What follows belongs to an exercise in optimizing a design on an open flow for a short achievable clock period and few clock cycles; a production flow would make more cautious choices. Function was checked by simulation only, so behaviour that the tests miss may differ from the original. Not every run is shown, and edits may drop behaviour that the tests do not exercise. Power is estimated from default activity; no workload was simulated.

### Met3 routing, run 1

Scale bar: 100 um.
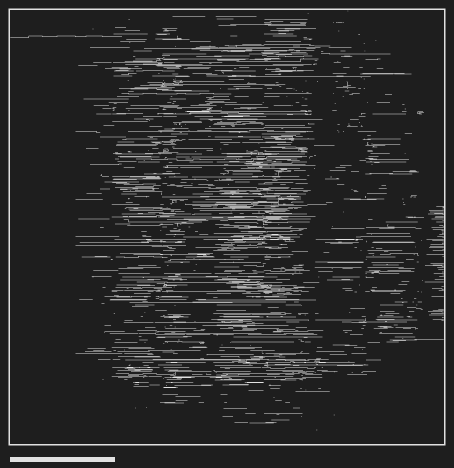
### Cell classes on the final placement, run 1

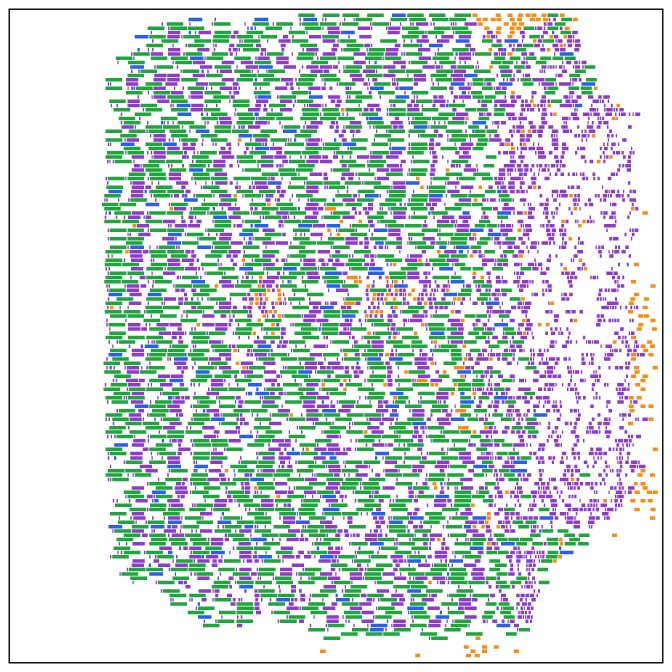
### The clock network, run 1

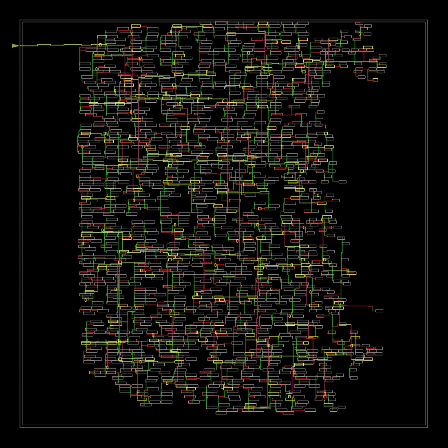
### Cell outlines without signal wires, run 1

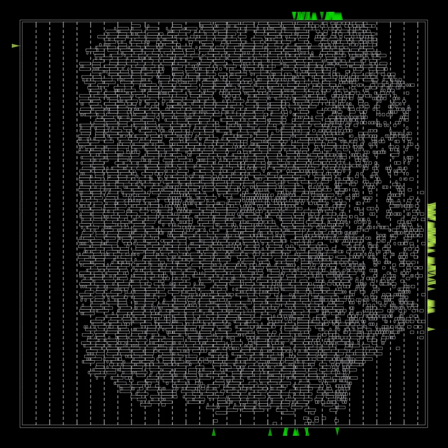
==> flow/design.v <==
module alu (a, b, ctrl, y, zero);
  input [31:0] a, b;
  input [2:0] ctrl;
  output [31:0] y;
  output zero;
  assign y =  (ctrl == 3'b000) ? (a & b) :
              (ctrl == 3'b001) ? (a | b) : 
              (ctrl == 3'b010) ? (a + b) :
              (ctrl == 3'b110) ? (a - b) : ((a<b) ? 32'd1: 32'd0);
  assign zero = (y == 32'd0) ? 1'b1 : 1'b0;
endmodule
module alu_controller (alu_op, func, operation);
  input [1:0] alu_op;
  input [5:0] func;
  output [2:0] operation;
  reg [2:0] operation;
  always @(alu_op, func)
  begin
    operation = 3'b000;
    if (alu_op == 2'b00)         
      operation = 3'b010;
    else if (alu_op == 2'b01)    
      operation = 3'b110;
    else if(alu_op == 2'b11)
      operation = 3'b111;
    else
      begin
        case (func)
          6'b100000: operation = 3'b010;   
          6'b100011: operation = 3'b110;   
          6'b100100: operation = 3'b000;   
          6'b100101: operation = 3'b001;   
          6'b101010: operation = 3'b111;   
          default:   operation = 3'b000;
        endcase
      end
  end
endmodule
module controller( clk, rst, opcode, func, zero, reg_dst, mem_to_reg, reg_write, 
                   pc_src, operation, PCsig, lord, IRwrite, mem_read,
                  mem_write, alu_srca, alu_srcb);
    input [5:0] opcode;
    input [5:0] func;
    input clk, rst, zero;
    output  reg_write, mem_write, mem_read, PCsig, lord, IRwrite, alu_srca;
    output [1:0] reg_dst, mem_to_reg, pc_src, alu_srcb;
    output [2:0] operation;
    reg     reg_write, mem_write, lord, IRwrite, mem_read, alu_srca, pcwrite, pcwritecond;
    reg [1:0] reg_dst, mem_to_reg, pc_src, alu_srcb;         
    reg [1:0] alu_op;       
    reg [3:0] ps, ns;
   parameter [3:0] IF=4'b0000, ID=4'b0001, memadr=4'b0010, memlw=4'b0011, lw=4'b0100, sw=4'b0101, exe=4'b0110,
		 rt=4'b0111, beq=4'b1000, J=4'b1001, addi=4'b1010 ,  slti=4'b1011, rti=4'b1100, Jr=4'b1101, Jal=4'b1110;
    alu_controller ALU_CTRL(alu_op, func, operation);
    always @(*)begin
	ns = IF;
	case(ps)
		IF: ns = ID;
		ID: ns = (opcode==6'b001001) ? addi :
			 (opcode==6'b000010) ? J:
			 (opcode==6'b000100) ? beq :
			 (opcode==6'b000000) ? exe :
		         (opcode==6'b000110) ? Jr :
			 (opcode==6'b001010) ? slti :
			 (opcode==6'b100011) ? memadr : 
			 (opcode==6'b101011) ? memadr:
			 (opcode==6'b000011) ? Jal :  IF;
		memadr: ns = (opcode==6'b101011) ? sw : memlw;
		memlw: ns = lw;
		lw: ns = IF;
		sw: ns = IF; 
		exe: ns = rt; 
		rt: ns = IF; 
		beq: ns = IF; 
		J: ns = IF;
		addi: ns = rti;
		slti: ns = rti;
		rti: ns = IF;
		Jr: ns = IF; 
		Jal: ns = IF; 
		default: ns = IF;
	endcase
    end
    always @(*)begin
	alu_op = 2'b00;
	{reg_dst, mem_to_reg, reg_write, mem_write, mem_read, lord, IRwrite, alu_srca, alu_srcb, pcwrite, pcwritecond, pc_src}=20'b0;
	case (ps)
		IF: begin  
			mem_read = 1'b1; alu_srca = 1'b0; lord = 1'b0; IRwrite=1'b1; alu_srcb = 2'b01; alu_op = 2'b00; pcwrite = 1'b1; pc_src = 2'b00;
			end
		ID: begin  
			{alu_srca,alu_srcb,alu_op}=5'b01100; end
		memadr: begin  
			{alu_srca,alu_srcb,alu_op}=5'b11000; end
		memlw: begin  
			mem_read = 1'b1; lord = 1'b1;end
		lw: begin  
			{reg_dst,reg_write,mem_to_reg}=5'b00101;end
		sw: begin  
			mem_write = 1'b1; lord = 1'b1;end
		exe: begin  
			{alu_srca,alu_srcb, alu_op}=5'b10010; end
		rt: begin  
			{reg_dst,reg_write,mem_to_reg}=5'b01100; end 
		beq: begin  
			{alu_srca,alu_srcb,alu_op,pcwritecond,pc_src}=8'b10001110; end
		J: begin  
			{pcwrite,pc_src}=3'b101; end 
		addi: begin  
			{alu_srca, alu_srcb, alu_op}=5'b11000; end
		slti: begin  
			{alu_op, alu_srcb, alu_srca}=5'b11101;end
		rti: begin  
			{reg_dst,reg_write,mem_to_reg}=5'b00100; end
		Jr: begin  
			{pcwrite, pc_src}=3'b111; end
		Jal: begin  
			{reg_dst, mem_to_reg, reg_write, pc_src, pcwrite}= 8'b10101011; end
	endcase
    end
    always @(posedge clk)begin
	if(rst) ps<=IF;
	else ps<=ns;
    end
    assign PCsig = (zero & pcwritecond) | pcwrite;
endmodule
module mux2to1_32b (i0, i1, sel, y);
  input [31:0] i0, i1;
  input sel;
  output [31:0] y;
  assign y = (sel==1'b1) ? i1 : i0;
endmodule
module mux4to1_32b (i0, i1, i2, i3, sel, y);
  input [31:0] i0, i1, i2, i3;
  input [1:0]sel;
  output [31:0] y;
  assign y = (sel==2'b00) ? i0 :
	     (sel==2'b01) ? i1 :
	     (sel==2'b10) ? i2 :
	     (sel==2'b11) ? i3 : 32'bx;
endmodule
module mux4to1_5b (i0, i1, i2, i3, sel, y);
  input [4:0] i0, i1, i2, i3;
  input [1:0]sel;
  output [4:0] y;
  assign y = (sel==2'b00) ? i0 :
	     (sel==2'b01) ? i1 :
	     (sel==2'b10) ? i2 :
	     (sel==2'b11) ? i3 : 5'bx;
endmodule
module reg_32b (d_in, sclr, ld, clk, d_out);
  input [31:0] d_in;
  input sclr, ld, clk;
  output [31:0] d_out;
  reg [31:0] d_out;
  always @(posedge clk)
  begin
    if (sclr==1'b1)
      d_out <= 32'd0;
    else if (ld)
      d_out <= d_in;
  end
endmodule
module reg_file (wr_data, rd_reg1, rd_reg2, wr_reg, reg_write, rst, clk, rd_data1, rd_data2);
  input [31:0] wr_data;
  input [4:0] rd_reg1, rd_reg2, wr_reg;
  input reg_write, rst, clk;
  output [31:0] rd_data1, rd_data2;
  reg [31:0] register_file [0:31];
  integer i;
  assign rd_data1 = (rd_reg1 == 5'b0) ? 32'd0 : register_file[rd_reg1];
  assign rd_data2 = (rd_reg2 == 5'b0) ? 32'd0 : register_file[rd_reg2];
  always @(posedge clk)
    if (rst == 1'b1)
      for (i=0; i<32 ; i=i+1 )
        register_file[i] <= 32'd0;
    else if (reg_write == 1'b1)
      if(wr_reg != 5'd0)
        register_file[wr_reg] <= wr_data;
endmodule
module shl2 (d_in, d_out);
  input [31:0] d_in;
  output [31:0] d_out;
  assign d_out = d_in << 2;
endmodule
module shl26 (d_in, d_out);
  input [25:0] d_in;
  output [27:0] d_out;
  assign d_out = d_in << 2;
endmodule
module sign_ext (d_in, d_out);
  input [15:0] d_in;
  output [31:0] d_out;
  assign d_out = {{16{d_in[15]}}, d_in};
endmodule
module datapath ( clk, rst, data_adr, data, wdata, reg_dst, mem_to_reg, pc_src, alu_ctrl, reg_write,zero,
                  PCsig, lord, IRwrite, alu_srca, alu_srcb, instt);
  input  clk, rst;
  input  reg_write, PCsig, lord, IRwrite, alu_srca;
  input [1:0] reg_dst, mem_to_reg, pc_src, alu_srcb;
  input  [2:0] alu_ctrl;
  output [31:0]data_adr;
  output [31:0]wdata;
  output [31:0] instt;
  input [31:0]data;
  output zero;
  wire [31:0] pc_out;
  wire [31:0] read_data1, read_data2, A, B;
  wire [31:0] sgn_ext_out;
  wire [31:0] alu_out;
  wire [27:0] shl2_out;
  wire [31:0] shl22_out;
  wire [31:0] muxa_out;
  wire [31:0] muxb_out; 
  wire [31:0] mux3_out;
  wire [31:0] MemAdr;
  wire [31:0] ALU_out;
  wire [31:0] memout;
  wire [31:0] mdr;
  wire [31:0] inst;
  wire [31:0] instt;
  wire [4:0]  mux1_out;
  wire [31:0] mux12_out;
  reg_32b PC(mux3_out, rst, PCsig, clk, pc_out);
  mux2to1_32b MUX_11(pc_out , ALU_out, lord, MemAdr); 
  reg_32b IR(memout, rst, IRwrite, clk, inst); 
  shl26 SHIFT1(inst[25:0], shl2_out);
  reg_32b MDR(memout, rst, 1'b1, clk, mdr); 
  mux4to1_5b MUX_1(inst[20:16], inst[15:11], 5'd31,,reg_dst, mux1_out);
  mux4to1_32b MUX_12(ALU_out, mdr, pc_out,, mem_to_reg, mux12_out);
  reg_file  RF(mux12_out, inst[25:21], inst[20:16], mux1_out, reg_write, rst, clk, read_data1, read_data2);
  reg_32b Areg(read_data1, rst, 1'b1, clk, A);
  reg_32b Breg(read_data2, rst, 1'b1, clk, B);
  sign_ext SGN_EXT(inst[15:0], sgn_ext_out);
  shl2 SHIFT2(sgn_ext_out, shl22_out);
  mux2to1_32b MUX_A(pc_out, A, alu_srca, muxa_out);
  mux4to1_32b MUX_B(B, 32'd4, sgn_ext_out, shl22_out, alu_srcb, muxb_out);
  alu ALU(muxa_out, muxb_out, alu_ctrl, alu_out, zero);
  reg_32b aluout(alu_out, rst, 1'b1, clk, ALU_out);
  mux4to1_32b pcsrc(alu_out, {pc_out[31:28],shl2_out}, ALU_out, A, pc_src, mux3_out);  
  assign data_adr = MemAdr;
  assign memout = data;
  assign wdata = B;
  assign instt = inst;
endmodule
module mips_multi_cycle (rst, clk, memwrite, memread, adr, inst, writedata);
  input rst, clk;
  output [31:0] adr, writedata;
  input [31:0] inst;
  output memread, memwrite;
  wire [31:0] data_adr, wdata;
  wire reg_write,zero, PCsig, lord, IRwrite, alu_srca;
  wire [1:0] reg_dst, mem_to_reg, pc_src, alu_srcb;
  wire [2:0] alu_ctrl;
  wire [31:0] instt;
  datapath DP( clk, rst, data_adr, inst, wdata, reg_dst, mem_to_reg, pc_src, alu_ctrl, reg_write,zero,
                  PCsig, lord, IRwrite, alu_srca, alu_srcb, instt);
  controller CU( clk, rst, instt[31:26], instt[5:0], zero, reg_dst, mem_to_reg, reg_write, 
                   pc_src, alu_ctrl, PCsig, lord, IRwrite, memread, memwrite, alu_srca, alu_srcb);
  assign adr = data_adr;
  assign writedata = wdata;
endmodule
==> flow/run.sh <==
#!/bin/bash
# synth_recipe.tcl (not shown) runs the flow's synth.tcl, then flattens the netlist and writes it again
# the make line also repeats each setting of config.mk as NAME=value (left out here)
make -C /OpenROAD-flow-scripts/flow DESIGN_CONFIG=/design/flow/config.mk WORK_HOME=/design/flow/orfs CLKGATE_MAP_FILE= SYNTH_SCRIPT=/design/flow/synth_recipe.tcl finish
==> flow/config.mk <==
export PLATFORM = sky130hd
export DESIGN_NAME = mips_multi_cycle
export DESIGN_NICKNAME = mips_multi_cycle
export VERILOG_FILES = /design/flow/design.v
export SDC_FILE = /design/flow/constraint.sdc
export NUM_CORES = 4
export LEC_CHECK = 0
export CAP_MARGIN = 20
export CORE_MARGIN = 2
export CORE_UTILIZATION = 40
export PLACE_DENSITY = 0.6
export SLEW_MARGIN = 20
==> flow/constraint.sdc <==
create_clock -name core_clock -period 7.5 [get_ports {clk}]
set_input_delay 1.5000 -clock core_clock [delete_from_list [all_inputs] [get_ports {clk}]]
set_output_delay 1.5000 -clock core_clock [all_outputs]
set_load 0.01 [all_outputs]
==> impl_metrics.csv, run 1 <==
group,metric,value,unit
outcome,outcome,"complete, no violations",
yosys,synth_mux_area_share,23.43,%
global_routing,use_met1,36.81,%
yosys,ys.warnings.count,41,
timing,hold_viol,0,
yosys,synth_compound_area_share,7.591,%
clock_tree,post_cts_resized,0,
finish,layout-area-overhead-vs-synth,11.87,%
timing,rsz0062_at_grt,"false",
global_routing,first_global_vias,47760,
yosys,synth_xor_area_share,0.1573,%
yosys,yosysTopAreaCell,"edfxtp_1",
timing,post-route-min-period,6460,ps
finish,seq_area,35060,um^2
global_routing,grt_usage,28.37,%
finish,n_all_inverters,121,
floorplanning,dieArea,170300,um^2
setup_path,cp-end-kind,"register",
finish,final_cell_mix,"nor2_1 (1242), edfxtp_1 (1024), mux4_2 (496), mux2i_1 (313), dfxtp_1 (197)",
floorplanning,die_x,412.7,um
setup_path,path_max_fanout,14,
timing,finalCritPeriodShare,86.14,%
route,ant_nets,0,
route,drc,0,
setup_path,crit_top_cell,"mux2i_1",
global_routing,use_met2,46.10,%
pwr,cellPowerDensity,337.2,nW/um^2
run,maxCapViolations,0,
finish,drive_above_1_share,21.07,%
yosys,async_flop_share,0,%
timing,drv_slew,0,
yosys,synthesis.area,66820,um^2
pwr,top_power_group,"combinational cells",
yosys,yosysMostFrequentCell,"nor2_1",
yosys,synth.avg_cell_area,12.48,um^2
yosys,synth.top_cells.by_area,"edfxtp_1 (46%), mux4_2 (17%), nor2_1 (7.0%)",
route,vias_per_cell,6.302,
floorplanning,ioPinCount,100,
finish,clockNetworkAreaShare,5.542,%
finish,layout_commonest_cell,"nor2_1",
setup_path,crit_arrival,7110,ps
yosys,synth_top_family_by_area,"multiplexers",
finish,largest_register_ffs,1024,
clock_tree,ctsHtreeMaxLevel,4,
Testbench counts for the RTL of run 1, summed over its fixed seeds: cycles 200,976.
Notes on 'Met3 routing' above:
- share of all routed wire: 10%
- main direction: horizontal
- longest straight run: 142 um
- wire length on this layer: 24.9 mm
vias after detailed routing: 47970
Post-Route WL: 244.2 mm
GR Layer Usage met3: 6.113%

Notes on 'Cell classes on the final placement' above:
- clock drivers and dummy loads: blue (cells 240; share of their area 5.8%)
- combinational and other logic: purple (cells 3648; share of their area 42%)
- flops: green (cells 1237; share of their area 49%)
- other buffers and delay cells: orange (cells 281; share of their area 3.4%)
Final Core Density: 44.91%
sequential cell area share: 46.90%
row cnt: 150
Finished Cell Area: 74760 um^2

Notes on 'The clock network' above:
final sequential cell count: 1237
clkbuf count: 178
CTS sink cnt: 1237
Inserted Clock Buffers: 132

Notes on 'Cell outlines without signal wires' above:
Finished Layout Cells: 7611
total core area: 166500 um^2
tap cells: 2204
filler cell count: 14980

==> run 1: through the flow <==
step	util, %	instance area [um^2]	hold slack (ps)
detailed placement	42.41	70600	504.7
global placement	42.41	70600	485.5
CTS	44.90	74740	513.5
finish	44.91	74760	516.8
floorplan	-	66940	461.3
global route	44.90	74750	538.8
==> run 1: critical path, delay by kind of cell, from the launching register on <==
family                     cells  cell delay (ps)
muxes                          3              730
DFF                            1              690
AOI/OAI and AO/OA              6             2660
adders and majority gates      1              560
buffers and inverters          1              350
and+or+nand+nor                4             1310
==> run 1: worst paths after layout <==
kind / from / end / slack (ps) / cells after the start
min reg2reg: DP.PC.d_out[25]$_SDFFE_PP0P_ / DP.PC.d_out[25]$_SDFFE_PP0P_ / 520 / 2
max reg2reg: DP.MUX_B.sel[0]$_SDFF_PP0_ / DP.PC.d_out[10]$_SDFFE_PP0P_ / 1040 / 15
max: DP.MUX_B.sel[0]$_SDFF_PP0_ / DP.PC.d_out[10]$_SDFFE_PP0P_ / 1040 / 15
min: DP.PC.d_out[25]$_SDFFE_PP0P_ / DP.PC.d_out[25]$_SDFFE_PP0P_ / 520 / 2
--- run 2 (changed files replaced; the others as in run 1) ---
==> flow/design.v <==
module pfx_pg (gh, ph, gl, pl, g, p);
  input gh, ph, gl, pl;
  output g, p;
  assign g = gh | (ph & gl);
  assign p = ph & pl;
endmodule
module pfx_g (gh, ph, gl, g);
  input gh, ph, gl;
  output g;
  assign g = gh | (ph & gl);
endmodule
module pfx_tree (g0, p0, c);
  input [31:0] g0, p0;
  output [31:0] c;
  wire [31:0] g [0:5];
  wire [31:0] p [0:5];
  assign g[0] = g0;
  assign p[0] = p0;
  genvar l, i;
  generate
    for (l = 0; l < 5; l = l + 1) begin : lv
      for (i = 0; i < 32; i = i + 1) begin : bt
        if (i >= (2 << l)) begin : pg
          pfx_pg n (g[l][i], p[l][i], g[l][i - (1 << l)], p[l][i - (1 << l)], g[l+1][i], p[l+1][i]);
        end else if (i >= (1 << l)) begin : go
          pfx_g n (g[l][i], p[l][i], g[l][i - (1 << l)], g[l+1][i]);
          assign p[l+1][i] = p[l][i];
        end else begin : th
          assign g[l+1][i] = g[l][i];
          assign p[l+1][i] = p[l][i];
        end
      end
    end
  endgenerate
  assign c = g[5];
endmodule
module add32 (a, b, s);
  input [31:0] a, b;
  output [31:0] s;
  wire [31:0] p0 = a ^ b;
  wire [31:0] c;
  pfx_tree t (a & b, p0, c);
  assign s = p0 ^ {c[30:0], 1'b0};
endmodule
module sub32 (a, b, s, ltu);
  input [31:0] a, b;
  output [31:0] s;
  output ltu;
  wire [31:0] nb = ~b;
  wire [31:0] p0 = a ^ nb;
  wire [31:0] g0 = a & nb;
  wire [31:0] c;
  pfx_tree t ({g0[31:1], a[0] | nb[0]}, p0, c);
  assign s = p0 ^ {c[30:0], 1'b1};
  assign ltu = ~c[31];
endmodule
module addw (a, b, s, co);
  parameter W = 16;
  parameter L = 4;
  input [W-1:0] a, b;
  output [W-1:0] s;
  output co;
  wire [W-1:0] g [0:L];
  wire [W-1:0] p [0:L];
  assign g[0] = a & b;
  assign p[0] = a ^ b;
  genvar l, i;
  generate
    for (l = 0; l < L; l = l + 1) begin : lv
      for (i = 0; i < W; i = i + 1) begin : bt
        if (i >= (2 << l)) begin : pg
          pfx_pg n (g[l][i], p[l][i], g[l][i - (1 << l)], p[l][i - (1 << l)], g[l+1][i], p[l+1][i]);
        end else if (i >= (1 << l)) begin : go
          pfx_g n (g[l][i], p[l][i], g[l][i - (1 << l)], g[l+1][i]);
          assign p[l+1][i] = p[l][i];
        end else begin : th
          assign g[l+1][i] = g[l][i];
          assign p[l+1][i] = p[l][i];
        end
      end
    end
  endgenerate
  assign s = p[0] ^ {g[L][W-2:0], 1'b0};
  assign co = g[L][W-1];
endmodule
module mips_multi_cycle (rst, clk, memwrite, memread, adr, inst, writedata);
  input rst, clk;
  output [31:0] adr, writedata;
  input [31:0] inst;
  output memread, memwrite;
  localparam [5:0] OP_R = 6'h00, OP_J = 6'h02, OP_JAL = 6'h03, OP_BEQ = 6'h04, OP_JR = 6'h06,
                   OP_ADDI = 6'h09, OP_SLTI = 6'h0A, OP_LW = 6'h23, OP_SW = 6'h2B;
  reg [31:0] adr_q, wdata_q, pc_f;
  reg        memwrite_q, memread_q, mcyc;
  reg        m_lw;
  reg [4:0]  m_rt;
  reg        e_v;
  reg [31:0] e_a, e_b, e_sd, e_bt;
  reg        e_fa, e_fb, e_fsd;                   
  reg        e_add, e_sub, e_and, e_or, e_slt;    
  reg        e_lw, e_sw, e_beq, e_jr;
  reg [4:0]  e_wr;
  reg [31:0] R;
  reg [4:0]  w_rd;
  reg [31:0] rf [1:31];
  localparam ICK = 4;
  localparam ICN = 1 << ICK;
  reg             ic_v   [0:ICN-1];
  reg [12:ICK+2]  ic_tag [0:ICN-1];
  reg [31:0]      ic_d   [0:ICN-1];
  reg             ic_fill;
  reg             icp_hit;
  reg [31:0]      icp_word;
  wire [31:0]     pc4_f   = pc_f + 32'd4;
  wire [ICK-1:0]  ic_idx  = pc_f[ICK+1:2];
  wire [ICK-1:0]  icn_idx = pc4_f[ICK+1:2];
  wire            icn_hit = ic_v[icn_idx] && (ic_tag[icn_idx] == pc4_f[12:ICK+2]) &&
                            (pc4_f[31:13] == 19'd0);
  wire            icc_hit = ic_v[ic_idx] && (ic_tag[ic_idx] == pc_f[12:ICK+2]) &&
                            (pc_f[31:13] == 19'd0);
  wire [31:0] fw = mcyc ? icp_word : inst;
  wire [5:0] f_op = fw[31:26];
  wire [5:0] f_fn = fw[5:0];
  wire [4:0] f_rs = fw[25:21];
  wire [4:0] f_rt = fw[20:16];
  wire [4:0] f_rd = fw[15:11];
  wire f_isR    = f_op == OP_R;
  wire f_isJ    = f_op == OP_J;
  wire f_isJAL  = f_op == OP_JAL;
  wire f_isBEQ  = f_op == OP_BEQ;
  wire f_isJR   = f_op == OP_JR;
  wire f_isADDI = f_op == OP_ADDI;
  wire f_isSLTI = f_op == OP_SLTI;
  wire f_isLW   = f_op == OP_LW;
  wire f_isSW   = f_op == OP_SW;
  wire f_use_rs  = f_isR | f_isADDI | f_isSLTI | f_isLW | f_isSW | f_isBEQ | f_isJR;
  wire f_use_rtb = f_isR | f_isBEQ;           
  wire f_imm     = f_isADDI | f_isSLTI | f_isLW | f_isSW;
  wire [4:0] f_wr = f_isR ? f_rd :
                    (f_isADDI | f_isSLTI | f_isLW) ? f_rt :
                    f_isJAL ? 5'd31 : 5'd0;
  wire f_sub = f_isR && (f_fn == 6'h23);
  wire f_or  = f_isR && (f_fn == 6'h25);
  wire f_slt = (f_isR && (f_fn == 6'h2A)) || f_isSLTI;
  wire f_add = (f_isR && (f_fn == 6'h20)) || !(f_isR || f_isSLTI);
  wire f_and = f_isR && !(f_fn == 6'h20 || f_fn == 6'h23 || f_fn == 6'h25 || f_fn == 6'h2A);
  wire [31:0] f_sext = {{16{fw[15]}}, fw[15:0]};
  wire [15:0] bt_lo;
  wire        bt_c;
  addw #(16) BTA (pc4_f[17:2], fw[15:0], bt_lo, bt_c);
  wire [13:0] pc_hi   = pc4_f[31:18];
  wire [13:0] pc_hi_p = pc_hi + 14'd1;
  wire [13:0] pc_hi_m = pc_hi - 14'd1;
  wire [13:0] bt_hi = (bt_c && !fw[15]) ? pc_hi_p : (!bt_c && fw[15]) ? pc_hi_m : pc_hi;
  wire [31:0] f_btarget = {bt_hi, bt_lo, 2'b00};
  wire f_bsame = f_isBEQ && (f_rs == f_rt);     
  wire [31:0] f_jtarget = {pc4_f[31:28], fw[25:0], 2'b00};
  wire [4:0] e_wr_alu = (e_v && !e_lw) ? e_wr : 5'd0;     
  wire [4:0] e_wr_ld  = (e_v &&  e_lw) ? e_wr : 5'd0;     
  wire fE_rs = (e_wr_alu != 5'd0) && (e_wr_alu == f_rs);
  wire fE_rt = (e_wr_alu != 5'd0) && (e_wr_alu == f_rt);
  wire lu_rs = (e_wr_ld != 5'd0) && (e_wr_ld == f_rs);
  wire lu_rt = (e_wr_ld != 5'd0) && (e_wr_ld == f_rt);
  wire fW_rs = (w_rd != 5'd0) && (w_rd == f_rs);
  wire fW_rt = (w_rd != 5'd0) && (w_rd == f_rt);
  wire fM_rs = m_lw && (m_rt != 5'd0) && (m_rt == f_rs);
  wire fM_rt = m_lw && (m_rt != 5'd0) && (m_rt == f_rt);
  wire [4:0] i_rs = inst[25:21], i_rt = inst[20:16];
  wire [4:0] c_rs = icp_word[25:21], c_rt = icp_word[20:16];
  wire [31:0] rfi_rs = (i_rs == 5'd0) ? 32'd0 : rf[i_rs];
  wire [31:0] rfi_rt = (i_rt == 5'd0) ? 32'd0 : rf[i_rt];
  wire [31:0] rfc_rs = (c_rs == 5'd0) ? 32'd0 : rf[c_rs];
  wire [31:0] rfc_rt = (c_rt == 5'd0) ? 32'd0 : rf[c_rt];
  wire [31:0] rf_rs = mcyc ? rfc_rs : rfi_rs;
  wire [31:0] rf_rt = mcyc ? rfc_rt : rfi_rt;
  wire [31:0] rs_val = fW_rs ? R : fM_rs ? inst : rf_rs;
  wire [31:0] rt_val = fW_rt ? R : fM_rt ? inst : rf_rt;
  wire [31:0] r31_val = (w_rd == 5'd31) ? R : (m_lw && m_rt == 5'd31) ? inst : rf[31];
  wire f_jr31 = f_isJR && (f_rs == 5'd31) && !fE_rs;
  wire f_lu = (lu_rs && f_use_rs) || (lu_rt && (f_use_rtb || f_isSW));
  wire [31:0] opA = e_fa ? R : e_a;
  wire [31:0] opB = e_fb ? R : e_b;
  wire [31:0] sd  = e_fsd ? R : e_sd;
  wire c_ab = !e_fa && !e_fb;
  wire c_rb =  e_fa && !e_fb;
  wire c_ar = !e_fa &&  e_fb;
  wire c_rr =  e_fa &&  e_fb;
  wire [31:0] add_ab, add_rb, add_ar, sub_ab, sub_rb, sub_ar;
  wire        ltu_ab, ltu_rb, ltu_ar;
  add32 ADD_AB (e_a, e_b, add_ab);
  add32 ADD_RB (R, e_b, add_rb);
  add32 ADD_AR (e_a, R, add_ar);
  sub32 SUB_AB (e_a, e_b, sub_ab, ltu_ab);
  sub32 SUB_RB (R, e_b, sub_rb, ltu_rb);
  sub32 SUB_AR (e_a, R, sub_ar, ltu_ar);
  wire [31:0] add_r = ({32{c_ab}} & add_ab) | ({32{c_rb}} & add_rb) |
                      ({32{c_ar}} & add_ar) | ({32{c_rr}} & {R[30:0], 1'b0});
  wire [31:0] sub_r = ({32{c_ab}} & sub_ab) | ({32{c_rb}} & sub_rb) | ({32{c_ar}} & sub_ar);
  wire        ltu   = (c_ab & ltu_ab) | (c_rb & ltu_rb) | (c_ar & ltu_ar);
  wire        eq    = (c_ab & (e_a == e_b)) | (c_rb & (R == e_b)) | (c_ar & (e_a == R)) | c_rr;
  wire [31:0] result = ({32{e_add}} & add_r) | ({32{e_sub}} & sub_r) |
                       ({32{e_and}} & (opA & opB)) | ({32{e_or}} & (opA | opB)) |
                       {31'd0, e_slt & ltu};
  wire redirE = e_v && ((e_beq && eq) || e_jr);
  wire [31:0] tE = e_jr ? opA : e_bt;
  wire e_mem = e_v && (e_lw || e_sw);
  wire fetch_ok = mcyc ? icp_hit : 1'b1;
  wire accept = fetch_ok && !f_lu;           
  wire f_jmp = f_isJ || f_isJAL || f_jr31 || f_bsame;
  wire [31:0] pc_seq = !accept ? pc_f :
                       (f_isJ || f_isJAL) ? f_jtarget :
                       f_jr31 ? r31_val :
                       f_bsame ? f_btarget : pc4_f;
  wire [31:0] pc_next = redirE ? tE : pc_seq;
  wire seq  = accept && !f_jmp;      
  wire hold = !accept;               
  integer i;
  always @(posedge clk) begin
    if (rst) begin
      adr_q <= 32'd0;
      pc_f <= 32'd0;
      memwrite_q <= 1'b0;
      memread_q <= 1'b1;
      mcyc <= 1'b0;
      m_lw <= 1'b0;
      e_v <= 1'b0;
      w_rd <= 5'd0;
      for (i = 1; i < 32; i = i + 1) rf[i] <= 32'd0;
      for (i = 0; i < ICN; i = i + 1) ic_v[i] <= 1'b0;
      ic_fill <= 1'b0;
      icp_hit <= 1'b0;
    end else begin
      pc_f <= pc_next;
      adr_q <= redirE ? tE : e_mem ? add_r : pc_seq;
      mcyc <= e_mem;
      memwrite_q <= e_v && e_sw;
      memread_q <= !(e_v && e_sw);
      m_lw <= e_v && e_lw;
      e_v <= accept && !redirE;
      w_rd <= (e_v && !e_lw) ? e_wr : 5'd0;
      ic_fill <= mcyc && !icp_hit;
      if (!mcyc && ic_fill && pc_f[31:13] == 19'd0) ic_v[ic_idx] <= 1'b1;
      icp_hit <= !redirE && ((icn_hit && seq) || (icc_hit && hold));
      if (m_lw && m_rt != 5'd0) rf[m_rt] <= inst;
      else if (w_rd != 5'd0) rf[w_rd] <= R;
    end
  end
  always @(posedge clk) begin
    m_rt <= e_wr;
    wdata_q <= sd;
    e_a <= f_isJAL ? pc4_f : rs_val;
    e_b <= f_isJAL ? 32'd0 : f_imm ? f_sext : rt_val;
    e_sd <= rt_val;
    e_fa <= fE_rs && !f_isJAL;
    e_fb <= fE_rt && !f_isJAL && !f_imm;
    e_fsd <= fE_rt;
    e_bt <= f_btarget;
    e_add <= f_add;
    e_sub <= f_sub;
    e_and <= f_and;
    e_or  <= f_or;
    e_slt <= f_slt;
    e_lw <= f_isLW;
    e_sw <= f_isSW;
    e_beq <= f_isBEQ && !f_bsame;
    e_jr <= f_isJR && !f_jr31;
    e_wr <= f_wr;
    R <= result;
    if (!rst && !mcyc && ic_fill) begin
      ic_tag[ic_idx] <= pc_f[12:ICK+2];
      ic_d[ic_idx] <= inst;
    end
    icp_word <= hold ? ic_d[ic_idx] : ic_d[icn_idx];
  end
  assign adr = adr_q;
  assign writedata = wdata_q;
  assign memwrite = memwrite_q;
  assign memread = memread_q;
endmodule
==> flow/config.mk <==
export PLATFORM = sky130hd
export DESIGN_NAME = mips_multi_cycle
export DESIGN_NICKNAME = mips_multi_cycle
export VERILOG_FILES = /design/flow/design.v
export SDC_FILE = /design/flow/constraint.sdc
export NUM_CORES = 4
export LEC_CHECK = 0
export ABC_CLOCK_PERIOD_IN_PS = 2500
export CAP_MARGIN = 20
export CORE_MARGIN = 2
export CORE_UTILIZATION = 45
export CTS_CLUSTER_SIZE = 40
export PLACE_DENSITY = 0.65
export SETUP_SLACK_MARGIN = 4.7
export SLEW_MARGIN = 20
export SYNTH_HIERARCHICAL = 1
==> run 2 against run 1 <==
Against the previous run: the flow now stops in 5_1_grt; synthesized cell count is 84% higher; synthesized area is 98% higher.
==> impl_metrics.csv, run 2 <==
group,metric,value,unit
outcome,error,"[ERROR GRT-0232] Routing congestion too high. Check the congestion heatmap in the GUI.",
global_routing,grt_usage,63.97,%
floorplanning,die_y,545.8,um
placement,place_congestion,1.020,
global_routing,grt_max_degree,69,
floorplanning,initial_utilization,45.31,%
floorplanning,die_x,545.8,um
clock_tree,root_buffer,"clkbuf_16",
clock_tree,clockBufferDepth,4,
outcome,outcome,"aborted with a tool error",
floorplanning,ioPinCount,100,
clock_tree,cts.sinks,1984,
yosys,ys.warnings.count,9,
global_routing,overflow,3,
clock_tree,numCtsBuffers,219,
placement,io_buffers,99,
outcome,haltStage,"5_1_grt",
clock_tree,ctsHtreeMaxLevel,4,
floorplanning,fp-row-count,198,
yosys,synth.avg_cell_area,13.38,um^2
yosys,synth_cells,9871,
placement,hpwl,338.4,mm
yosys,synthesis.area,132100,um^2
Testbench counts for the RTL of run 2, summed over its fixed seeds: cycles 62,382.
run 2: layer usage:
metal / global-route usage (%) / GRT overflow
met5: 49.63 / 0
met4: 58.71 / 2
met3: 57.23 / 1
met2: 74.30 / 0
met1: 62.78 / 0
run 2: metrics by stage:
step | setup slack [ps] | util [%] | instance area (um^2) | instances | power [mW]
3_3_place_gp | 1517 | 47.44 | 138300 | 13260 | 28.92
2_1_floorplan | 2839 | - | 136800 | 9902 | 23.73
4_1_cts | 3294 | 60.66 | 176900 | 15060 | 44.07
3_5_place_dp | 1508 | 47.48 | 138400 | 13260 | 28.94
run 2: worst min path at each step:
stage                     startpoint                   to  slack (ps)  cells past startpoint
floorplan            e_wr[2]$_DFF_P_      m_rt[2]$_DFF_P_         330                      0
CTS                 e_sd[23]$_DFF_P_  wdata_q[23]$_DFF_P_         460                      1
detailed placement  e_sd[28]$_DFF_P_  wdata_q[28]$_DFF_P_         450                      1
global placement     ic_v[8]$_DFF_P_      ic_v[8]$_DFF_P_         450                      2
run 2: what timing repair did:
action                     4_1_cts
hold buffers                     0
hold endpoints to repair         0
setup endpoints to repair     2964
buffers inserted              1045
gates resized for setup       3131
pin swaps                      402
cloned                         345
==> run 3, diff against run 2 <==
--- a/flow/config.mk
+++ b/flow/config.mk
@@ -8,9 +8,8 @@
 export ABC_CLOCK_PERIOD_IN_PS = 2500
 export CAP_MARGIN = 20
 export CORE_MARGIN = 2
-export CORE_UTILIZATION = 45
-export CTS_CLUSTER_SIZE = 40
-export PLACE_DENSITY = 0.65
+export CORE_UTILIZATION = 35
+export PLACE_DENSITY = 0.5
 export SETUP_SLACK_MARGIN = 4.7
 export SLEW_MARGIN = 20
 export SYNTH_HIERARCHICAL = 1
### Cell classes on the final placement, run 3

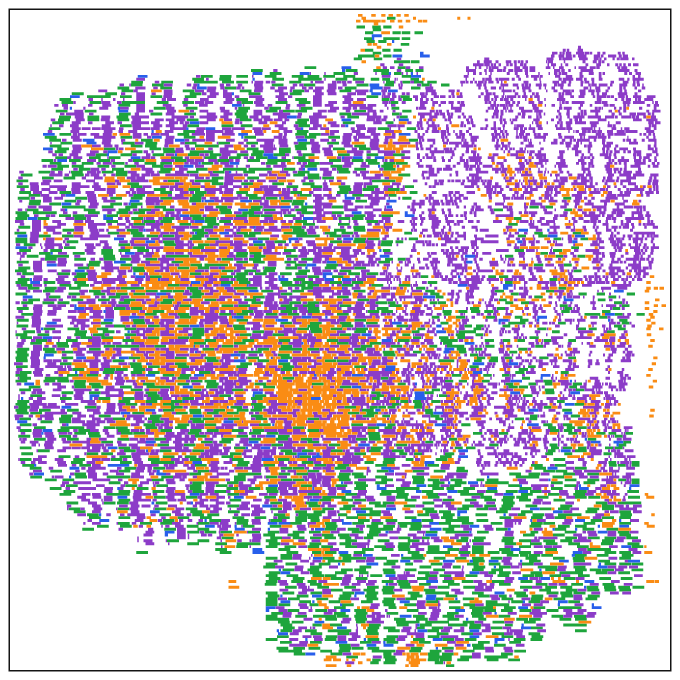
- flops: green (cells 1984; share of their area 31%)
- combinational and other logic: purple (cells 7051; share of their area 47%)
- other buffers and delay cells: orange (cells 2038; share of their area 18%)
- clock drivers and dummy loads: blue (cells 425; share of their area 4.1%)
Final Core Density: 50.65%
row cnt: 225
Finished Cell Area: 190200 um^2

### M2 wires, run 3

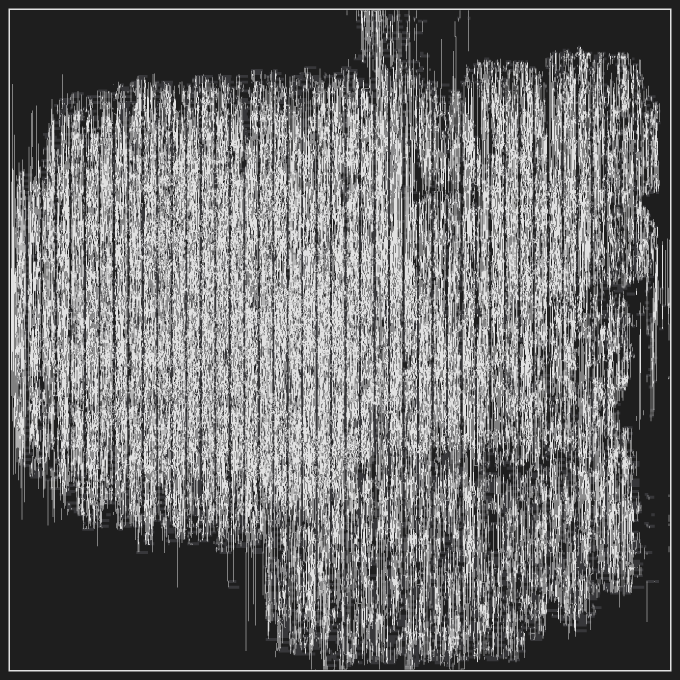
- wire length on this layer: 318 mm
- share of all routed wire: 39%
- main direction: vertical
- longest straight run: 251 um
vias after detailed routing: 120300
Post-Route WL: 805.1 mm
met2 usage: 54.81%

### Cell outlines without signal wires, run 3

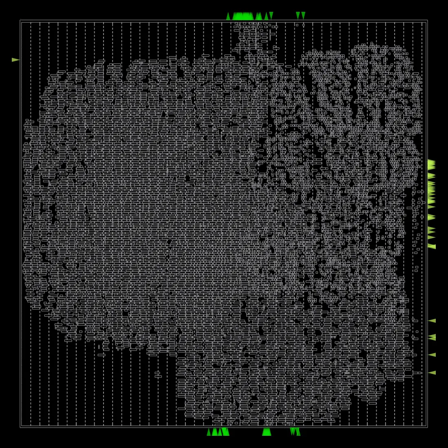
tap cells: 4994
Finished Layout Cells: 16570
sequential cell area share: 29.78%
total core area: 375500 um^2
filler cell count: 30620

==> run 3 against run 2 <==
Against the previous run: synthesized cell count stayed put; the layout now fails its checks (max-capacitance violations, max-slew violations); synthesized area stayed put.
==> impl_metrics.csv, run 3 <==
group,metric,value,unit
clock_tree,numCtsBuffers,232,
placement,place_congestion,0.9752,
yosys,synthesis.area,132100,um^2
timing,post-route-min-period,4313,ps
clock_tree,cts.sinks,1984,
global_routing,overflow,0,
pwr,cellPowerDensity,248.6,nW/um^2
floorplanning,initial_utilization,35.18,%
setup_path,ff2ff_setup_slack,3200,ps
timing,whs,460.6,ps
finish,final_cell_mix,"mux4_2 (1709), edfxtp_1 (1648), nor2_4 (861), a21o_1 (815), and2_1 (584)",
min_path,worstHoldPathCells,1,
setup_path,crit_arrival,5130,ps
yosys,synth.avg_cell_area,13.38,um^2
outcome,check.faults,"max-capacitance violations, max-slew violations",
global_routing,grt_usage,39.53,%
timing,drv_slew,34,
finish,drive_above_1_share,53.44,%
setup_path,path_max_fanout,11,
setup_path,cp-endpoint,"pc_f[31]$_SDFF_PP0_",
min_path,hp-start,"e_sd[29]$_DFF_P_",
setup_path,crit_top_cell,"and2_4",
floorplanning,die_x,618.4,um
placement,postPlaceCellArea,140200,um^2
outcome,outcome,"finished with violations",
placement,hpwl,380.0,mm
run,maxCapViolations,2,
timing,rsz0062_at_grt,"true",
min_path,holdPathEnd,"wdata_q[29]$_DFF_P_",
route,drc,0,
placement,placedCellCount,14400,
setup_path,cp_top_family,"simple AND/OR/NAND/NOR gates",
setup_path,cp-end-kind,"register",
yosys,ys.warnings.count,9,
floorplanning,die_y,618.4,um
placement,post-place-ws,1382,ps
==> run 3: cell type report <==
| class | count | share of cell area (%) |
|---|---|---|
| diodes | 73 | 0.09604 |
| clock buffers | 297 | 3.263 |
| clock inverters | 128 | 0.6848 |
| inverters | 202 | 0.4105 |
| multi-input cells | 6849 | 44.81 |
| flip-flops and latches | 1984 | 29.78 |
| well taps | 4994 | 3.285 |
| repair buffers | 2038 | 17.68 |
==> run 3: repair_timing <==
item	4_1_cts	5_1_grt
endpoints found under the setup margin	2848	2446
resized for setup	3100	2024
hold buffers	0	0
buffers inserted	1007	271
gates cloned	339	51
pin swaps	310	291
==> run 3: per-layer routing <==
metal  track usage, %  vias up  part of all wire [%]
met3            21.22     4605                    16
li1                 -    42000                     -
met1            44.42    61010                    32
met5            7.816        -                  0.78
met2            54.81    12550                    39
met4            31.32      147                    11
==> run 3: power groups by stage <==
stage,registers [mW],clock network [mW],logic [mW]
after global routing,13.3,12.1,22.3
after global placement,13.5,0,15.9
final,13.3,11.8,22.2
after floorplan,13.0,0,10.7
after detailed placement,13.6,0,15.9
after CTS,13.2,11.7,20.0
==> run 4, diff against run 3 <==
--- a/flow/design.v
+++ b/flow/design.v
@@ -83,6 +83,36 @@
   assign s = p[0] ^ {g[L][W-2:0], 1'b0};
   assign co = g[L][W-1];
 endmodule
+module addw1 (a, b, s, co);
+  parameter W = 16;
+  parameter L = 4;
+  input [W-1:0] a, b;
+  output [W-1:0] s;
+  output co;
+  wire [W-1:0] g [0:L];
+  wire [W-1:0] p [0:L];
+  wire [W-1:0] x = a ^ b;
+  assign g[0] = {a[W-1:1] & b[W-1:1], a[0] | b[0]};
+  assign p[0] = x;
+  genvar l, i;
+  generate
+    for (l = 0; l < L; l = l + 1) begin : lv
+      for (i = 0; i < W; i = i + 1) begin : bt
+        if (i >= (2 << l)) begin : pg
+          pfx_pg n (g[l][i], p[l][i], g[l][i - (1 << l)], p[l][i - (1 << l)], g[l+1][i], p[l+1][i]);
+        end else if (i >= (1 << l)) begin : go
+          pfx_g n (g[l][i], p[l][i], g[l][i - (1 << l)], g[l+1][i]);
+          assign p[l+1][i] = p[l][i];
+        end else begin : th
+          assign g[l+1][i] = g[l][i];
+          assign p[l+1][i] = p[l][i];
+        end
+      end
+    end
+  endgenerate
+  assign s = x ^ {g[L][W-2:0], 1'b1};
+  assign co = g[L][W-1];
+endmodule
 module mips_multi_cycle (rst, clk, memwrite, memread, adr, inst, writedata);
   input rst, clk;
   output [31:0] adr, writedata;
@@ -92,6 +122,8 @@
                    OP_ADDI = 6'h09, OP_SLTI = 6'h0A, OP_LW = 6'h23, OP_SW = 6'h2B;
   reg [31:0] adr_q, wdata_q, pc_f;
   reg        memwrite_q, memread_q, mcyc;
+  reg        mc_wh, mc_wl, mc_rs, mc_rt;        
+  reg [31:1] wen;                               
   reg        m_lw;
   reg [4:0]  m_rt;
   reg        e_v;
@@ -99,6 +131,9 @@
   reg        e_fa, e_fb, e_fsd;                   
   reg        e_add, e_sub, e_and, e_or, e_slt;    
   reg        e_lw, e_sw, e_beq, e_jr;
+  reg        e_mem1, e_mem2;                      
+  reg        e_rp;                                
+  reg [31:0] e_pc;
   reg [4:0]  e_wr;
   reg [31:0] R;
   reg [4:0]  w_rd;
@@ -118,7 +153,8 @@
                             (pc4_f[31:13] == 19'd0);
   wire            icc_hit = ic_v[ic_idx] && (ic_tag[ic_idx] == pc_f[12:ICK+2]) &&
                             (pc_f[31:13] == 19'd0);
-  wire [31:0] fw = mcyc ? icp_word : inst;
+  wire [31:0] fw = {mc_wh ? icp_word[31:16] : inst[31:16],
+                    mc_wl ? icp_word[15:0] : inst[15:0]};
   wire [5:0] f_op = fw[31:26];
   wire [5:0] f_fn = fw[5:0];
   wire [4:0] f_rs = fw[25:21];
@@ -147,16 +183,17 @@
   wire [31:0] f_sext = {{16{fw[15]}}, fw[15:0]};
   wire [15:0] bt_lo;
   wire        bt_c;
-  addw #(16) BTA (pc4_f[17:2], fw[15:0], bt_lo, bt_c);
-  wire [13:0] pc_hi   = pc4_f[31:18];
+  addw1 #(16, 4) BTA (pc_f[17:2], fw[15:0], bt_lo, bt_c);
+  wire [13:0] pc_hi   = pc_f[31:18];
   wire [13:0] pc_hi_p = pc_hi + 14'd1;
   wire [13:0] pc_hi_m = pc_hi - 14'd1;
   wire [13:0] bt_hi = (bt_c && !fw[15]) ? pc_hi_p : (!bt_c && fw[15]) ? pc_hi_m : pc_hi;
   wire [31:0] f_btarget = {bt_hi, bt_lo, 2'b00};
   wire f_bsame = f_isBEQ && (f_rs == f_rt);     
   wire [31:0] f_jtarget = {pc4_f[31:28], fw[25:0], 2'b00};
-  wire [4:0] e_wr_alu = (e_v && !e_lw) ? e_wr : 5'd0;     
-  wire [4:0] e_wr_ld  = (e_v &&  e_lw) ? e_wr : 5'd0;     
+  wire e_go = e_v && !e_rp;                                
+  wire [4:0] e_wr_alu = (e_go && !e_lw) ? e_wr : 5'd0;    
+  wire [4:0] e_wr_ld  = (e_go &&  e_lw) ? e_wr : 5'd0;    
   wire fE_rs = (e_wr_alu != 5'd0) && (e_wr_alu == f_rs);
   wire fE_rt = (e_wr_alu != 5'd0) && (e_wr_alu == f_rt);
   wire lu_rs = (e_wr_ld != 5'd0) && (e_wr_ld == f_rs);
@@ -165,14 +202,10 @@
   wire fW_rt = (w_rd != 5'd0) && (w_rd == f_rt);
   wire fM_rs = m_lw && (m_rt != 5'd0) && (m_rt == f_rs);
   wire fM_rt = m_lw && (m_rt != 5'd0) && (m_rt == f_rt);
-  wire [4:0] i_rs = inst[25:21], i_rt = inst[20:16];
-  wire [4:0] c_rs = icp_word[25:21], c_rt = icp_word[20:16];
-  wire [31:0] rfi_rs = (i_rs == 5'd0) ? 32'd0 : rf[i_rs];
-  wire [31:0] rfi_rt = (i_rt == 5'd0) ? 32'd0 : rf[i_rt];
-  wire [31:0] rfc_rs = (c_rs == 5'd0) ? 32'd0 : rf[c_rs];
-  wire [31:0] rfc_rt = (c_rt == 5'd0) ? 32'd0 : rf[c_rt];
-  wire [31:0] rf_rs = mcyc ? rfc_rs : rfi_rs;
-  wire [31:0] rf_rt = mcyc ? rfc_rt : rfi_rt;
+  wire [4:0] r_rs = mc_rs ? icp_word[25:21] : inst[25:21];
+  wire [4:0] r_rt = mc_rt ? icp_word[20:16] : inst[20:16];
+  wire [31:0] rf_rs = (r_rs == 5'd0) ? 32'd0 : rf[r_rs];
+  wire [31:0] rf_rt = (r_rt == 5'd0) ? 32'd0 : rf[r_rt];
   wire [31:0] rs_val = fW_rs ? R : fM_rs ? inst : rf_rs;
   wire [31:0] rt_val = fW_rt ? R : fM_rt ? inst : rf_rt;
   wire [31:0] r31_val = (w_rd == 5'd31) ? R : (m_lw && m_rt == 5'd31) ? inst : rf[31];
@@ -201,11 +234,11 @@
   wire [31:0] result = ({32{e_add}} & add_r) | ({32{e_sub}} & sub_r) |
                        ({32{e_and}} & (opA & opB)) | ({32{e_or}} & (opA | opB)) |
                        {31'd0, e_slt & ltu};
-  wire redirE = e_v && ((e_beq && eq) || e_jr);
-  wire [31:0] tE = e_jr ? opA : e_bt;
-  wire e_mem = e_v && (e_lw || e_sw);
+  wire redirE = e_v && (e_rp || (e_beq && eq) || e_jr);
+  wire [31:0] tE = e_rp ? e_pc : e_jr ? opA : e_bt;
+  wire e_mem = e_go && (e_lw || e_sw);
   wire fetch_ok = mcyc ? icp_hit : 1'b1;
-  wire accept = fetch_ok && !f_lu;           
+  wire accept = fetch_ok;                    
   wire f_jmp = f_isJ || f_isJAL || f_jr31 || f_bsame;
   wire [31:0] pc_seq = !accept ? pc_f :
                        (f_isJ || f_isJAL) ? f_jtarget :
@@ -222,6 +255,11 @@
       memwrite_q <= 1'b0;
       memread_q <= 1'b1;
       mcyc <= 1'b0;
+      mc_wh <= 1'b0;
+      mc_wl <= 1'b0;
+      mc_rs <= 1'b0;
+      mc_rt <= 1'b0;
+      wen <= 31'd0;
       m_lw <= 1'b0;
       e_v <= 1'b0;
       w_rd <= 5'd0;
@@ -233,16 +271,21 @@
       pc_f <= pc_next;
       adr_q <= redirE ? tE : e_mem ? add_r : pc_seq;
       mcyc <= e_mem;
-      memwrite_q <= e_v && e_sw;
-      memread_q <= !(e_v && e_sw);
-      m_lw <= e_v && e_lw;
+      mc_wh <= (e_go && e_lw) || (e_go && e_sw);
+      mc_wl <= e_go && (e_lw ^ e_sw);    
+      mc_rs <= e_go && e_mem1;
+      mc_rt <= e_go && e_mem2;
+      for (i = 1; i < 32; i = i + 1) wen[i] <= e_go && (e_wr == i);
+      memwrite_q <= e_go && e_sw;
+      memread_q <= !(e_go && e_sw);
+      m_lw <= e_go && e_lw;
       e_v <= accept && !redirE;
-      w_rd <= (e_v && !e_lw) ? e_wr : 5'd0;
+      w_rd <= (e_go && !e_lw) ? e_wr : 5'd0;
       ic_fill <= mcyc && !icp_hit;
       if (!mcyc && ic_fill && pc_f[31:13] == 19'd0) ic_v[ic_idx] <= 1'b1;
       icp_hit <= !redirE && ((icn_hit && seq) || (icc_hit && hold));
-      if (m_lw && m_rt != 5'd0) rf[m_rt] <= inst;
-      else if (w_rd != 5'd0) rf[w_rd] <= R;
+      for (i = 1; i < 32; i = i + 1)
+        if (wen[i]) rf[i] <= m_lw ? inst : R;
     end
   end
   always @(posedge clk) begin
@@ -264,6 +307,10 @@
     e_sw <= f_isSW;
     e_beq <= f_isBEQ && !f_bsame;
     e_jr <= f_isJR && !f_jr31;
+    e_rp <= f_lu;
+    e_mem1 <= f_isLW | f_isSW;
+    e_mem2 <= f_isLW ^ f_isSW;
+    e_pc <= pc_f;
     e_wr <= f_wr;
     R <= result;
     if (!rst && !mcyc && ic_fill) begin
--- a/flow/config.mk
+++ b/flow/config.mk
@@ -10,6 +10,6 @@
 export CORE_MARGIN = 2
 export CORE_UTILIZATION = 35
 export PLACE_DENSITY = 0.5
-export SETUP_SLACK_MARGIN = 4.7
+export SETUP_SLACK_MARGIN = 4.2
 export SLEW_MARGIN = 20
 export SYNTH_HIERARCHICAL = 1
### Sequential cells grouped by signal name, run 4

Other sequential cells in the stronger grey, the rest of the logic in the fainter grey.
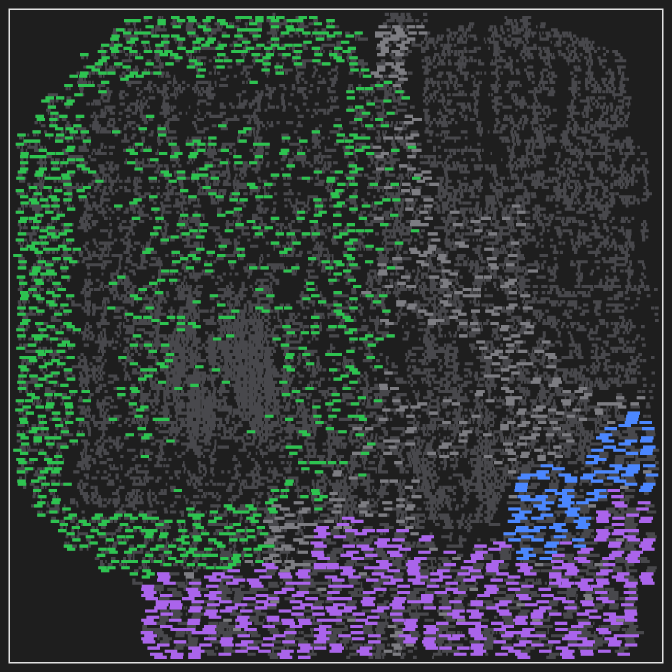
- ic_d: purple (sequential cells 512; where a band across the bottom)
- ic_tag: blue (sequential cells 112; where lower right)
- rf: green (sequential cells 992)
- not coloured: 406
Final Core Density: 45.10%
P_seq: 11.8 mW

### Met3 routing, run 4

Scale bar: 200 um.
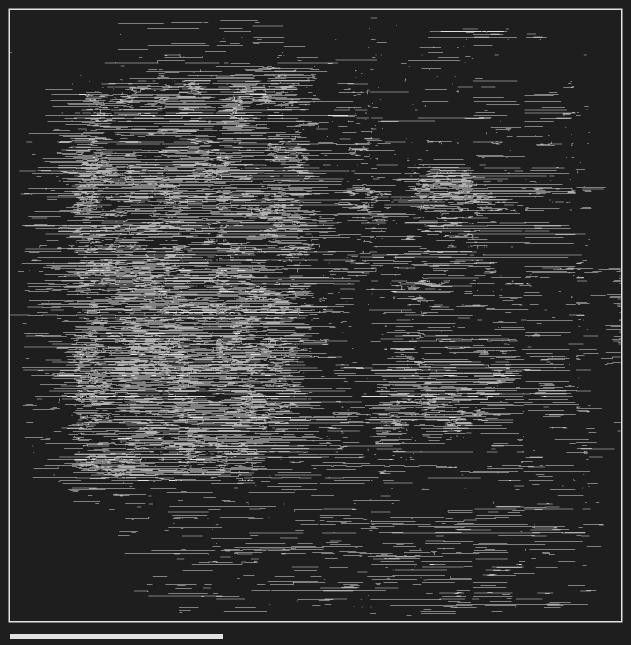
GR Layer Usage met3: 15.49%
Post-Route WL: 734.9 mm
vias after detailed routing: 114100

### M2 wires, run 4

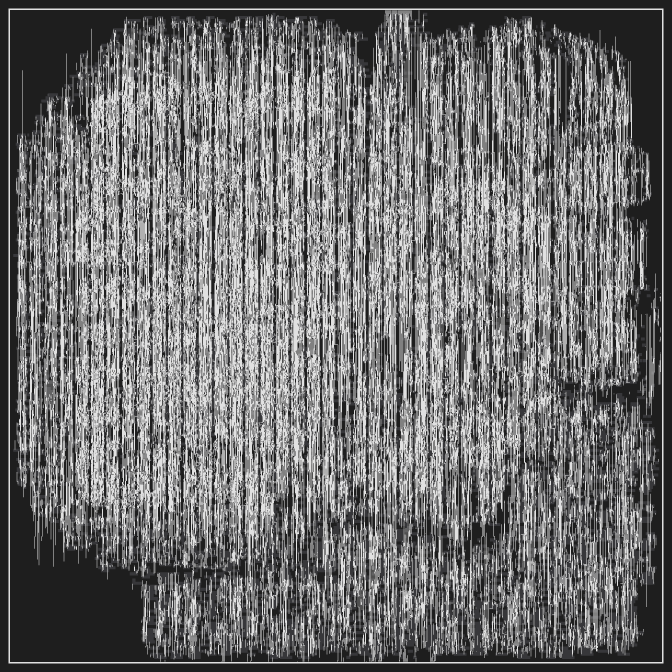
- nets with wire on the layer: 10431
- longest straight run: 157 um
met2 usage: 60.71%

==> run 4 against run 3 <==
Against the previous run: now clean on timing, DRC and antenna; design area fell by 23%; maximum frequency up 9.3%; final cell count increased by 0.25%; critical path depth decreased by 2; clock skew grew 1.9 ps; critical path type unchanged; utilization shrank 5.6 points; clock-buffer cell count is 6 higher; highest routed layer unchanged; worst hold slack got worse by 100 ps; sequential power shrank 11%.
==> impl_metrics.csv, run 4 <==
group,metric,value,unit
outcome,outcome,"complete, no violations",
timing,post-route-min-period,3946,ps
floorplanning,initial_utilization,35.12,%
yosys,ys.warnings.count,42,
setup_path,cp_num_cells,13,
yosys,synth_cells,11380,
global_routing,first_global_vias,104400,
global_routing,grt_usage,42.66,%
global_routing,grt_max_degree,181,
timing,finalCritPeriodShare,52.61,%
floorplanning,fp-row-count,209,
yosys,synthesis.area,113600,um^2
run,maxCapViolations,0,
clock_tree,numCtsBuffers,229,
finish,layout_commonest_cell,"dfxtp_1",
setup_path,cp_top_family,"buffers and inverters",
placement,io_buffers,99,
pwr,p_comb,6.96,mW
floorplanning,die_y,573.7,um
clock_tree,clockBufferDepth,4,
finish,final_cell_mix,"dfxtp_1 (1251), nor2_1 (1192), a211oi_1 (1046), buf_4 (894), a21o_1 (813)",
clock_tree,root_buffer,"clkbuf_16",
pwr,pg_clk,12.1,mW
setup_path,worst-path-buf-inv,7,
timing,hold_viol,0,
timing,drv_slew,0,
finish,seq_area,47150,um^2
clock_tree,ctsHtreeMaxLevel,4,
Testbench counts for the RTL of run 4, summed over its fixed seeds: cycles 62,511.
-- run 4: through the flow --
stage          setup WS (ps)  cell area, um^2  power, mW  hold WS (ps)
2_1_floorplan           3202           116600      15.40         329.0
3_3_place_gp           754.6           121700      17.60         341.0
3_5_place_dp           968.7           121900      17.61         339.3
4_1_cts                 3870           140800      30.22         353.2
5_1_grt                 3643           145700      31.37         362.6
6_report                3554           145900      30.79         355.7
-- run 4: final timing paths --
path	slack, ps	start	endpoint
max	3550	inst[20]	e_sd[22]$_DFF_P_
min	360	pc_f[1]$_SDFF_PP0_	e_pc[1]$_DFF_P_
max reg2reg	3570	mc_rt$_SDFF_PP0_	e_sd[22]$_DFF_P_
min reg2reg	360	pc_f[1]$_SDFF_PP0_	e_pc[1]$_DFF_P_
-- run 4: final cells by class --
cell class                      count  area share [%]
Clock buffer                      303           4.449
Timing Repair Buffer             1507           11.36
Tap cell                         4325           3.710
Multi-Input combinational cell   8093           46.59
Sequential cell                  2022           32.33
Inverter                          165          0.4332
Clock inverter                    119           1.010
Antenna cell                       73          0.1252
-- run 4: metal layers --
metal	vias up	share of wire, %
met3	3182	12
met5	-	0.16
met2	9286	41
met4	66	10
li1	44830	-
met1	56680	37
==> run 5, diff against run 4 <==
--- a/flow/design.v
+++ b/flow/design.v
@@ -113,6 +113,29 @@
   assign s = x ^ {g[L][W-2:0], 1'b1};
   assign co = g[L][W-1];
 endmodule
+module mux32 (d, s, y);
+  input [31:0] d;
+  input [4:0] s;
+  output y;
+  wire [7:0] l1;
+  wire [1:0] l2;
+  genvar i;
+  generate
+    for (i = 0; i < 8; i = i + 1) begin : m1
+      mux4 m (d[4*i+3:4*i], s[1:0], l1[i]);
+    end
+    for (i = 0; i < 2; i = i + 1) begin : m2
+      mux4 m (l1[4*i+3:4*i], s[3:2], l2[i]);
+    end
+  endgenerate
+  assign y = s[4] ? l2[1] : l2[0];
+endmodule
+module mux4 (d, s, y);
+  input [3:0] d;
+  input [1:0] s;
+  output y;
+  assign y = s[1] ? (s[0] ? d[3] : d[2]) : (s[0] ? d[1] : d[0]);
+endmodule
 module mips_multi_cycle (rst, clk, memwrite, memread, adr, inst, writedata);
   input rst, clk;
   output [31:0] adr, writedata;
@@ -204,10 +227,25 @@
   wire fM_rt = m_lw && (m_rt != 5'd0) && (m_rt == f_rt);
   wire [4:0] r_rs = mc_rs ? icp_word[25:21] : inst[25:21];
   wire [4:0] r_rt = mc_rt ? icp_word[20:16] : inst[20:16];
-  wire [31:0] rf_rs = (r_rs == 5'd0) ? 32'd0 : rf[r_rs];
-  wire [31:0] rf_rt = (r_rt == 5'd0) ? 32'd0 : rf[r_rt];
-  wire [31:0] rs_val = fW_rs ? R : fM_rs ? inst : rf_rs;
-  wire [31:0] rt_val = fW_rt ? R : fM_rt ? inst : rf_rt;
+  wire [31:0] rf_rs, rf_rt;
+  genvar gb, gr;
+  generate
+    for (gb = 0; gb < 32; gb = gb + 1) begin : rd
+      wire [31:0] col;                  
+      assign col[0] = 1'b0;
+      for (gr = 1; gr < 32; gr = gr + 1) begin : c
+        assign col[gr] = rf[gr][gb];
+      end
+      mux32 RS (col, r_rs, rf_rs[gb]);
+      mux32 RT (col, r_rt, rf_rt[gb]);
+    end
+  endgenerate
+  wire        a_rf = !f_isJAL && !fW_rs && !fM_rs;
+  wire        b_rf = !f_isJAL && !f_imm && !fW_rt && !fM_rt;
+  wire        s_rf = !fW_rt && !fM_rt;
+  wire [31:0] a_other = f_isJAL ? pc4_f : fW_rs ? R : inst;
+  wire [31:0] b_other = f_isJAL ? 32'd0 : f_imm ? f_sext : fW_rt ? R : inst;
+  wire [31:0] s_other = fW_rt ? R : inst;
   wire [31:0] r31_val = (w_rd == 5'd31) ? R : (m_lw && m_rt == 5'd31) ? inst : rf[31];
   wire f_jr31 = f_isJR && (f_rs == 5'd31) && !fE_rs;
   wire f_lu = (lu_rs && f_use_rs) || (lu_rt && (f_use_rtb || f_isSW));
@@ -291,9 +329,9 @@
   always @(posedge clk) begin
     m_rt <= e_wr;
     wdata_q <= sd;
-    e_a <= f_isJAL ? pc4_f : rs_val;
-    e_b <= f_isJAL ? 32'd0 : f_imm ? f_sext : rt_val;
-    e_sd <= rt_val;
+    e_a <= a_rf ? rf_rs : a_other;
+    e_b <= b_rf ? rf_rt : b_other;
+    e_sd <= s_rf ? rf_rt : s_other;
     e_fa <= fE_rs && !f_isJAL;
     e_fb <= fE_rt && !f_isJAL && !f_imm;
     e_fsd <= fE_rt;
--- a/flow/config.mk
+++ b/flow/config.mk
@@ -6,10 +6,10 @@
 export NUM_CORES = 4
 export LEC_CHECK = 0
 export ABC_CLOCK_PERIOD_IN_PS = 2500
-export CAP_MARGIN = 20
+export CAP_MARGIN = 40
 export CORE_MARGIN = 2
 export CORE_UTILIZATION = 35
 export PLACE_DENSITY = 0.5
 export SETUP_SLACK_MARGIN = 4.2
-export SLEW_MARGIN = 20
+export SLEW_MARGIN = 40
 export SYNTH_HIERARCHICAL = 1
### The clock network, run 5

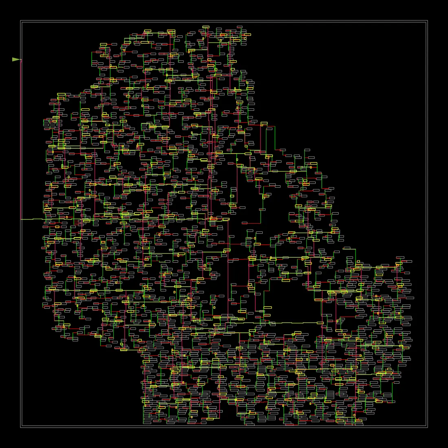
final sequential cell count: 2022
clk_skew: 104.4 ps
worst skew pair latency: 950 ps

### Sequential cells grouped by signal name, run 5

Other sequential cells in the stronger grey, the rest of the logic in the fainter grey.
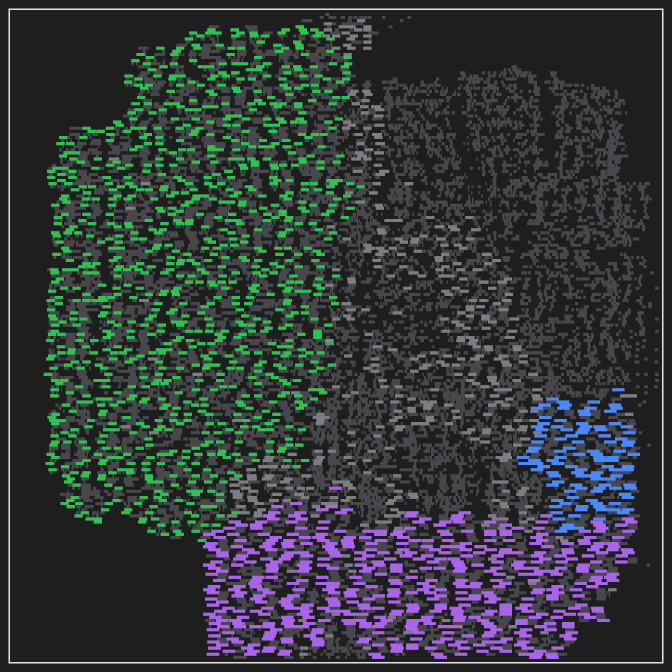
- ic_tag: blue (sequential cells 112)
- rf: green (sequential cells 992)
- ic_d: purple (sequential cells 512)

### Cell outlines without signal wires, run 5

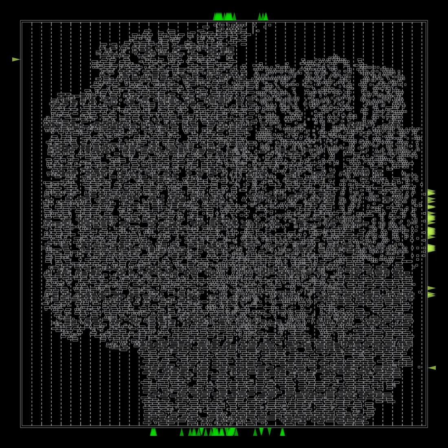
total core area: 326600 um^2
sequential cell area share: 34.34%

==> run 5 against run 4 <==
Against the previous run: register-to-register slack improved by 160 ps; wire length is 33% lower; sequential share of layout area is 2.0 points higher; die area increased by 0.97%; clock skew shrank 34 ps; power increased by 8.0%; first-iteration DRC count shrank 39%; final cell count shrank 11%; worst setup slack better by 130 ps; synthesized area is 0.98% higher; sequential power about the same; synthesized cell count fell by 12%; critical endpoint is now adr_q[25]$_SDFF_PP0_; highest routed layer unchanged.
==> impl_metrics.csv, run 5 <==
group,metric,value,unit
pwr,p_seq,12.1,mW
clock_tree,root_buffer,"clkbuf_16",
min_path,hp-start,"pc_f[0]$_SDFF_PP0_",
setup_path,crit_top_cell,"and2_4",
setup_path,timing.critical_path.from,"inst[15]",
pwr,pg_clk,11.6,mW
route,met1Wirelength,204.0,mm
global_routing,use_met2,44.83,%
setup_path,ff2ff_setup_slack,3730,ps
finish,layout-area-overhead-vs-synth,19.72,%
setup_path,r2r_end,"adr_q[25]$_SDFF_PP0_",
run,maxCapViolations,0,
floorplanning,die_y,576.5,um
floorplanning,die_x,576.5,um
finish,largest_register_ffs,992,
finish,n_fill_cell,30530,
setup_path,path_max_fanout,12,
route,routed_wl,495.9,mm
clock_tree,cts.sinks,2022,
setup_path,worst-path-buf-inv,5,
finish,finalNonFillerCells,14850,
outcome,outcome,"complete, no violations",
clock_tree,clockBufferDepth,4,
clock_tree,numCtsBuffers,223,
min_path,holdPathEnd,"e_pc[0]$_DFF_P_",
route,vias_per_cell,6.154,
floorplanning,initial_utilization,35.12,%
floorplanning,ioPinCount,100,
placement,hpwl,319.4,mm
setup_path,cp-endpoint,"adr_q[25]$_SDFF_PP0_",
route,ant_nets,0,
setup_path,crit_arrival,4590,ps
clock_tree,post_cts_resized,780,
finish,final_cell_mix,"dfxtp_1 (1247), nor2_1 (1193), mux4_2 (1063), a211oi_1 (1025), a21o_1 (823)",
yosys,ys.warnings.count,10,
floorplanning,fp-row-count,210,
global_routing,use_met1,39.06,%
placement,io_buffers,99,
timing,finalCritPeriodShare,50.85,%
Testbench counts for the RTL of run 5, summed over its fixed seeds: cycles 62,511.
[run 5: cell type report]
type / instances / area (um^2) / area share (%)
multi-input cells: 7101 / 66880 / 48.70
flip-flops and latches: 2022 / 47160 / 34.34
repair buffers: 781 / 9537 / 6.944
clock buffers: 308 / 6325 / 4.605
well taps: 4346 / 5438 / 3.959
clock inverters: 108 / 1326 / 0.9657
inverters: 157 / 616.8 / 0.4491
diodes: 23 / 57.56 / 0.04191
[run 5: worst reg2reg max path, cell delays in order, from the launching register on]
cell	delay (ps)
dfxtp_4	370
buf_6	220
mux2i_4	370
inv_2	80
inv_2	80
ha_4	140
inv_2	50
a21o_1	170
a21o_1	190
a21o_1	220
a21o_4	290
clkinv_8	90
buf_8	110
and4_4	250
a2bb2oi_2	160
xor2_1	200
mux2i_1	100
nor2_1	170
nor3_1	70
o32ai_1	300
[run 5: through the flow]
stage	cell area (um^2)	util, %	hold WS (ps)	total power, mW
global route	137300	42.05	379.5	34.26
CTS	135000	41.33	371.1	33.01
detailed placement	121900	37.33	365.9	20.70
global placement	121100	37.08	362.6	20.65
floorplan	115700	-	329.0	18.07
finish	137300	42.05	374.3	33.25
==> run 6, diff against run 5 <==
--- a/flow/design.v
+++ b/flow/design.v
@@ -212,7 +212,6 @@
   wire [13:0] pc_hi_m = pc_hi - 14'd1;
   wire [13:0] bt_hi = (bt_c && !fw[15]) ? pc_hi_p : (!bt_c && fw[15]) ? pc_hi_m : pc_hi;
   wire [31:0] f_btarget = {bt_hi, bt_lo, 2'b00};
-  wire f_bsame = f_isBEQ && (f_rs == f_rt);     
   wire [31:0] f_jtarget = {pc4_f[31:28], fw[25:0], 2'b00};
   wire e_go = e_v && !e_rp;                                
   wire [4:0] e_wr_alu = (e_go && !e_lw) ? e_wr : 5'd0;    
@@ -277,11 +276,10 @@
   wire e_mem = e_go && (e_lw || e_sw);
   wire fetch_ok = mcyc ? icp_hit : 1'b1;
   wire accept = fetch_ok;                    
-  wire f_jmp = f_isJ || f_isJAL || f_jr31 || f_bsame;
+  wire f_jmp = f_isJ || f_isJAL || f_jr31;
   wire [31:0] pc_seq = !accept ? pc_f :
                        (f_isJ || f_isJAL) ? f_jtarget :
-                       f_jr31 ? r31_val :
-                       f_bsame ? f_btarget : pc4_f;
+                       f_jr31 ? r31_val : pc4_f;
   wire [31:0] pc_next = redirE ? tE : pc_seq;
   wire seq  = accept && !f_jmp;      
   wire hold = !accept;               
@@ -343,7 +341,7 @@
     e_slt <= f_slt;
     e_lw <= f_isLW;
     e_sw <= f_isSW;
-    e_beq <= f_isBEQ && !f_bsame;
+    e_beq <= f_isBEQ;
     e_jr <= f_isJR && !f_jr31;
     e_rp <= f_lu;
     e_mem1 <= f_isLW | f_isSW;
### Met3 routing, run 6

Scale bar: 200 um.
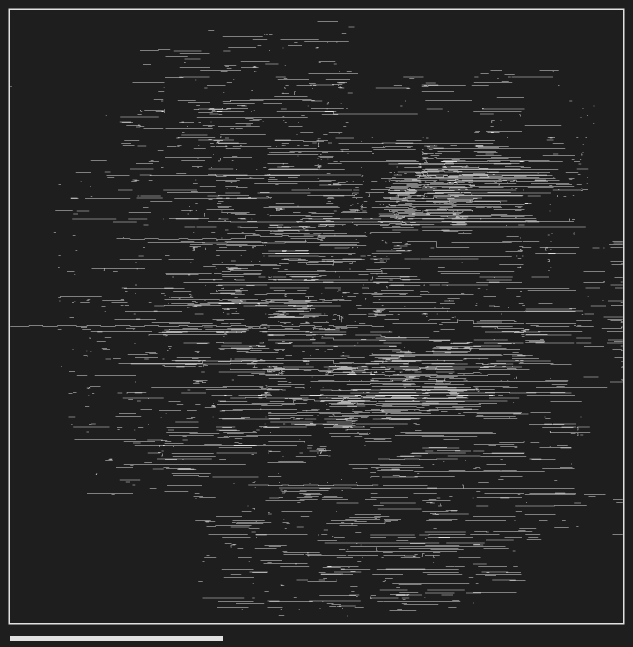
vias after detailed routing: 89510
Post-Route WL: 490.9 mm
GR Layer Usage met3: 5.649%

### The clock network, run 6

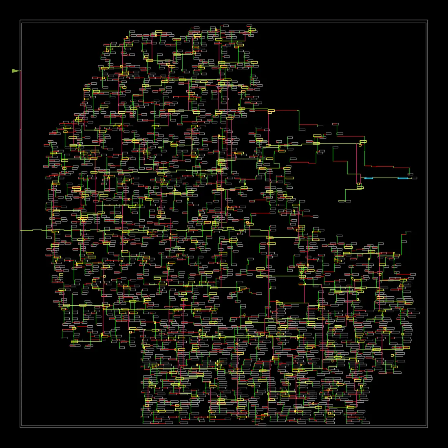
clk_skew: 73.71 ps
Clock group: 11.8 mW

### Cell classes on the final placement, run 6

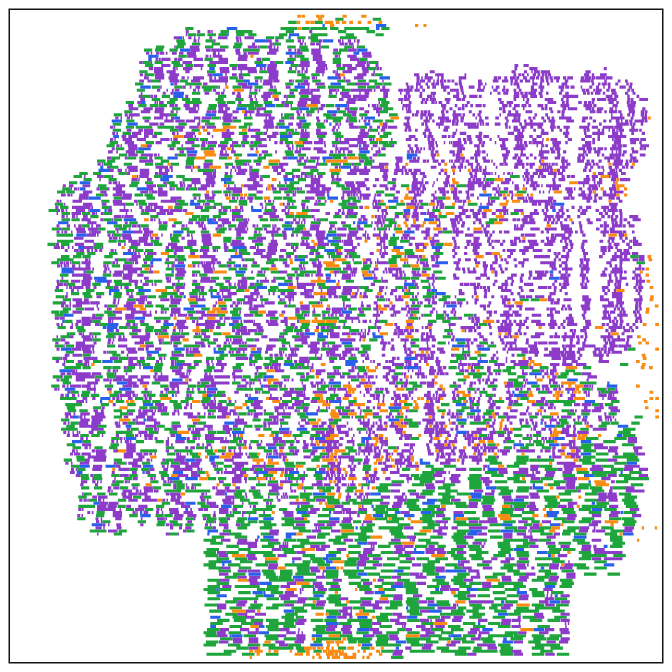
- flops: green (cells 2022; share of their area 36%)
- combinational and other logic: purple (cells 7134; share of their area 51%)
- other buffers and delay cells: orange (cells 716; share of their area 6.9%)
- clock drivers and dummy loads: blue (cells 401; share of their area 6.0%)

==> run 6 against run 5 <==
Against the previous run: synthesized area is 0.40% lower; clock skew is 31 ps lower; maximum frequency is 13% higher; non-clock buffer count is 65 lower; via count is 2.0% lower; critical path type is now reg2reg; clock power hardly changed; first-iteration DRC count is 8.0% lower; critical path depth is 11 lower; register-to-register slack better by 400 ps.
==> impl_metrics.csv, run 6 <==
group,metric,value,unit
setup_path,r2r_end,"adr_q[8]$_SDFF_PP0_",
finish,largest_register_ffs,992,
min_path,holdPathEnd,"mc_rs$_SDFF_PP0_",
pwr,top_power_group,"clock",
yosys,synth.avg_cell_area,11.51,um^2
floorplanning,die_x,575.3,um
setup_path,ff2ff_setup_slack,4130,ps
timing,setup_ws,4126,ps
yosys,synthesis.area,114300,um^2
setup_path,rr_worst_depth,7,
placement,postPlaceCellArea,121300,um^2
placement,placedCellCount,13880,
min_path,hp-start,"e_mem1$_DFF_P_",
finish,layout-area-overhead-vs-synth,18.96,%
pwr,cellPowerDensity,210.5,nW/um^2
floorplanning,core_area,324500,um^2
setup_path,crit_arrival,4130,ps
finish,final_cell_mix,"dfxtp_1 (1261), nor2_1 (1230), mux4_2 (1064), a211oi_1 (1024), a21o_1 (852)",
placement,place_congestion,0.9798,
floorplanning,ioPinCount,100,
pwr,finalPower,28.60,mW
run,maxCapViolations,0,
finish,finalNonFillerCells,14620,
yosys,synth_cells,9924,
clock_tree,cts.sinks,2022,
clock_tree,numCtsBuffers,219,
route,drc,0,
timing,finalCritPeriodShare,44.99,%
finish,drive_above_1_share,26.19,%
finish,fin_area,135900,um^2
global_routing,first_global_vias,86830,
timing,rsz0062_at_grt,"true",
yosys,ys.warnings.count,10,
placement,hpwl,308.3,mm
placement,post-place-ws,1800,ps
clock_tree,cts_hold_buf,0,
outcome,outcome,"complete, no violations",
setup_path,r2r-start,"e_fb$_DFF_P_",
setup_path,path_max_fanout,77,
clock_tree,post_cts_resized,587,
clock_tree,clock_latency,920,ps
Testbench counts for the RTL of run 6, summed over its fixed seeds: cycles 63,068.
run 6: how the worst max path moves through the flow:
stage	end	slack, ps
after floorplan	e_b[11]$_DFF_P_	2450
after global placement	e_a[12]$_DFF_P_	1590
after detailed placement	e_b[0]$_DFF_P_	1800
after CTS	icp_hit$_SDFF_PP0_	4010
after global routing	icp_hit$_SDFF_PP0_	4080
final	adr_q[8]$_SDFF_PP0_	4130
run 6: critical path, cell delays in order, from the launching register on:
cell and delay [ps]:
dfxtp_4 680, buf_12 450, nor4b_1 400, nand3_1 290, a31oi_4 320, buf_12 330
nand2_1 130, a21oi_1 390
run 6: metal layers:
layer | track usage [%] | vias up | wire (um)
met5 | 0 | - | 52
met4 | 15.60 | 8 | 30460
met3 | 5.649 | 1055 | 40650
met2 | 44.88 | 4461 | 221300
met1 | 37.44 | 45890 | 198400
li1 | - | 38090 | -
run 6: area by class of cell:
class / count / area, um^2
fill: 30240 / 188600
antenna: 18 / 45.04
inverter: 182 / 695.7
timing repair buffer: 716 / 8965
sequential: 2022 / 47120
clock buffer: 282 / 6101
tap: 4325 / 5411
clock inverter: 119 / 1684
multi-input combinational: 6952 / 65890
==> run 7, diff against run 6 <==
--- a/flow/design.v
+++ b/flow/design.v
@@ -224,9 +224,7 @@
   wire fW_rt = (w_rd != 5'd0) && (w_rd == f_rt);
   wire fM_rs = m_lw && (m_rt != 5'd0) && (m_rt == f_rs);
   wire fM_rt = m_lw && (m_rt != 5'd0) && (m_rt == f_rt);
-  wire [4:0] r_rs = mc_rs ? icp_word[25:21] : inst[25:21];
-  wire [4:0] r_rt = mc_rt ? icp_word[20:16] : inst[20:16];
-  wire [31:0] rf_rs, rf_rt;
+  wire [31:0] rfi_rs, rfi_rt, rfc_rs, rfc_rt;
   genvar gb, gr;
   generate
     for (gb = 0; gb < 32; gb = gb + 1) begin : rd
@@ -235,10 +233,14 @@
       for (gr = 1; gr < 32; gr = gr + 1) begin : c
         assign col[gr] = rf[gr][gb];
       end
-      mux32 RS (col, r_rs, rf_rs[gb]);
-      mux32 RT (col, r_rt, rf_rt[gb]);
+      mux32 IRS (col, inst[25:21], rfi_rs[gb]);
+      mux32 IRT (col, inst[20:16], rfi_rt[gb]);
+      mux32 CRS (col, icp_word[25:21], rfc_rs[gb]);
+      mux32 CRT (col, icp_word[20:16], rfc_rt[gb]);
     end
   endgenerate
+  wire [31:0] rf_rs = mc_rs ? rfc_rs : rfi_rs;
+  wire [31:0] rf_rt = mc_rt ? rfc_rt : rfi_rt;
   wire        a_rf = !f_isJAL && !fW_rs && !fM_rs;
   wire        b_rf = !f_isJAL && !f_imm && !fW_rt && !fM_rt;
   wire        s_rf = !fW_rt && !fM_rt;
### Met3 routing, run 7

Scale bar: 200 um.
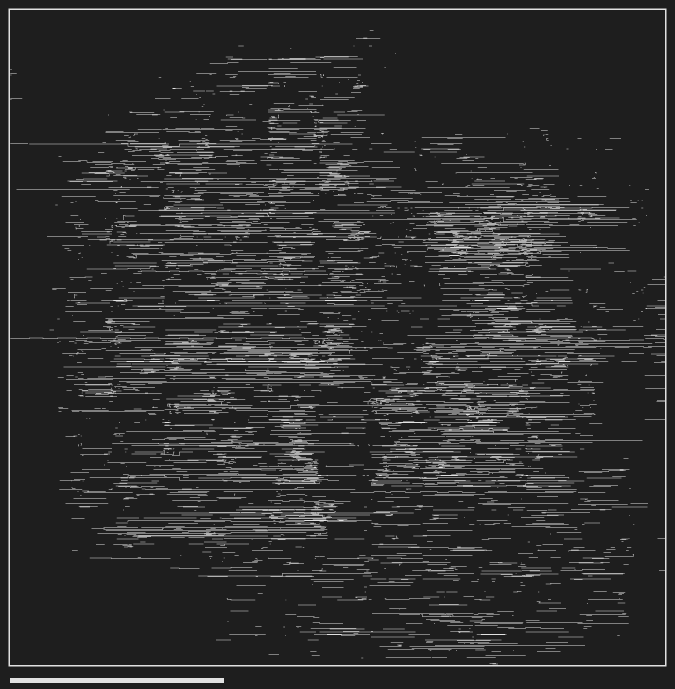
- main direction: horizontal
- longest straight run: 236 um
- wire length on this layer: 60.7 mm
- nets with wire on the layer: 1587
Post-Route WL: 578.5 mm
GR Layer Usage met3: 6.968%

### The clock network, run 7

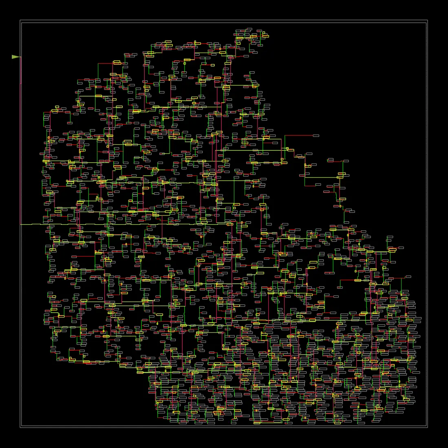
clk_skew: 133.3 ps
Clock group: 11.7 mW

### M2 wires, run 7

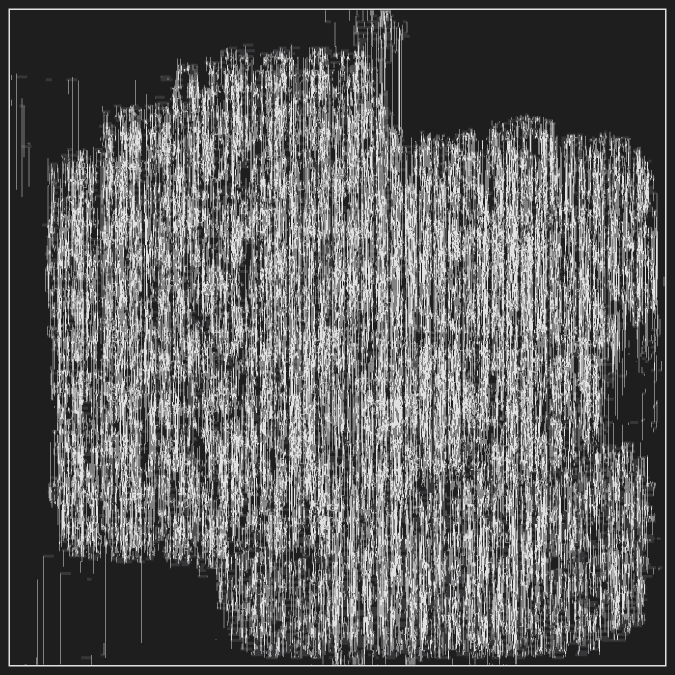
- nets with wire on the layer: 9584
- share of all routed wire: 45%
- main direction: vertical
- wire length on this layer: 260 mm
met2 usage: 45.80%
vias after detailed routing: 104100

==> run 7 against run 6 <==
Against the previous run: still clean on timing, DRC and antenna; die area grew 14%; non-clock buffer count grew 115; final cell count is 10% higher; utilization increased by 0.11 points; global-route usage rose by 0.95 points; sequential power hardly changed; design area up 14%; via count increased by 16%; sequential cell count did not move; wire length increased by 18%; register-to-register slack better by 30 ps; critical endpoint is now adr_q[19]$_SDFF_PP0_; highest routed layer unchanged.
==> impl_metrics.csv, run 7 <==
group,metric,value,unit
route,vias_per_cell,6.468,
timing,rsz0062_at_grt,"true",
clock_tree,cts.sinks,2022,
clock_tree,numCtsBuffers,230,
clock_tree,ctsHtreeMaxLevel,4,
finish,layout_commonest_cell,"mux4_2",
floorplanning,die_y,613.4,um
yosys,synth_cells,10580,
timing,finalCritPeriodShare,44.89,%
clock_tree,clock_latency,1020,ps
placement,place_congestion,0.9821,
finish,drive_above_1_share,31.83,%
route,dr_wl_met2,260.0,mm
finish,sh_seq_area,30.41,%
finish,biggestCellCategory,"multi-input gates",
finish,bufAreaShareNonClock,7.303,%
global_routing,use_met1,38.84,%
floorplanning,tap_cells,4950,
floorplanning,core_area,369400,um^2
finish,multiInputCombCellCount,7707,
floorplanning,fp-row-count,223,
placement,post-place-ws,2077,ps
floorplanning,dieArea,376300,um^2
placement,io_buffers,99,
global_routing,first_global_vias,99500,
placement,hpwl,353.5,mm
finish,clkbuf_count,322,
timing,hold_viol,0,
finish,n_fill_cell,34330,
placement,placedCellCount,15230,
global_routing,overflow,0,
finish,multi_input_area_share,52.96,%
finish,finalNonFillerCells,16100,
finish,layout-area-overhead-vs-synth,19.34,%
finish,antenna_cells,29,
finish,largest_register_ffs,992,
global_routing,grt_max_degree,200,
pwr,cellPowerDensity,201.6,nW/um^2
finish,multiInputGateArea,82160,um^2
outcome,outcome,"complete, no violations",
yosys,ys.warnings.count,10,
Testbench counts for the RTL of run 7, summed over its fixed seeds: cycles 63,068.
[run 7: critical path, cell delays in order]
cell and delay, ps:
clkdlybuf4s50_1 450, buf_12 190, o32a_1 360, or2_2 500, o21ai_0 610, a21oi_1 110
o21a_1 160, o31ai_1 230, o21a_1 140
[run 7: worst paths after layout]
| path | startpoint | endpoint | slack (ps) | cells past startpoint |
|---|---|---|---|---|
| worst max register to register | R[5]$_DFF_P_ | adr_q[30]$_SDFF_PP0_ | 4160 | 11 |
| worst min-delay path | pc_f[0]$_SDFF_PP0_ | e_pc[0]$_DFF_P_ | 410 | 0 |
| worst min register to register | pc_f[0]$_SDFF_PP0_ | e_pc[0]$_DFF_P_ | 410 | 0 |
| worst max-delay path | inst[29] | adr_q[19]$_SDFF_PP0_ | 4130 | 9 |
[run 7: what timing repair did]
action | 4_1_cts | 5_1_grt
gates resized for setup | 688 | 244
setup endpoints to repair | 598 | 220
pin swaps | 27 | 43
buffers inserted | 165 | 170
hold endpoints to repair | 0 | 0
gates cloned | 57 | 29
hold buffers | 0 | 0
[run 7: report_power, final]
group	switching [mW]	internal, mW
sequential	0.324	11.4
combinational	4.46	3.36
clock	4.96	6.77
total	9.75	21.5
==> run 8, diff against run 7 <==
--- a/flow/config.mk
+++ b/flow/config.mk
@@ -9,7 +9,8 @@
 export CAP_MARGIN = 40
 export CORE_MARGIN = 2
 export CORE_UTILIZATION = 35
+export CTS_CLUSTER_SIZE = 24
 export PLACE_DENSITY = 0.5
-export SETUP_SLACK_MARGIN = 4.2
+export SETUP_SLACK_MARGIN = 4.4
 export SLEW_MARGIN = 40
 export SYNTH_HIERARCHICAL = 1
### The clock network, run 8

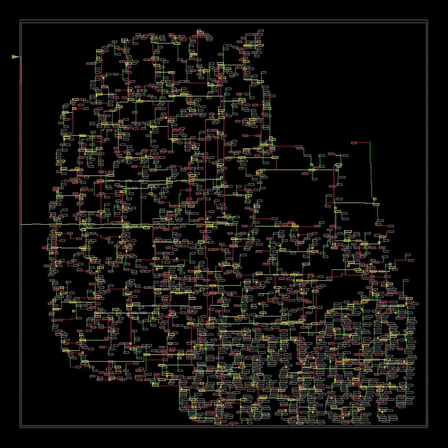
Inserted Clock Buffers: 230
CTS sink cnt: 2022
clk_skew: 107.2 ps

### Cell outlines without signal wires, run 8

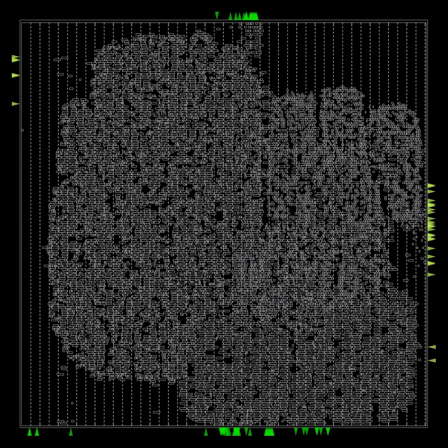
Finished Layout Cells: 16370
tap cells: 4950
Final Core Density: 43.65%
row cnt: 223
total core area: 369400 um^2

### M2 wires, run 8

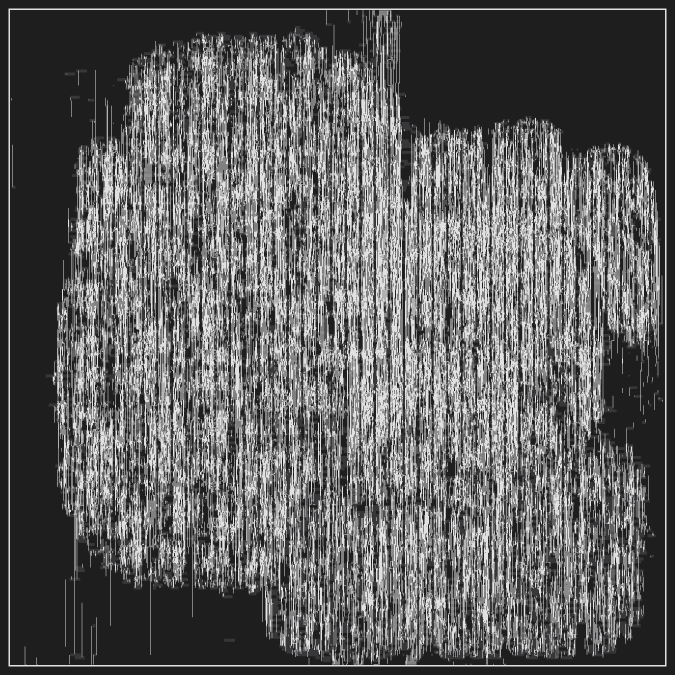
Post-Route WL: 584.4 mm
vias after detailed routing: 105900
met2 usage: 45.89%

==> run 8 against run 7 <==
Against the previous run: global-route usage increased by 0.58 points; wire length increased by 1.0%; first-iteration DRC count increased by 1.8%; register-to-register slack got worse by 140 ps; clock-buffer cell count decreased by 7; sequential share of layout area decreased by 1.1 points; synthesized area unchanged; final cell count increased by 1.7%; non-clock buffer count increased by 271; sequential power about the same; maximum frequency decreased by 3.3%; design area increased by 4.0%; largest cell class unchanged; largest power group unchanged.
==> impl_metrics.csv, run 8 <==
group,metric,value,unit
global_routing,grt_usage,30.24,%
pwr,top_power_group,"registers",
placement,io_buffers,99,
setup_path,crit_arrival,4390,ps
setup_path,crit_chain,"and4_1, nand3_1, nor4_1, xnor2_1, and4b_1, a41oi_2, nor3_1",
pwr,finalPower,31.66,mW
min_path,worstHoldPathCells,0,
timing,finalCritPeriodShare,46.43,%
yosys,ys.warnings.count,10,
placement,hpwl,355.8,mm
pwr,internal-power,21.72,mW
floorplanning,initial_utilization,35.19,%
timing,post-route-min-period,3482,ps
finish,final_cell_mix,"mux4_2 (1704), dfxtp_1 (1227), nor2_1 (1191), a211oi_1 (1036), a21o_1 (807)",
global_routing,overflow,0,
clock_tree,root_buffer,"clkbuf_16",
setup_path,timing.critical_path.from,"pc_f[24]$_SDFF_PP0_",
outcome,outcome,"complete, no violations",
global_routing,grt-busiest-layer,"met2",
setup_path,rr_worst_depth,7,
placement,post-place-ws,2250,ps
clock_tree,clockBufferDepth,4,
global_routing,grt_max_degree,174,
timing,whs,435.4,ps
finish,layout_commonest_cell,"mux4_2",
setup_path,cp-endpoint,"icp_hit$_SDFF_PP0_",
route,vias_per_cell,6.467,
setup_path,r2r_end,"icp_hit$_SDFF_PP0_",
setup_path,path_max_fanout,11,
setup_path,cp_slowest_stage_delay,730,ps
global_routing,use_met3,7.243,%
timing,hold_viol,0,
global_routing,first_global_vias,102000,
pwr,p_seq,11.7,mW
clock_tree,clock_latency,990,ps
min_path,hp-start,"pc_f[1]$_SDFF_PP0_",
timing,setup_ws,4018,ps
placement,place_congestion,0.9700,
timing,drv_slew,0,
pwr,switching_share,31.40,%
pwr,pg_clk,11.7,mW
yosys,synth.avg_cell_area,12.28,um^2
setup_path,r2r-start,"pc_f[24]$_SDFF_PP0_",
route,drc,0,
floorplanning,dieArea,376300,um^2
yosys,synthesis.area,130000,um^2
floorplanning,ioPinCount,100,
pwr,combPwrFrac,26.0,%
setup_path,cp_slowest_cell,"dfxtp_1",
route,ant_nets,0,
[run 8: routing by layer]
layer | part of all wire, % | wire, um | vias to the layer above
li1 | - | - | 43130
met1 | 38 | 224100 | 54140
met2 | 44 | 258500 | 6924
met3 | 11 | 61940 | 1645
met4 | 6.8 | 39710 | 26
met5 | 0.031 | 181 | -
[run 8: cell type report]
cell class                 instances  area, um^2
sequential                      2022       47260
fill                           33600      208200
clock inverter                   108        1169
antenna                           21       52.55
inverter                         140       539.3
clock buffer                     315        6553
multi-input combinational       7712       84420
tap                             4950        6193
timing repair buffer            1102       15070
[run 8: critical path, delay by kind of cell, from the launching register on]
kind | cells | cell delay, ps
AOI/OAI and AO/OA | 1 | 140
xor gates and xnor gates | 1 | 510
DFF | 1 | 730
and+or+nand+nor | 5 | 2010
[run 8: repair_timing]
| action | in CTS | in global routing |
|---|---|---|
| setup buffers | 385 | 177 |
| cloned | 102 | 24 |
| setup endpoints to repair | 798 | 512 |
| resized for setup | 1284 | 384 |
| pin swaps | 119 | 159 |
[run 8: per-stage QoR]
stage,std cells,area [um^2]
final,16370,161300
after global routing,16360,161200
after CTS,16150,157300
after detailed placement,15240,138200
after global placement,15190,137100
after floorplan,10710,131000
==> run 9, diff against run 8 <==
--- a/flow/design.v
+++ b/flow/design.v
@@ -152,6 +152,7 @@
   reg        e_v;
   reg [31:0] e_a, e_b, e_sd, e_bt;
   reg        e_fa, e_fb, e_fsd;                   
+  reg        e_cab, e_crb, e_car, e_crr;          
   reg        e_add, e_sub, e_and, e_or, e_slt;    
   reg        e_lw, e_sw, e_beq, e_jr;
   reg        e_mem1, e_mem2;                      
@@ -249,14 +250,13 @@
   wire [31:0] s_other = fW_rt ? R : inst;
   wire [31:0] r31_val = (w_rd == 5'd31) ? R : (m_lw && m_rt == 5'd31) ? inst : rf[31];
   wire f_jr31 = f_isJR && (f_rs == 5'd31) && !fE_rs;
+  wire f_fa = fE_rs && !f_isJAL;
+  wire f_fb = fE_rt && !f_isJAL && !f_imm;
   wire f_lu = (lu_rs && f_use_rs) || (lu_rt && (f_use_rtb || f_isSW));
   wire [31:0] opA = e_fa ? R : e_a;
   wire [31:0] opB = e_fb ? R : e_b;
   wire [31:0] sd  = e_fsd ? R : e_sd;
-  wire c_ab = !e_fa && !e_fb;
-  wire c_rb =  e_fa && !e_fb;
-  wire c_ar = !e_fa &&  e_fb;
-  wire c_rr =  e_fa &&  e_fb;
+  wire c_ab = e_cab, c_rb = e_crb, c_ar = e_car, c_rr = e_crr;
   wire [31:0] add_ab, add_rb, add_ar, sub_ab, sub_rb, sub_ar;
   wire        ltu_ab, ltu_rb, ltu_ar;
   add32 ADD_AB (e_a, e_b, add_ab);
@@ -332,8 +332,12 @@
     e_a <= a_rf ? rf_rs : a_other;
     e_b <= b_rf ? rf_rt : b_other;
     e_sd <= s_rf ? rf_rt : s_other;
-    e_fa <= fE_rs && !f_isJAL;
-    e_fb <= fE_rt && !f_isJAL && !f_imm;
+    e_fa <= f_fa;
+    e_fb <= f_fb;
+    e_cab <= !f_fa && !f_fb;
+    e_crb <=  f_fa && !f_fb;
+    e_car <= !f_fa &&  f_fb;
+    e_crr <=  f_fa &&  f_fb;
     e_fsd <= fE_rt;
     e_bt <= f_btarget;
     e_add <= f_add;
--- a/flow/config.mk
+++ b/flow/config.mk
@@ -9,8 +9,7 @@
 export CAP_MARGIN = 40
 export CORE_MARGIN = 2
 export CORE_UTILIZATION = 35
-export CTS_CLUSTER_SIZE = 24
 export PLACE_DENSITY = 0.5
-export SETUP_SLACK_MARGIN = 4.4
+export SETUP_SLACK_MARGIN = 4.2
 export SLEW_MARGIN = 40
 export SYNTH_HIERARCHICAL = 1
### Cell classes on the final placement, run 9

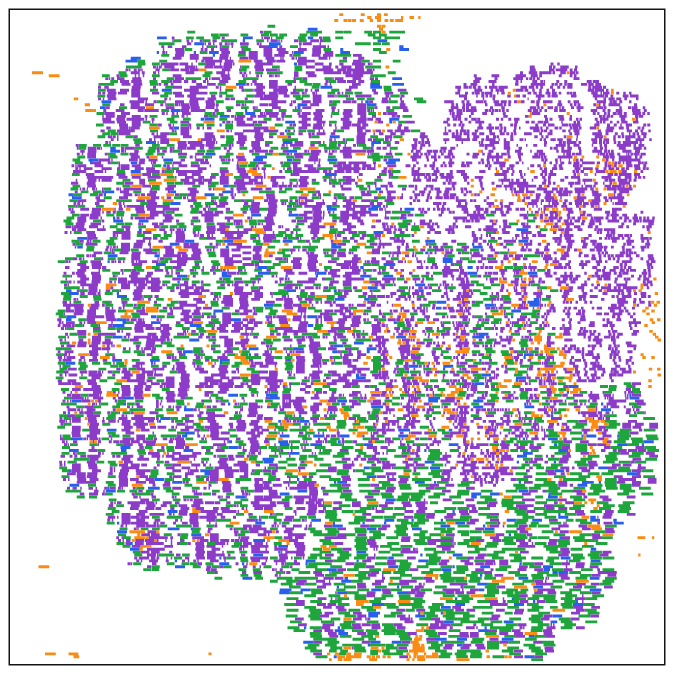
- clock drivers and dummy loads: blue (cells 431; share of their area 5.3%)
- other buffers and delay cells: orange (cells 876; share of their area 7.6%)
- combinational and other logic: purple (cells 7832; share of their area 55%)
- flops: green (cells 2026; share of their area 32%)

### Sequential cells grouped by signal name, run 9

Other sequential cells in the stronger grey, the rest of the logic in the fainter grey.
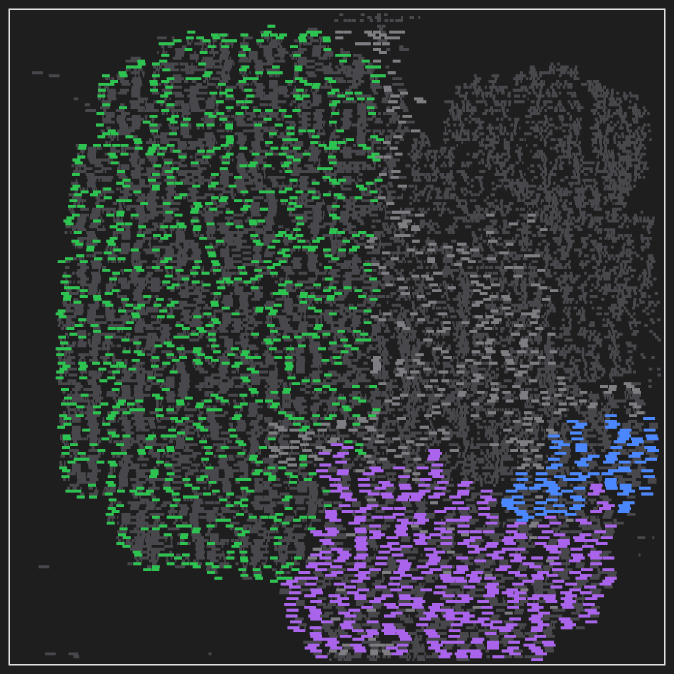
sequential cell area share: 30.36%
P_seq: 11.7 mW
Seq. cell area: 47270 um^2
Final Core Density: 42.24%

### Cell outlines without signal wires, run 9

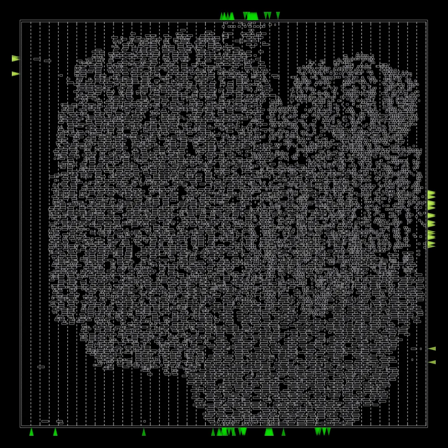
final sequential cell count: 2026
Finished Layout Cells: 16150

==> run 9 against run 8 <==
Against the previous run: clock power is essentially flat; die area shrank 0.37%; sequential cell count grew 4; worst hold slack gained 4.6 ps; non-clock buffer count shrank 226; critical path type unchanged; sequential share of layout area grew 1.1 points; highest routed layer unchanged; still clean on timing, DRC and antenna; largest cell class unchanged; global-route usage shrank 0.17 points; maximum frequency shrank 2.0%; final cell count shrank 1.3%.
==> impl_metrics.csv, run 9 <==
group,metric,value,unit
outcome,outcome,"complete, no violations",
pwr,cellPowerDensity,203.0,nW/um^2
placement,postPlaceCellArea,137900,um^2
global_routing,grt_max_degree,177,
timing,finalCritPeriodShare,47.38,%
floorplanning,die_x,612.3,um
setup_path,cp-endpoint,"R[26]$_DFF_P_",
setup_path,crit_top_cell,"a21o_1",
setup_path,crit_arrival,4290,ps
floorplanning,core_area,368600,um^2
yosys,synthesis.area,129500,um^2
clock_tree,cts.sinks,2026,
floorplanning,dieArea,374900,um^2
route,drc,0,
clock_tree,clock_latency,960,ps
finish,drive_above_1_share,33.13,%
route,num_vias,104000,
min_path,holdPathEnd,"e_pc[22]$_DFF_P_",
floorplanning,initial_utilization,35.14,%
min_path,hp-start,"pc_f[22]$_SDFF_PP0_",
global_routing,overflow,0,
placement,io_buffers,99,
yosys,synth_cells,10580,
run,maxCapViolations,0,
clock_tree,root_buffer,"clkbuf_16",
setup_path,r2r-start,"e_b[9]$_DFF_P_",
setup_path,timing.critical_path.from,"e_b[9]$_DFF_P_",
yosys,synth.avg_cell_area,12.24,um^2
global_routing,first_global_vias,100000,
clock_tree,cts_hold_buf,0,
setup_path,rr_worst_depth,13,
min_path,worstHoldPathCells,0,
floorplanning,die_y,612.3,um
setup_path,cp-end-kind,"register",
placement,post-place-ws,2099,ps
route,vias_per_cell,6.440,
placement,place_congestion,0.9795,
setup_path,r2r_end,"R[26]$_DFF_P_",
Testbench counts for the RTL of run 9, summed over its fixed seeds: cycles 63,068.
[run 9: metal layers]
metal | part of all wire, % | vias to the layer above | global-route usage [%]
li1 | - | 42660 | -
met1 | 39 | 53630 | 39.16
met2 | 46 | 6299 | 47.07
met3 | 9.4 | 1408 | 6.051
met4 | 6.4 | 18 | 16.11
met5 | 0.023 | - | 0
[run 9: repair_timing]
action | in CTS | in global routing
buffers inserted | 240 | 123
pin swaps | 76 | 129
cloned | 60 | 18
gates resized for setup | 815 | 283
setup endpoints to repair | 407 | 167
[run 9: cell type report]
cell class / instances / area, um^2
Fill cell: 33910 / 212900
Multi-Input combinational cell: 7656 / 82200
Sequential cell: 2026 / 47270
Timing Repair Buffer: 876 / 11320
Clock buffer: 301 / 6477
Tap cell: 4950 / 6193
Clock inverter: 130 / 1480
Inverter: 176 / 675.6
Antenna cell: 37 / 92.59
[run 9: power by group]
part | internal (mW) | leakage [nW] | switching [mW]
sequential | 11.4 | 17.1 | 0.335
clock | 7.06 | 3.90 | 4.95
combinational | 3.37 | 37.6 | 4.48

what the ideal ports hide:
No port has a modelled driver above. Below, the same layouts with a new extraction and two added sets of constraints. Step 1, drivers: a clkbuf_16 drives clk and a buf_2 each remaining input, both assumed. Step 2, shift: input delay + t, output delay - t, t = (earliest + latest rising clock arrival at the registers) / 2. This alone moves slack from input paths to output paths. a / b / c = ideal / step 1 / step 2; a / b = the first two.
run | t (ns) | setup WS [ns] | hold slack, ns | clock arrival spread, ns
run 1 | 0.865 | 1.040 / 1.040 / 1.040 | 0.517 / 0.517 / 0.517 | 0.039 / 0.040
run 3 | 1.087 | 3.187 / 3.204 / 2.193 | 0.461 / 0.461 / 0.461 | 0.140 / 0.140
run 4 | 1.033 | 3.554 / 3.542 / 2.509 | 0.356 / 0.356 / 0.356 | 0.138 / 0.138
run 5 | 0.994 | 3.686 / 3.733 / 2.754 | 0.374 / 0.374 / 0.374 | 0.106 / 0.106
run 6 | 0.992 | 4.126 / 4.123 / 3.131 | 0.449 / 0.449 / 0.449 | 0.088 / 0.088
run 7 | 1.050 | 4.133 / 3.950 / 2.900 | 0.407 / 0.407 / 0.407 | 0.151 / 0.151
run 8 | 1.034 | 4.018 / 3.985 / 2.950 | 0.435 / 0.435 / 0.435 | 0.123 / 0.123
run 9 | 1.002 | 3.947 / 3.741 / 2.739 | 0.440 / 0.440 / 0.440 | 0.123 / 0.123
The setup slack of run 7, which loses most, moves by -0.183 ns with the drivers and by -1.233 ns with both steps.
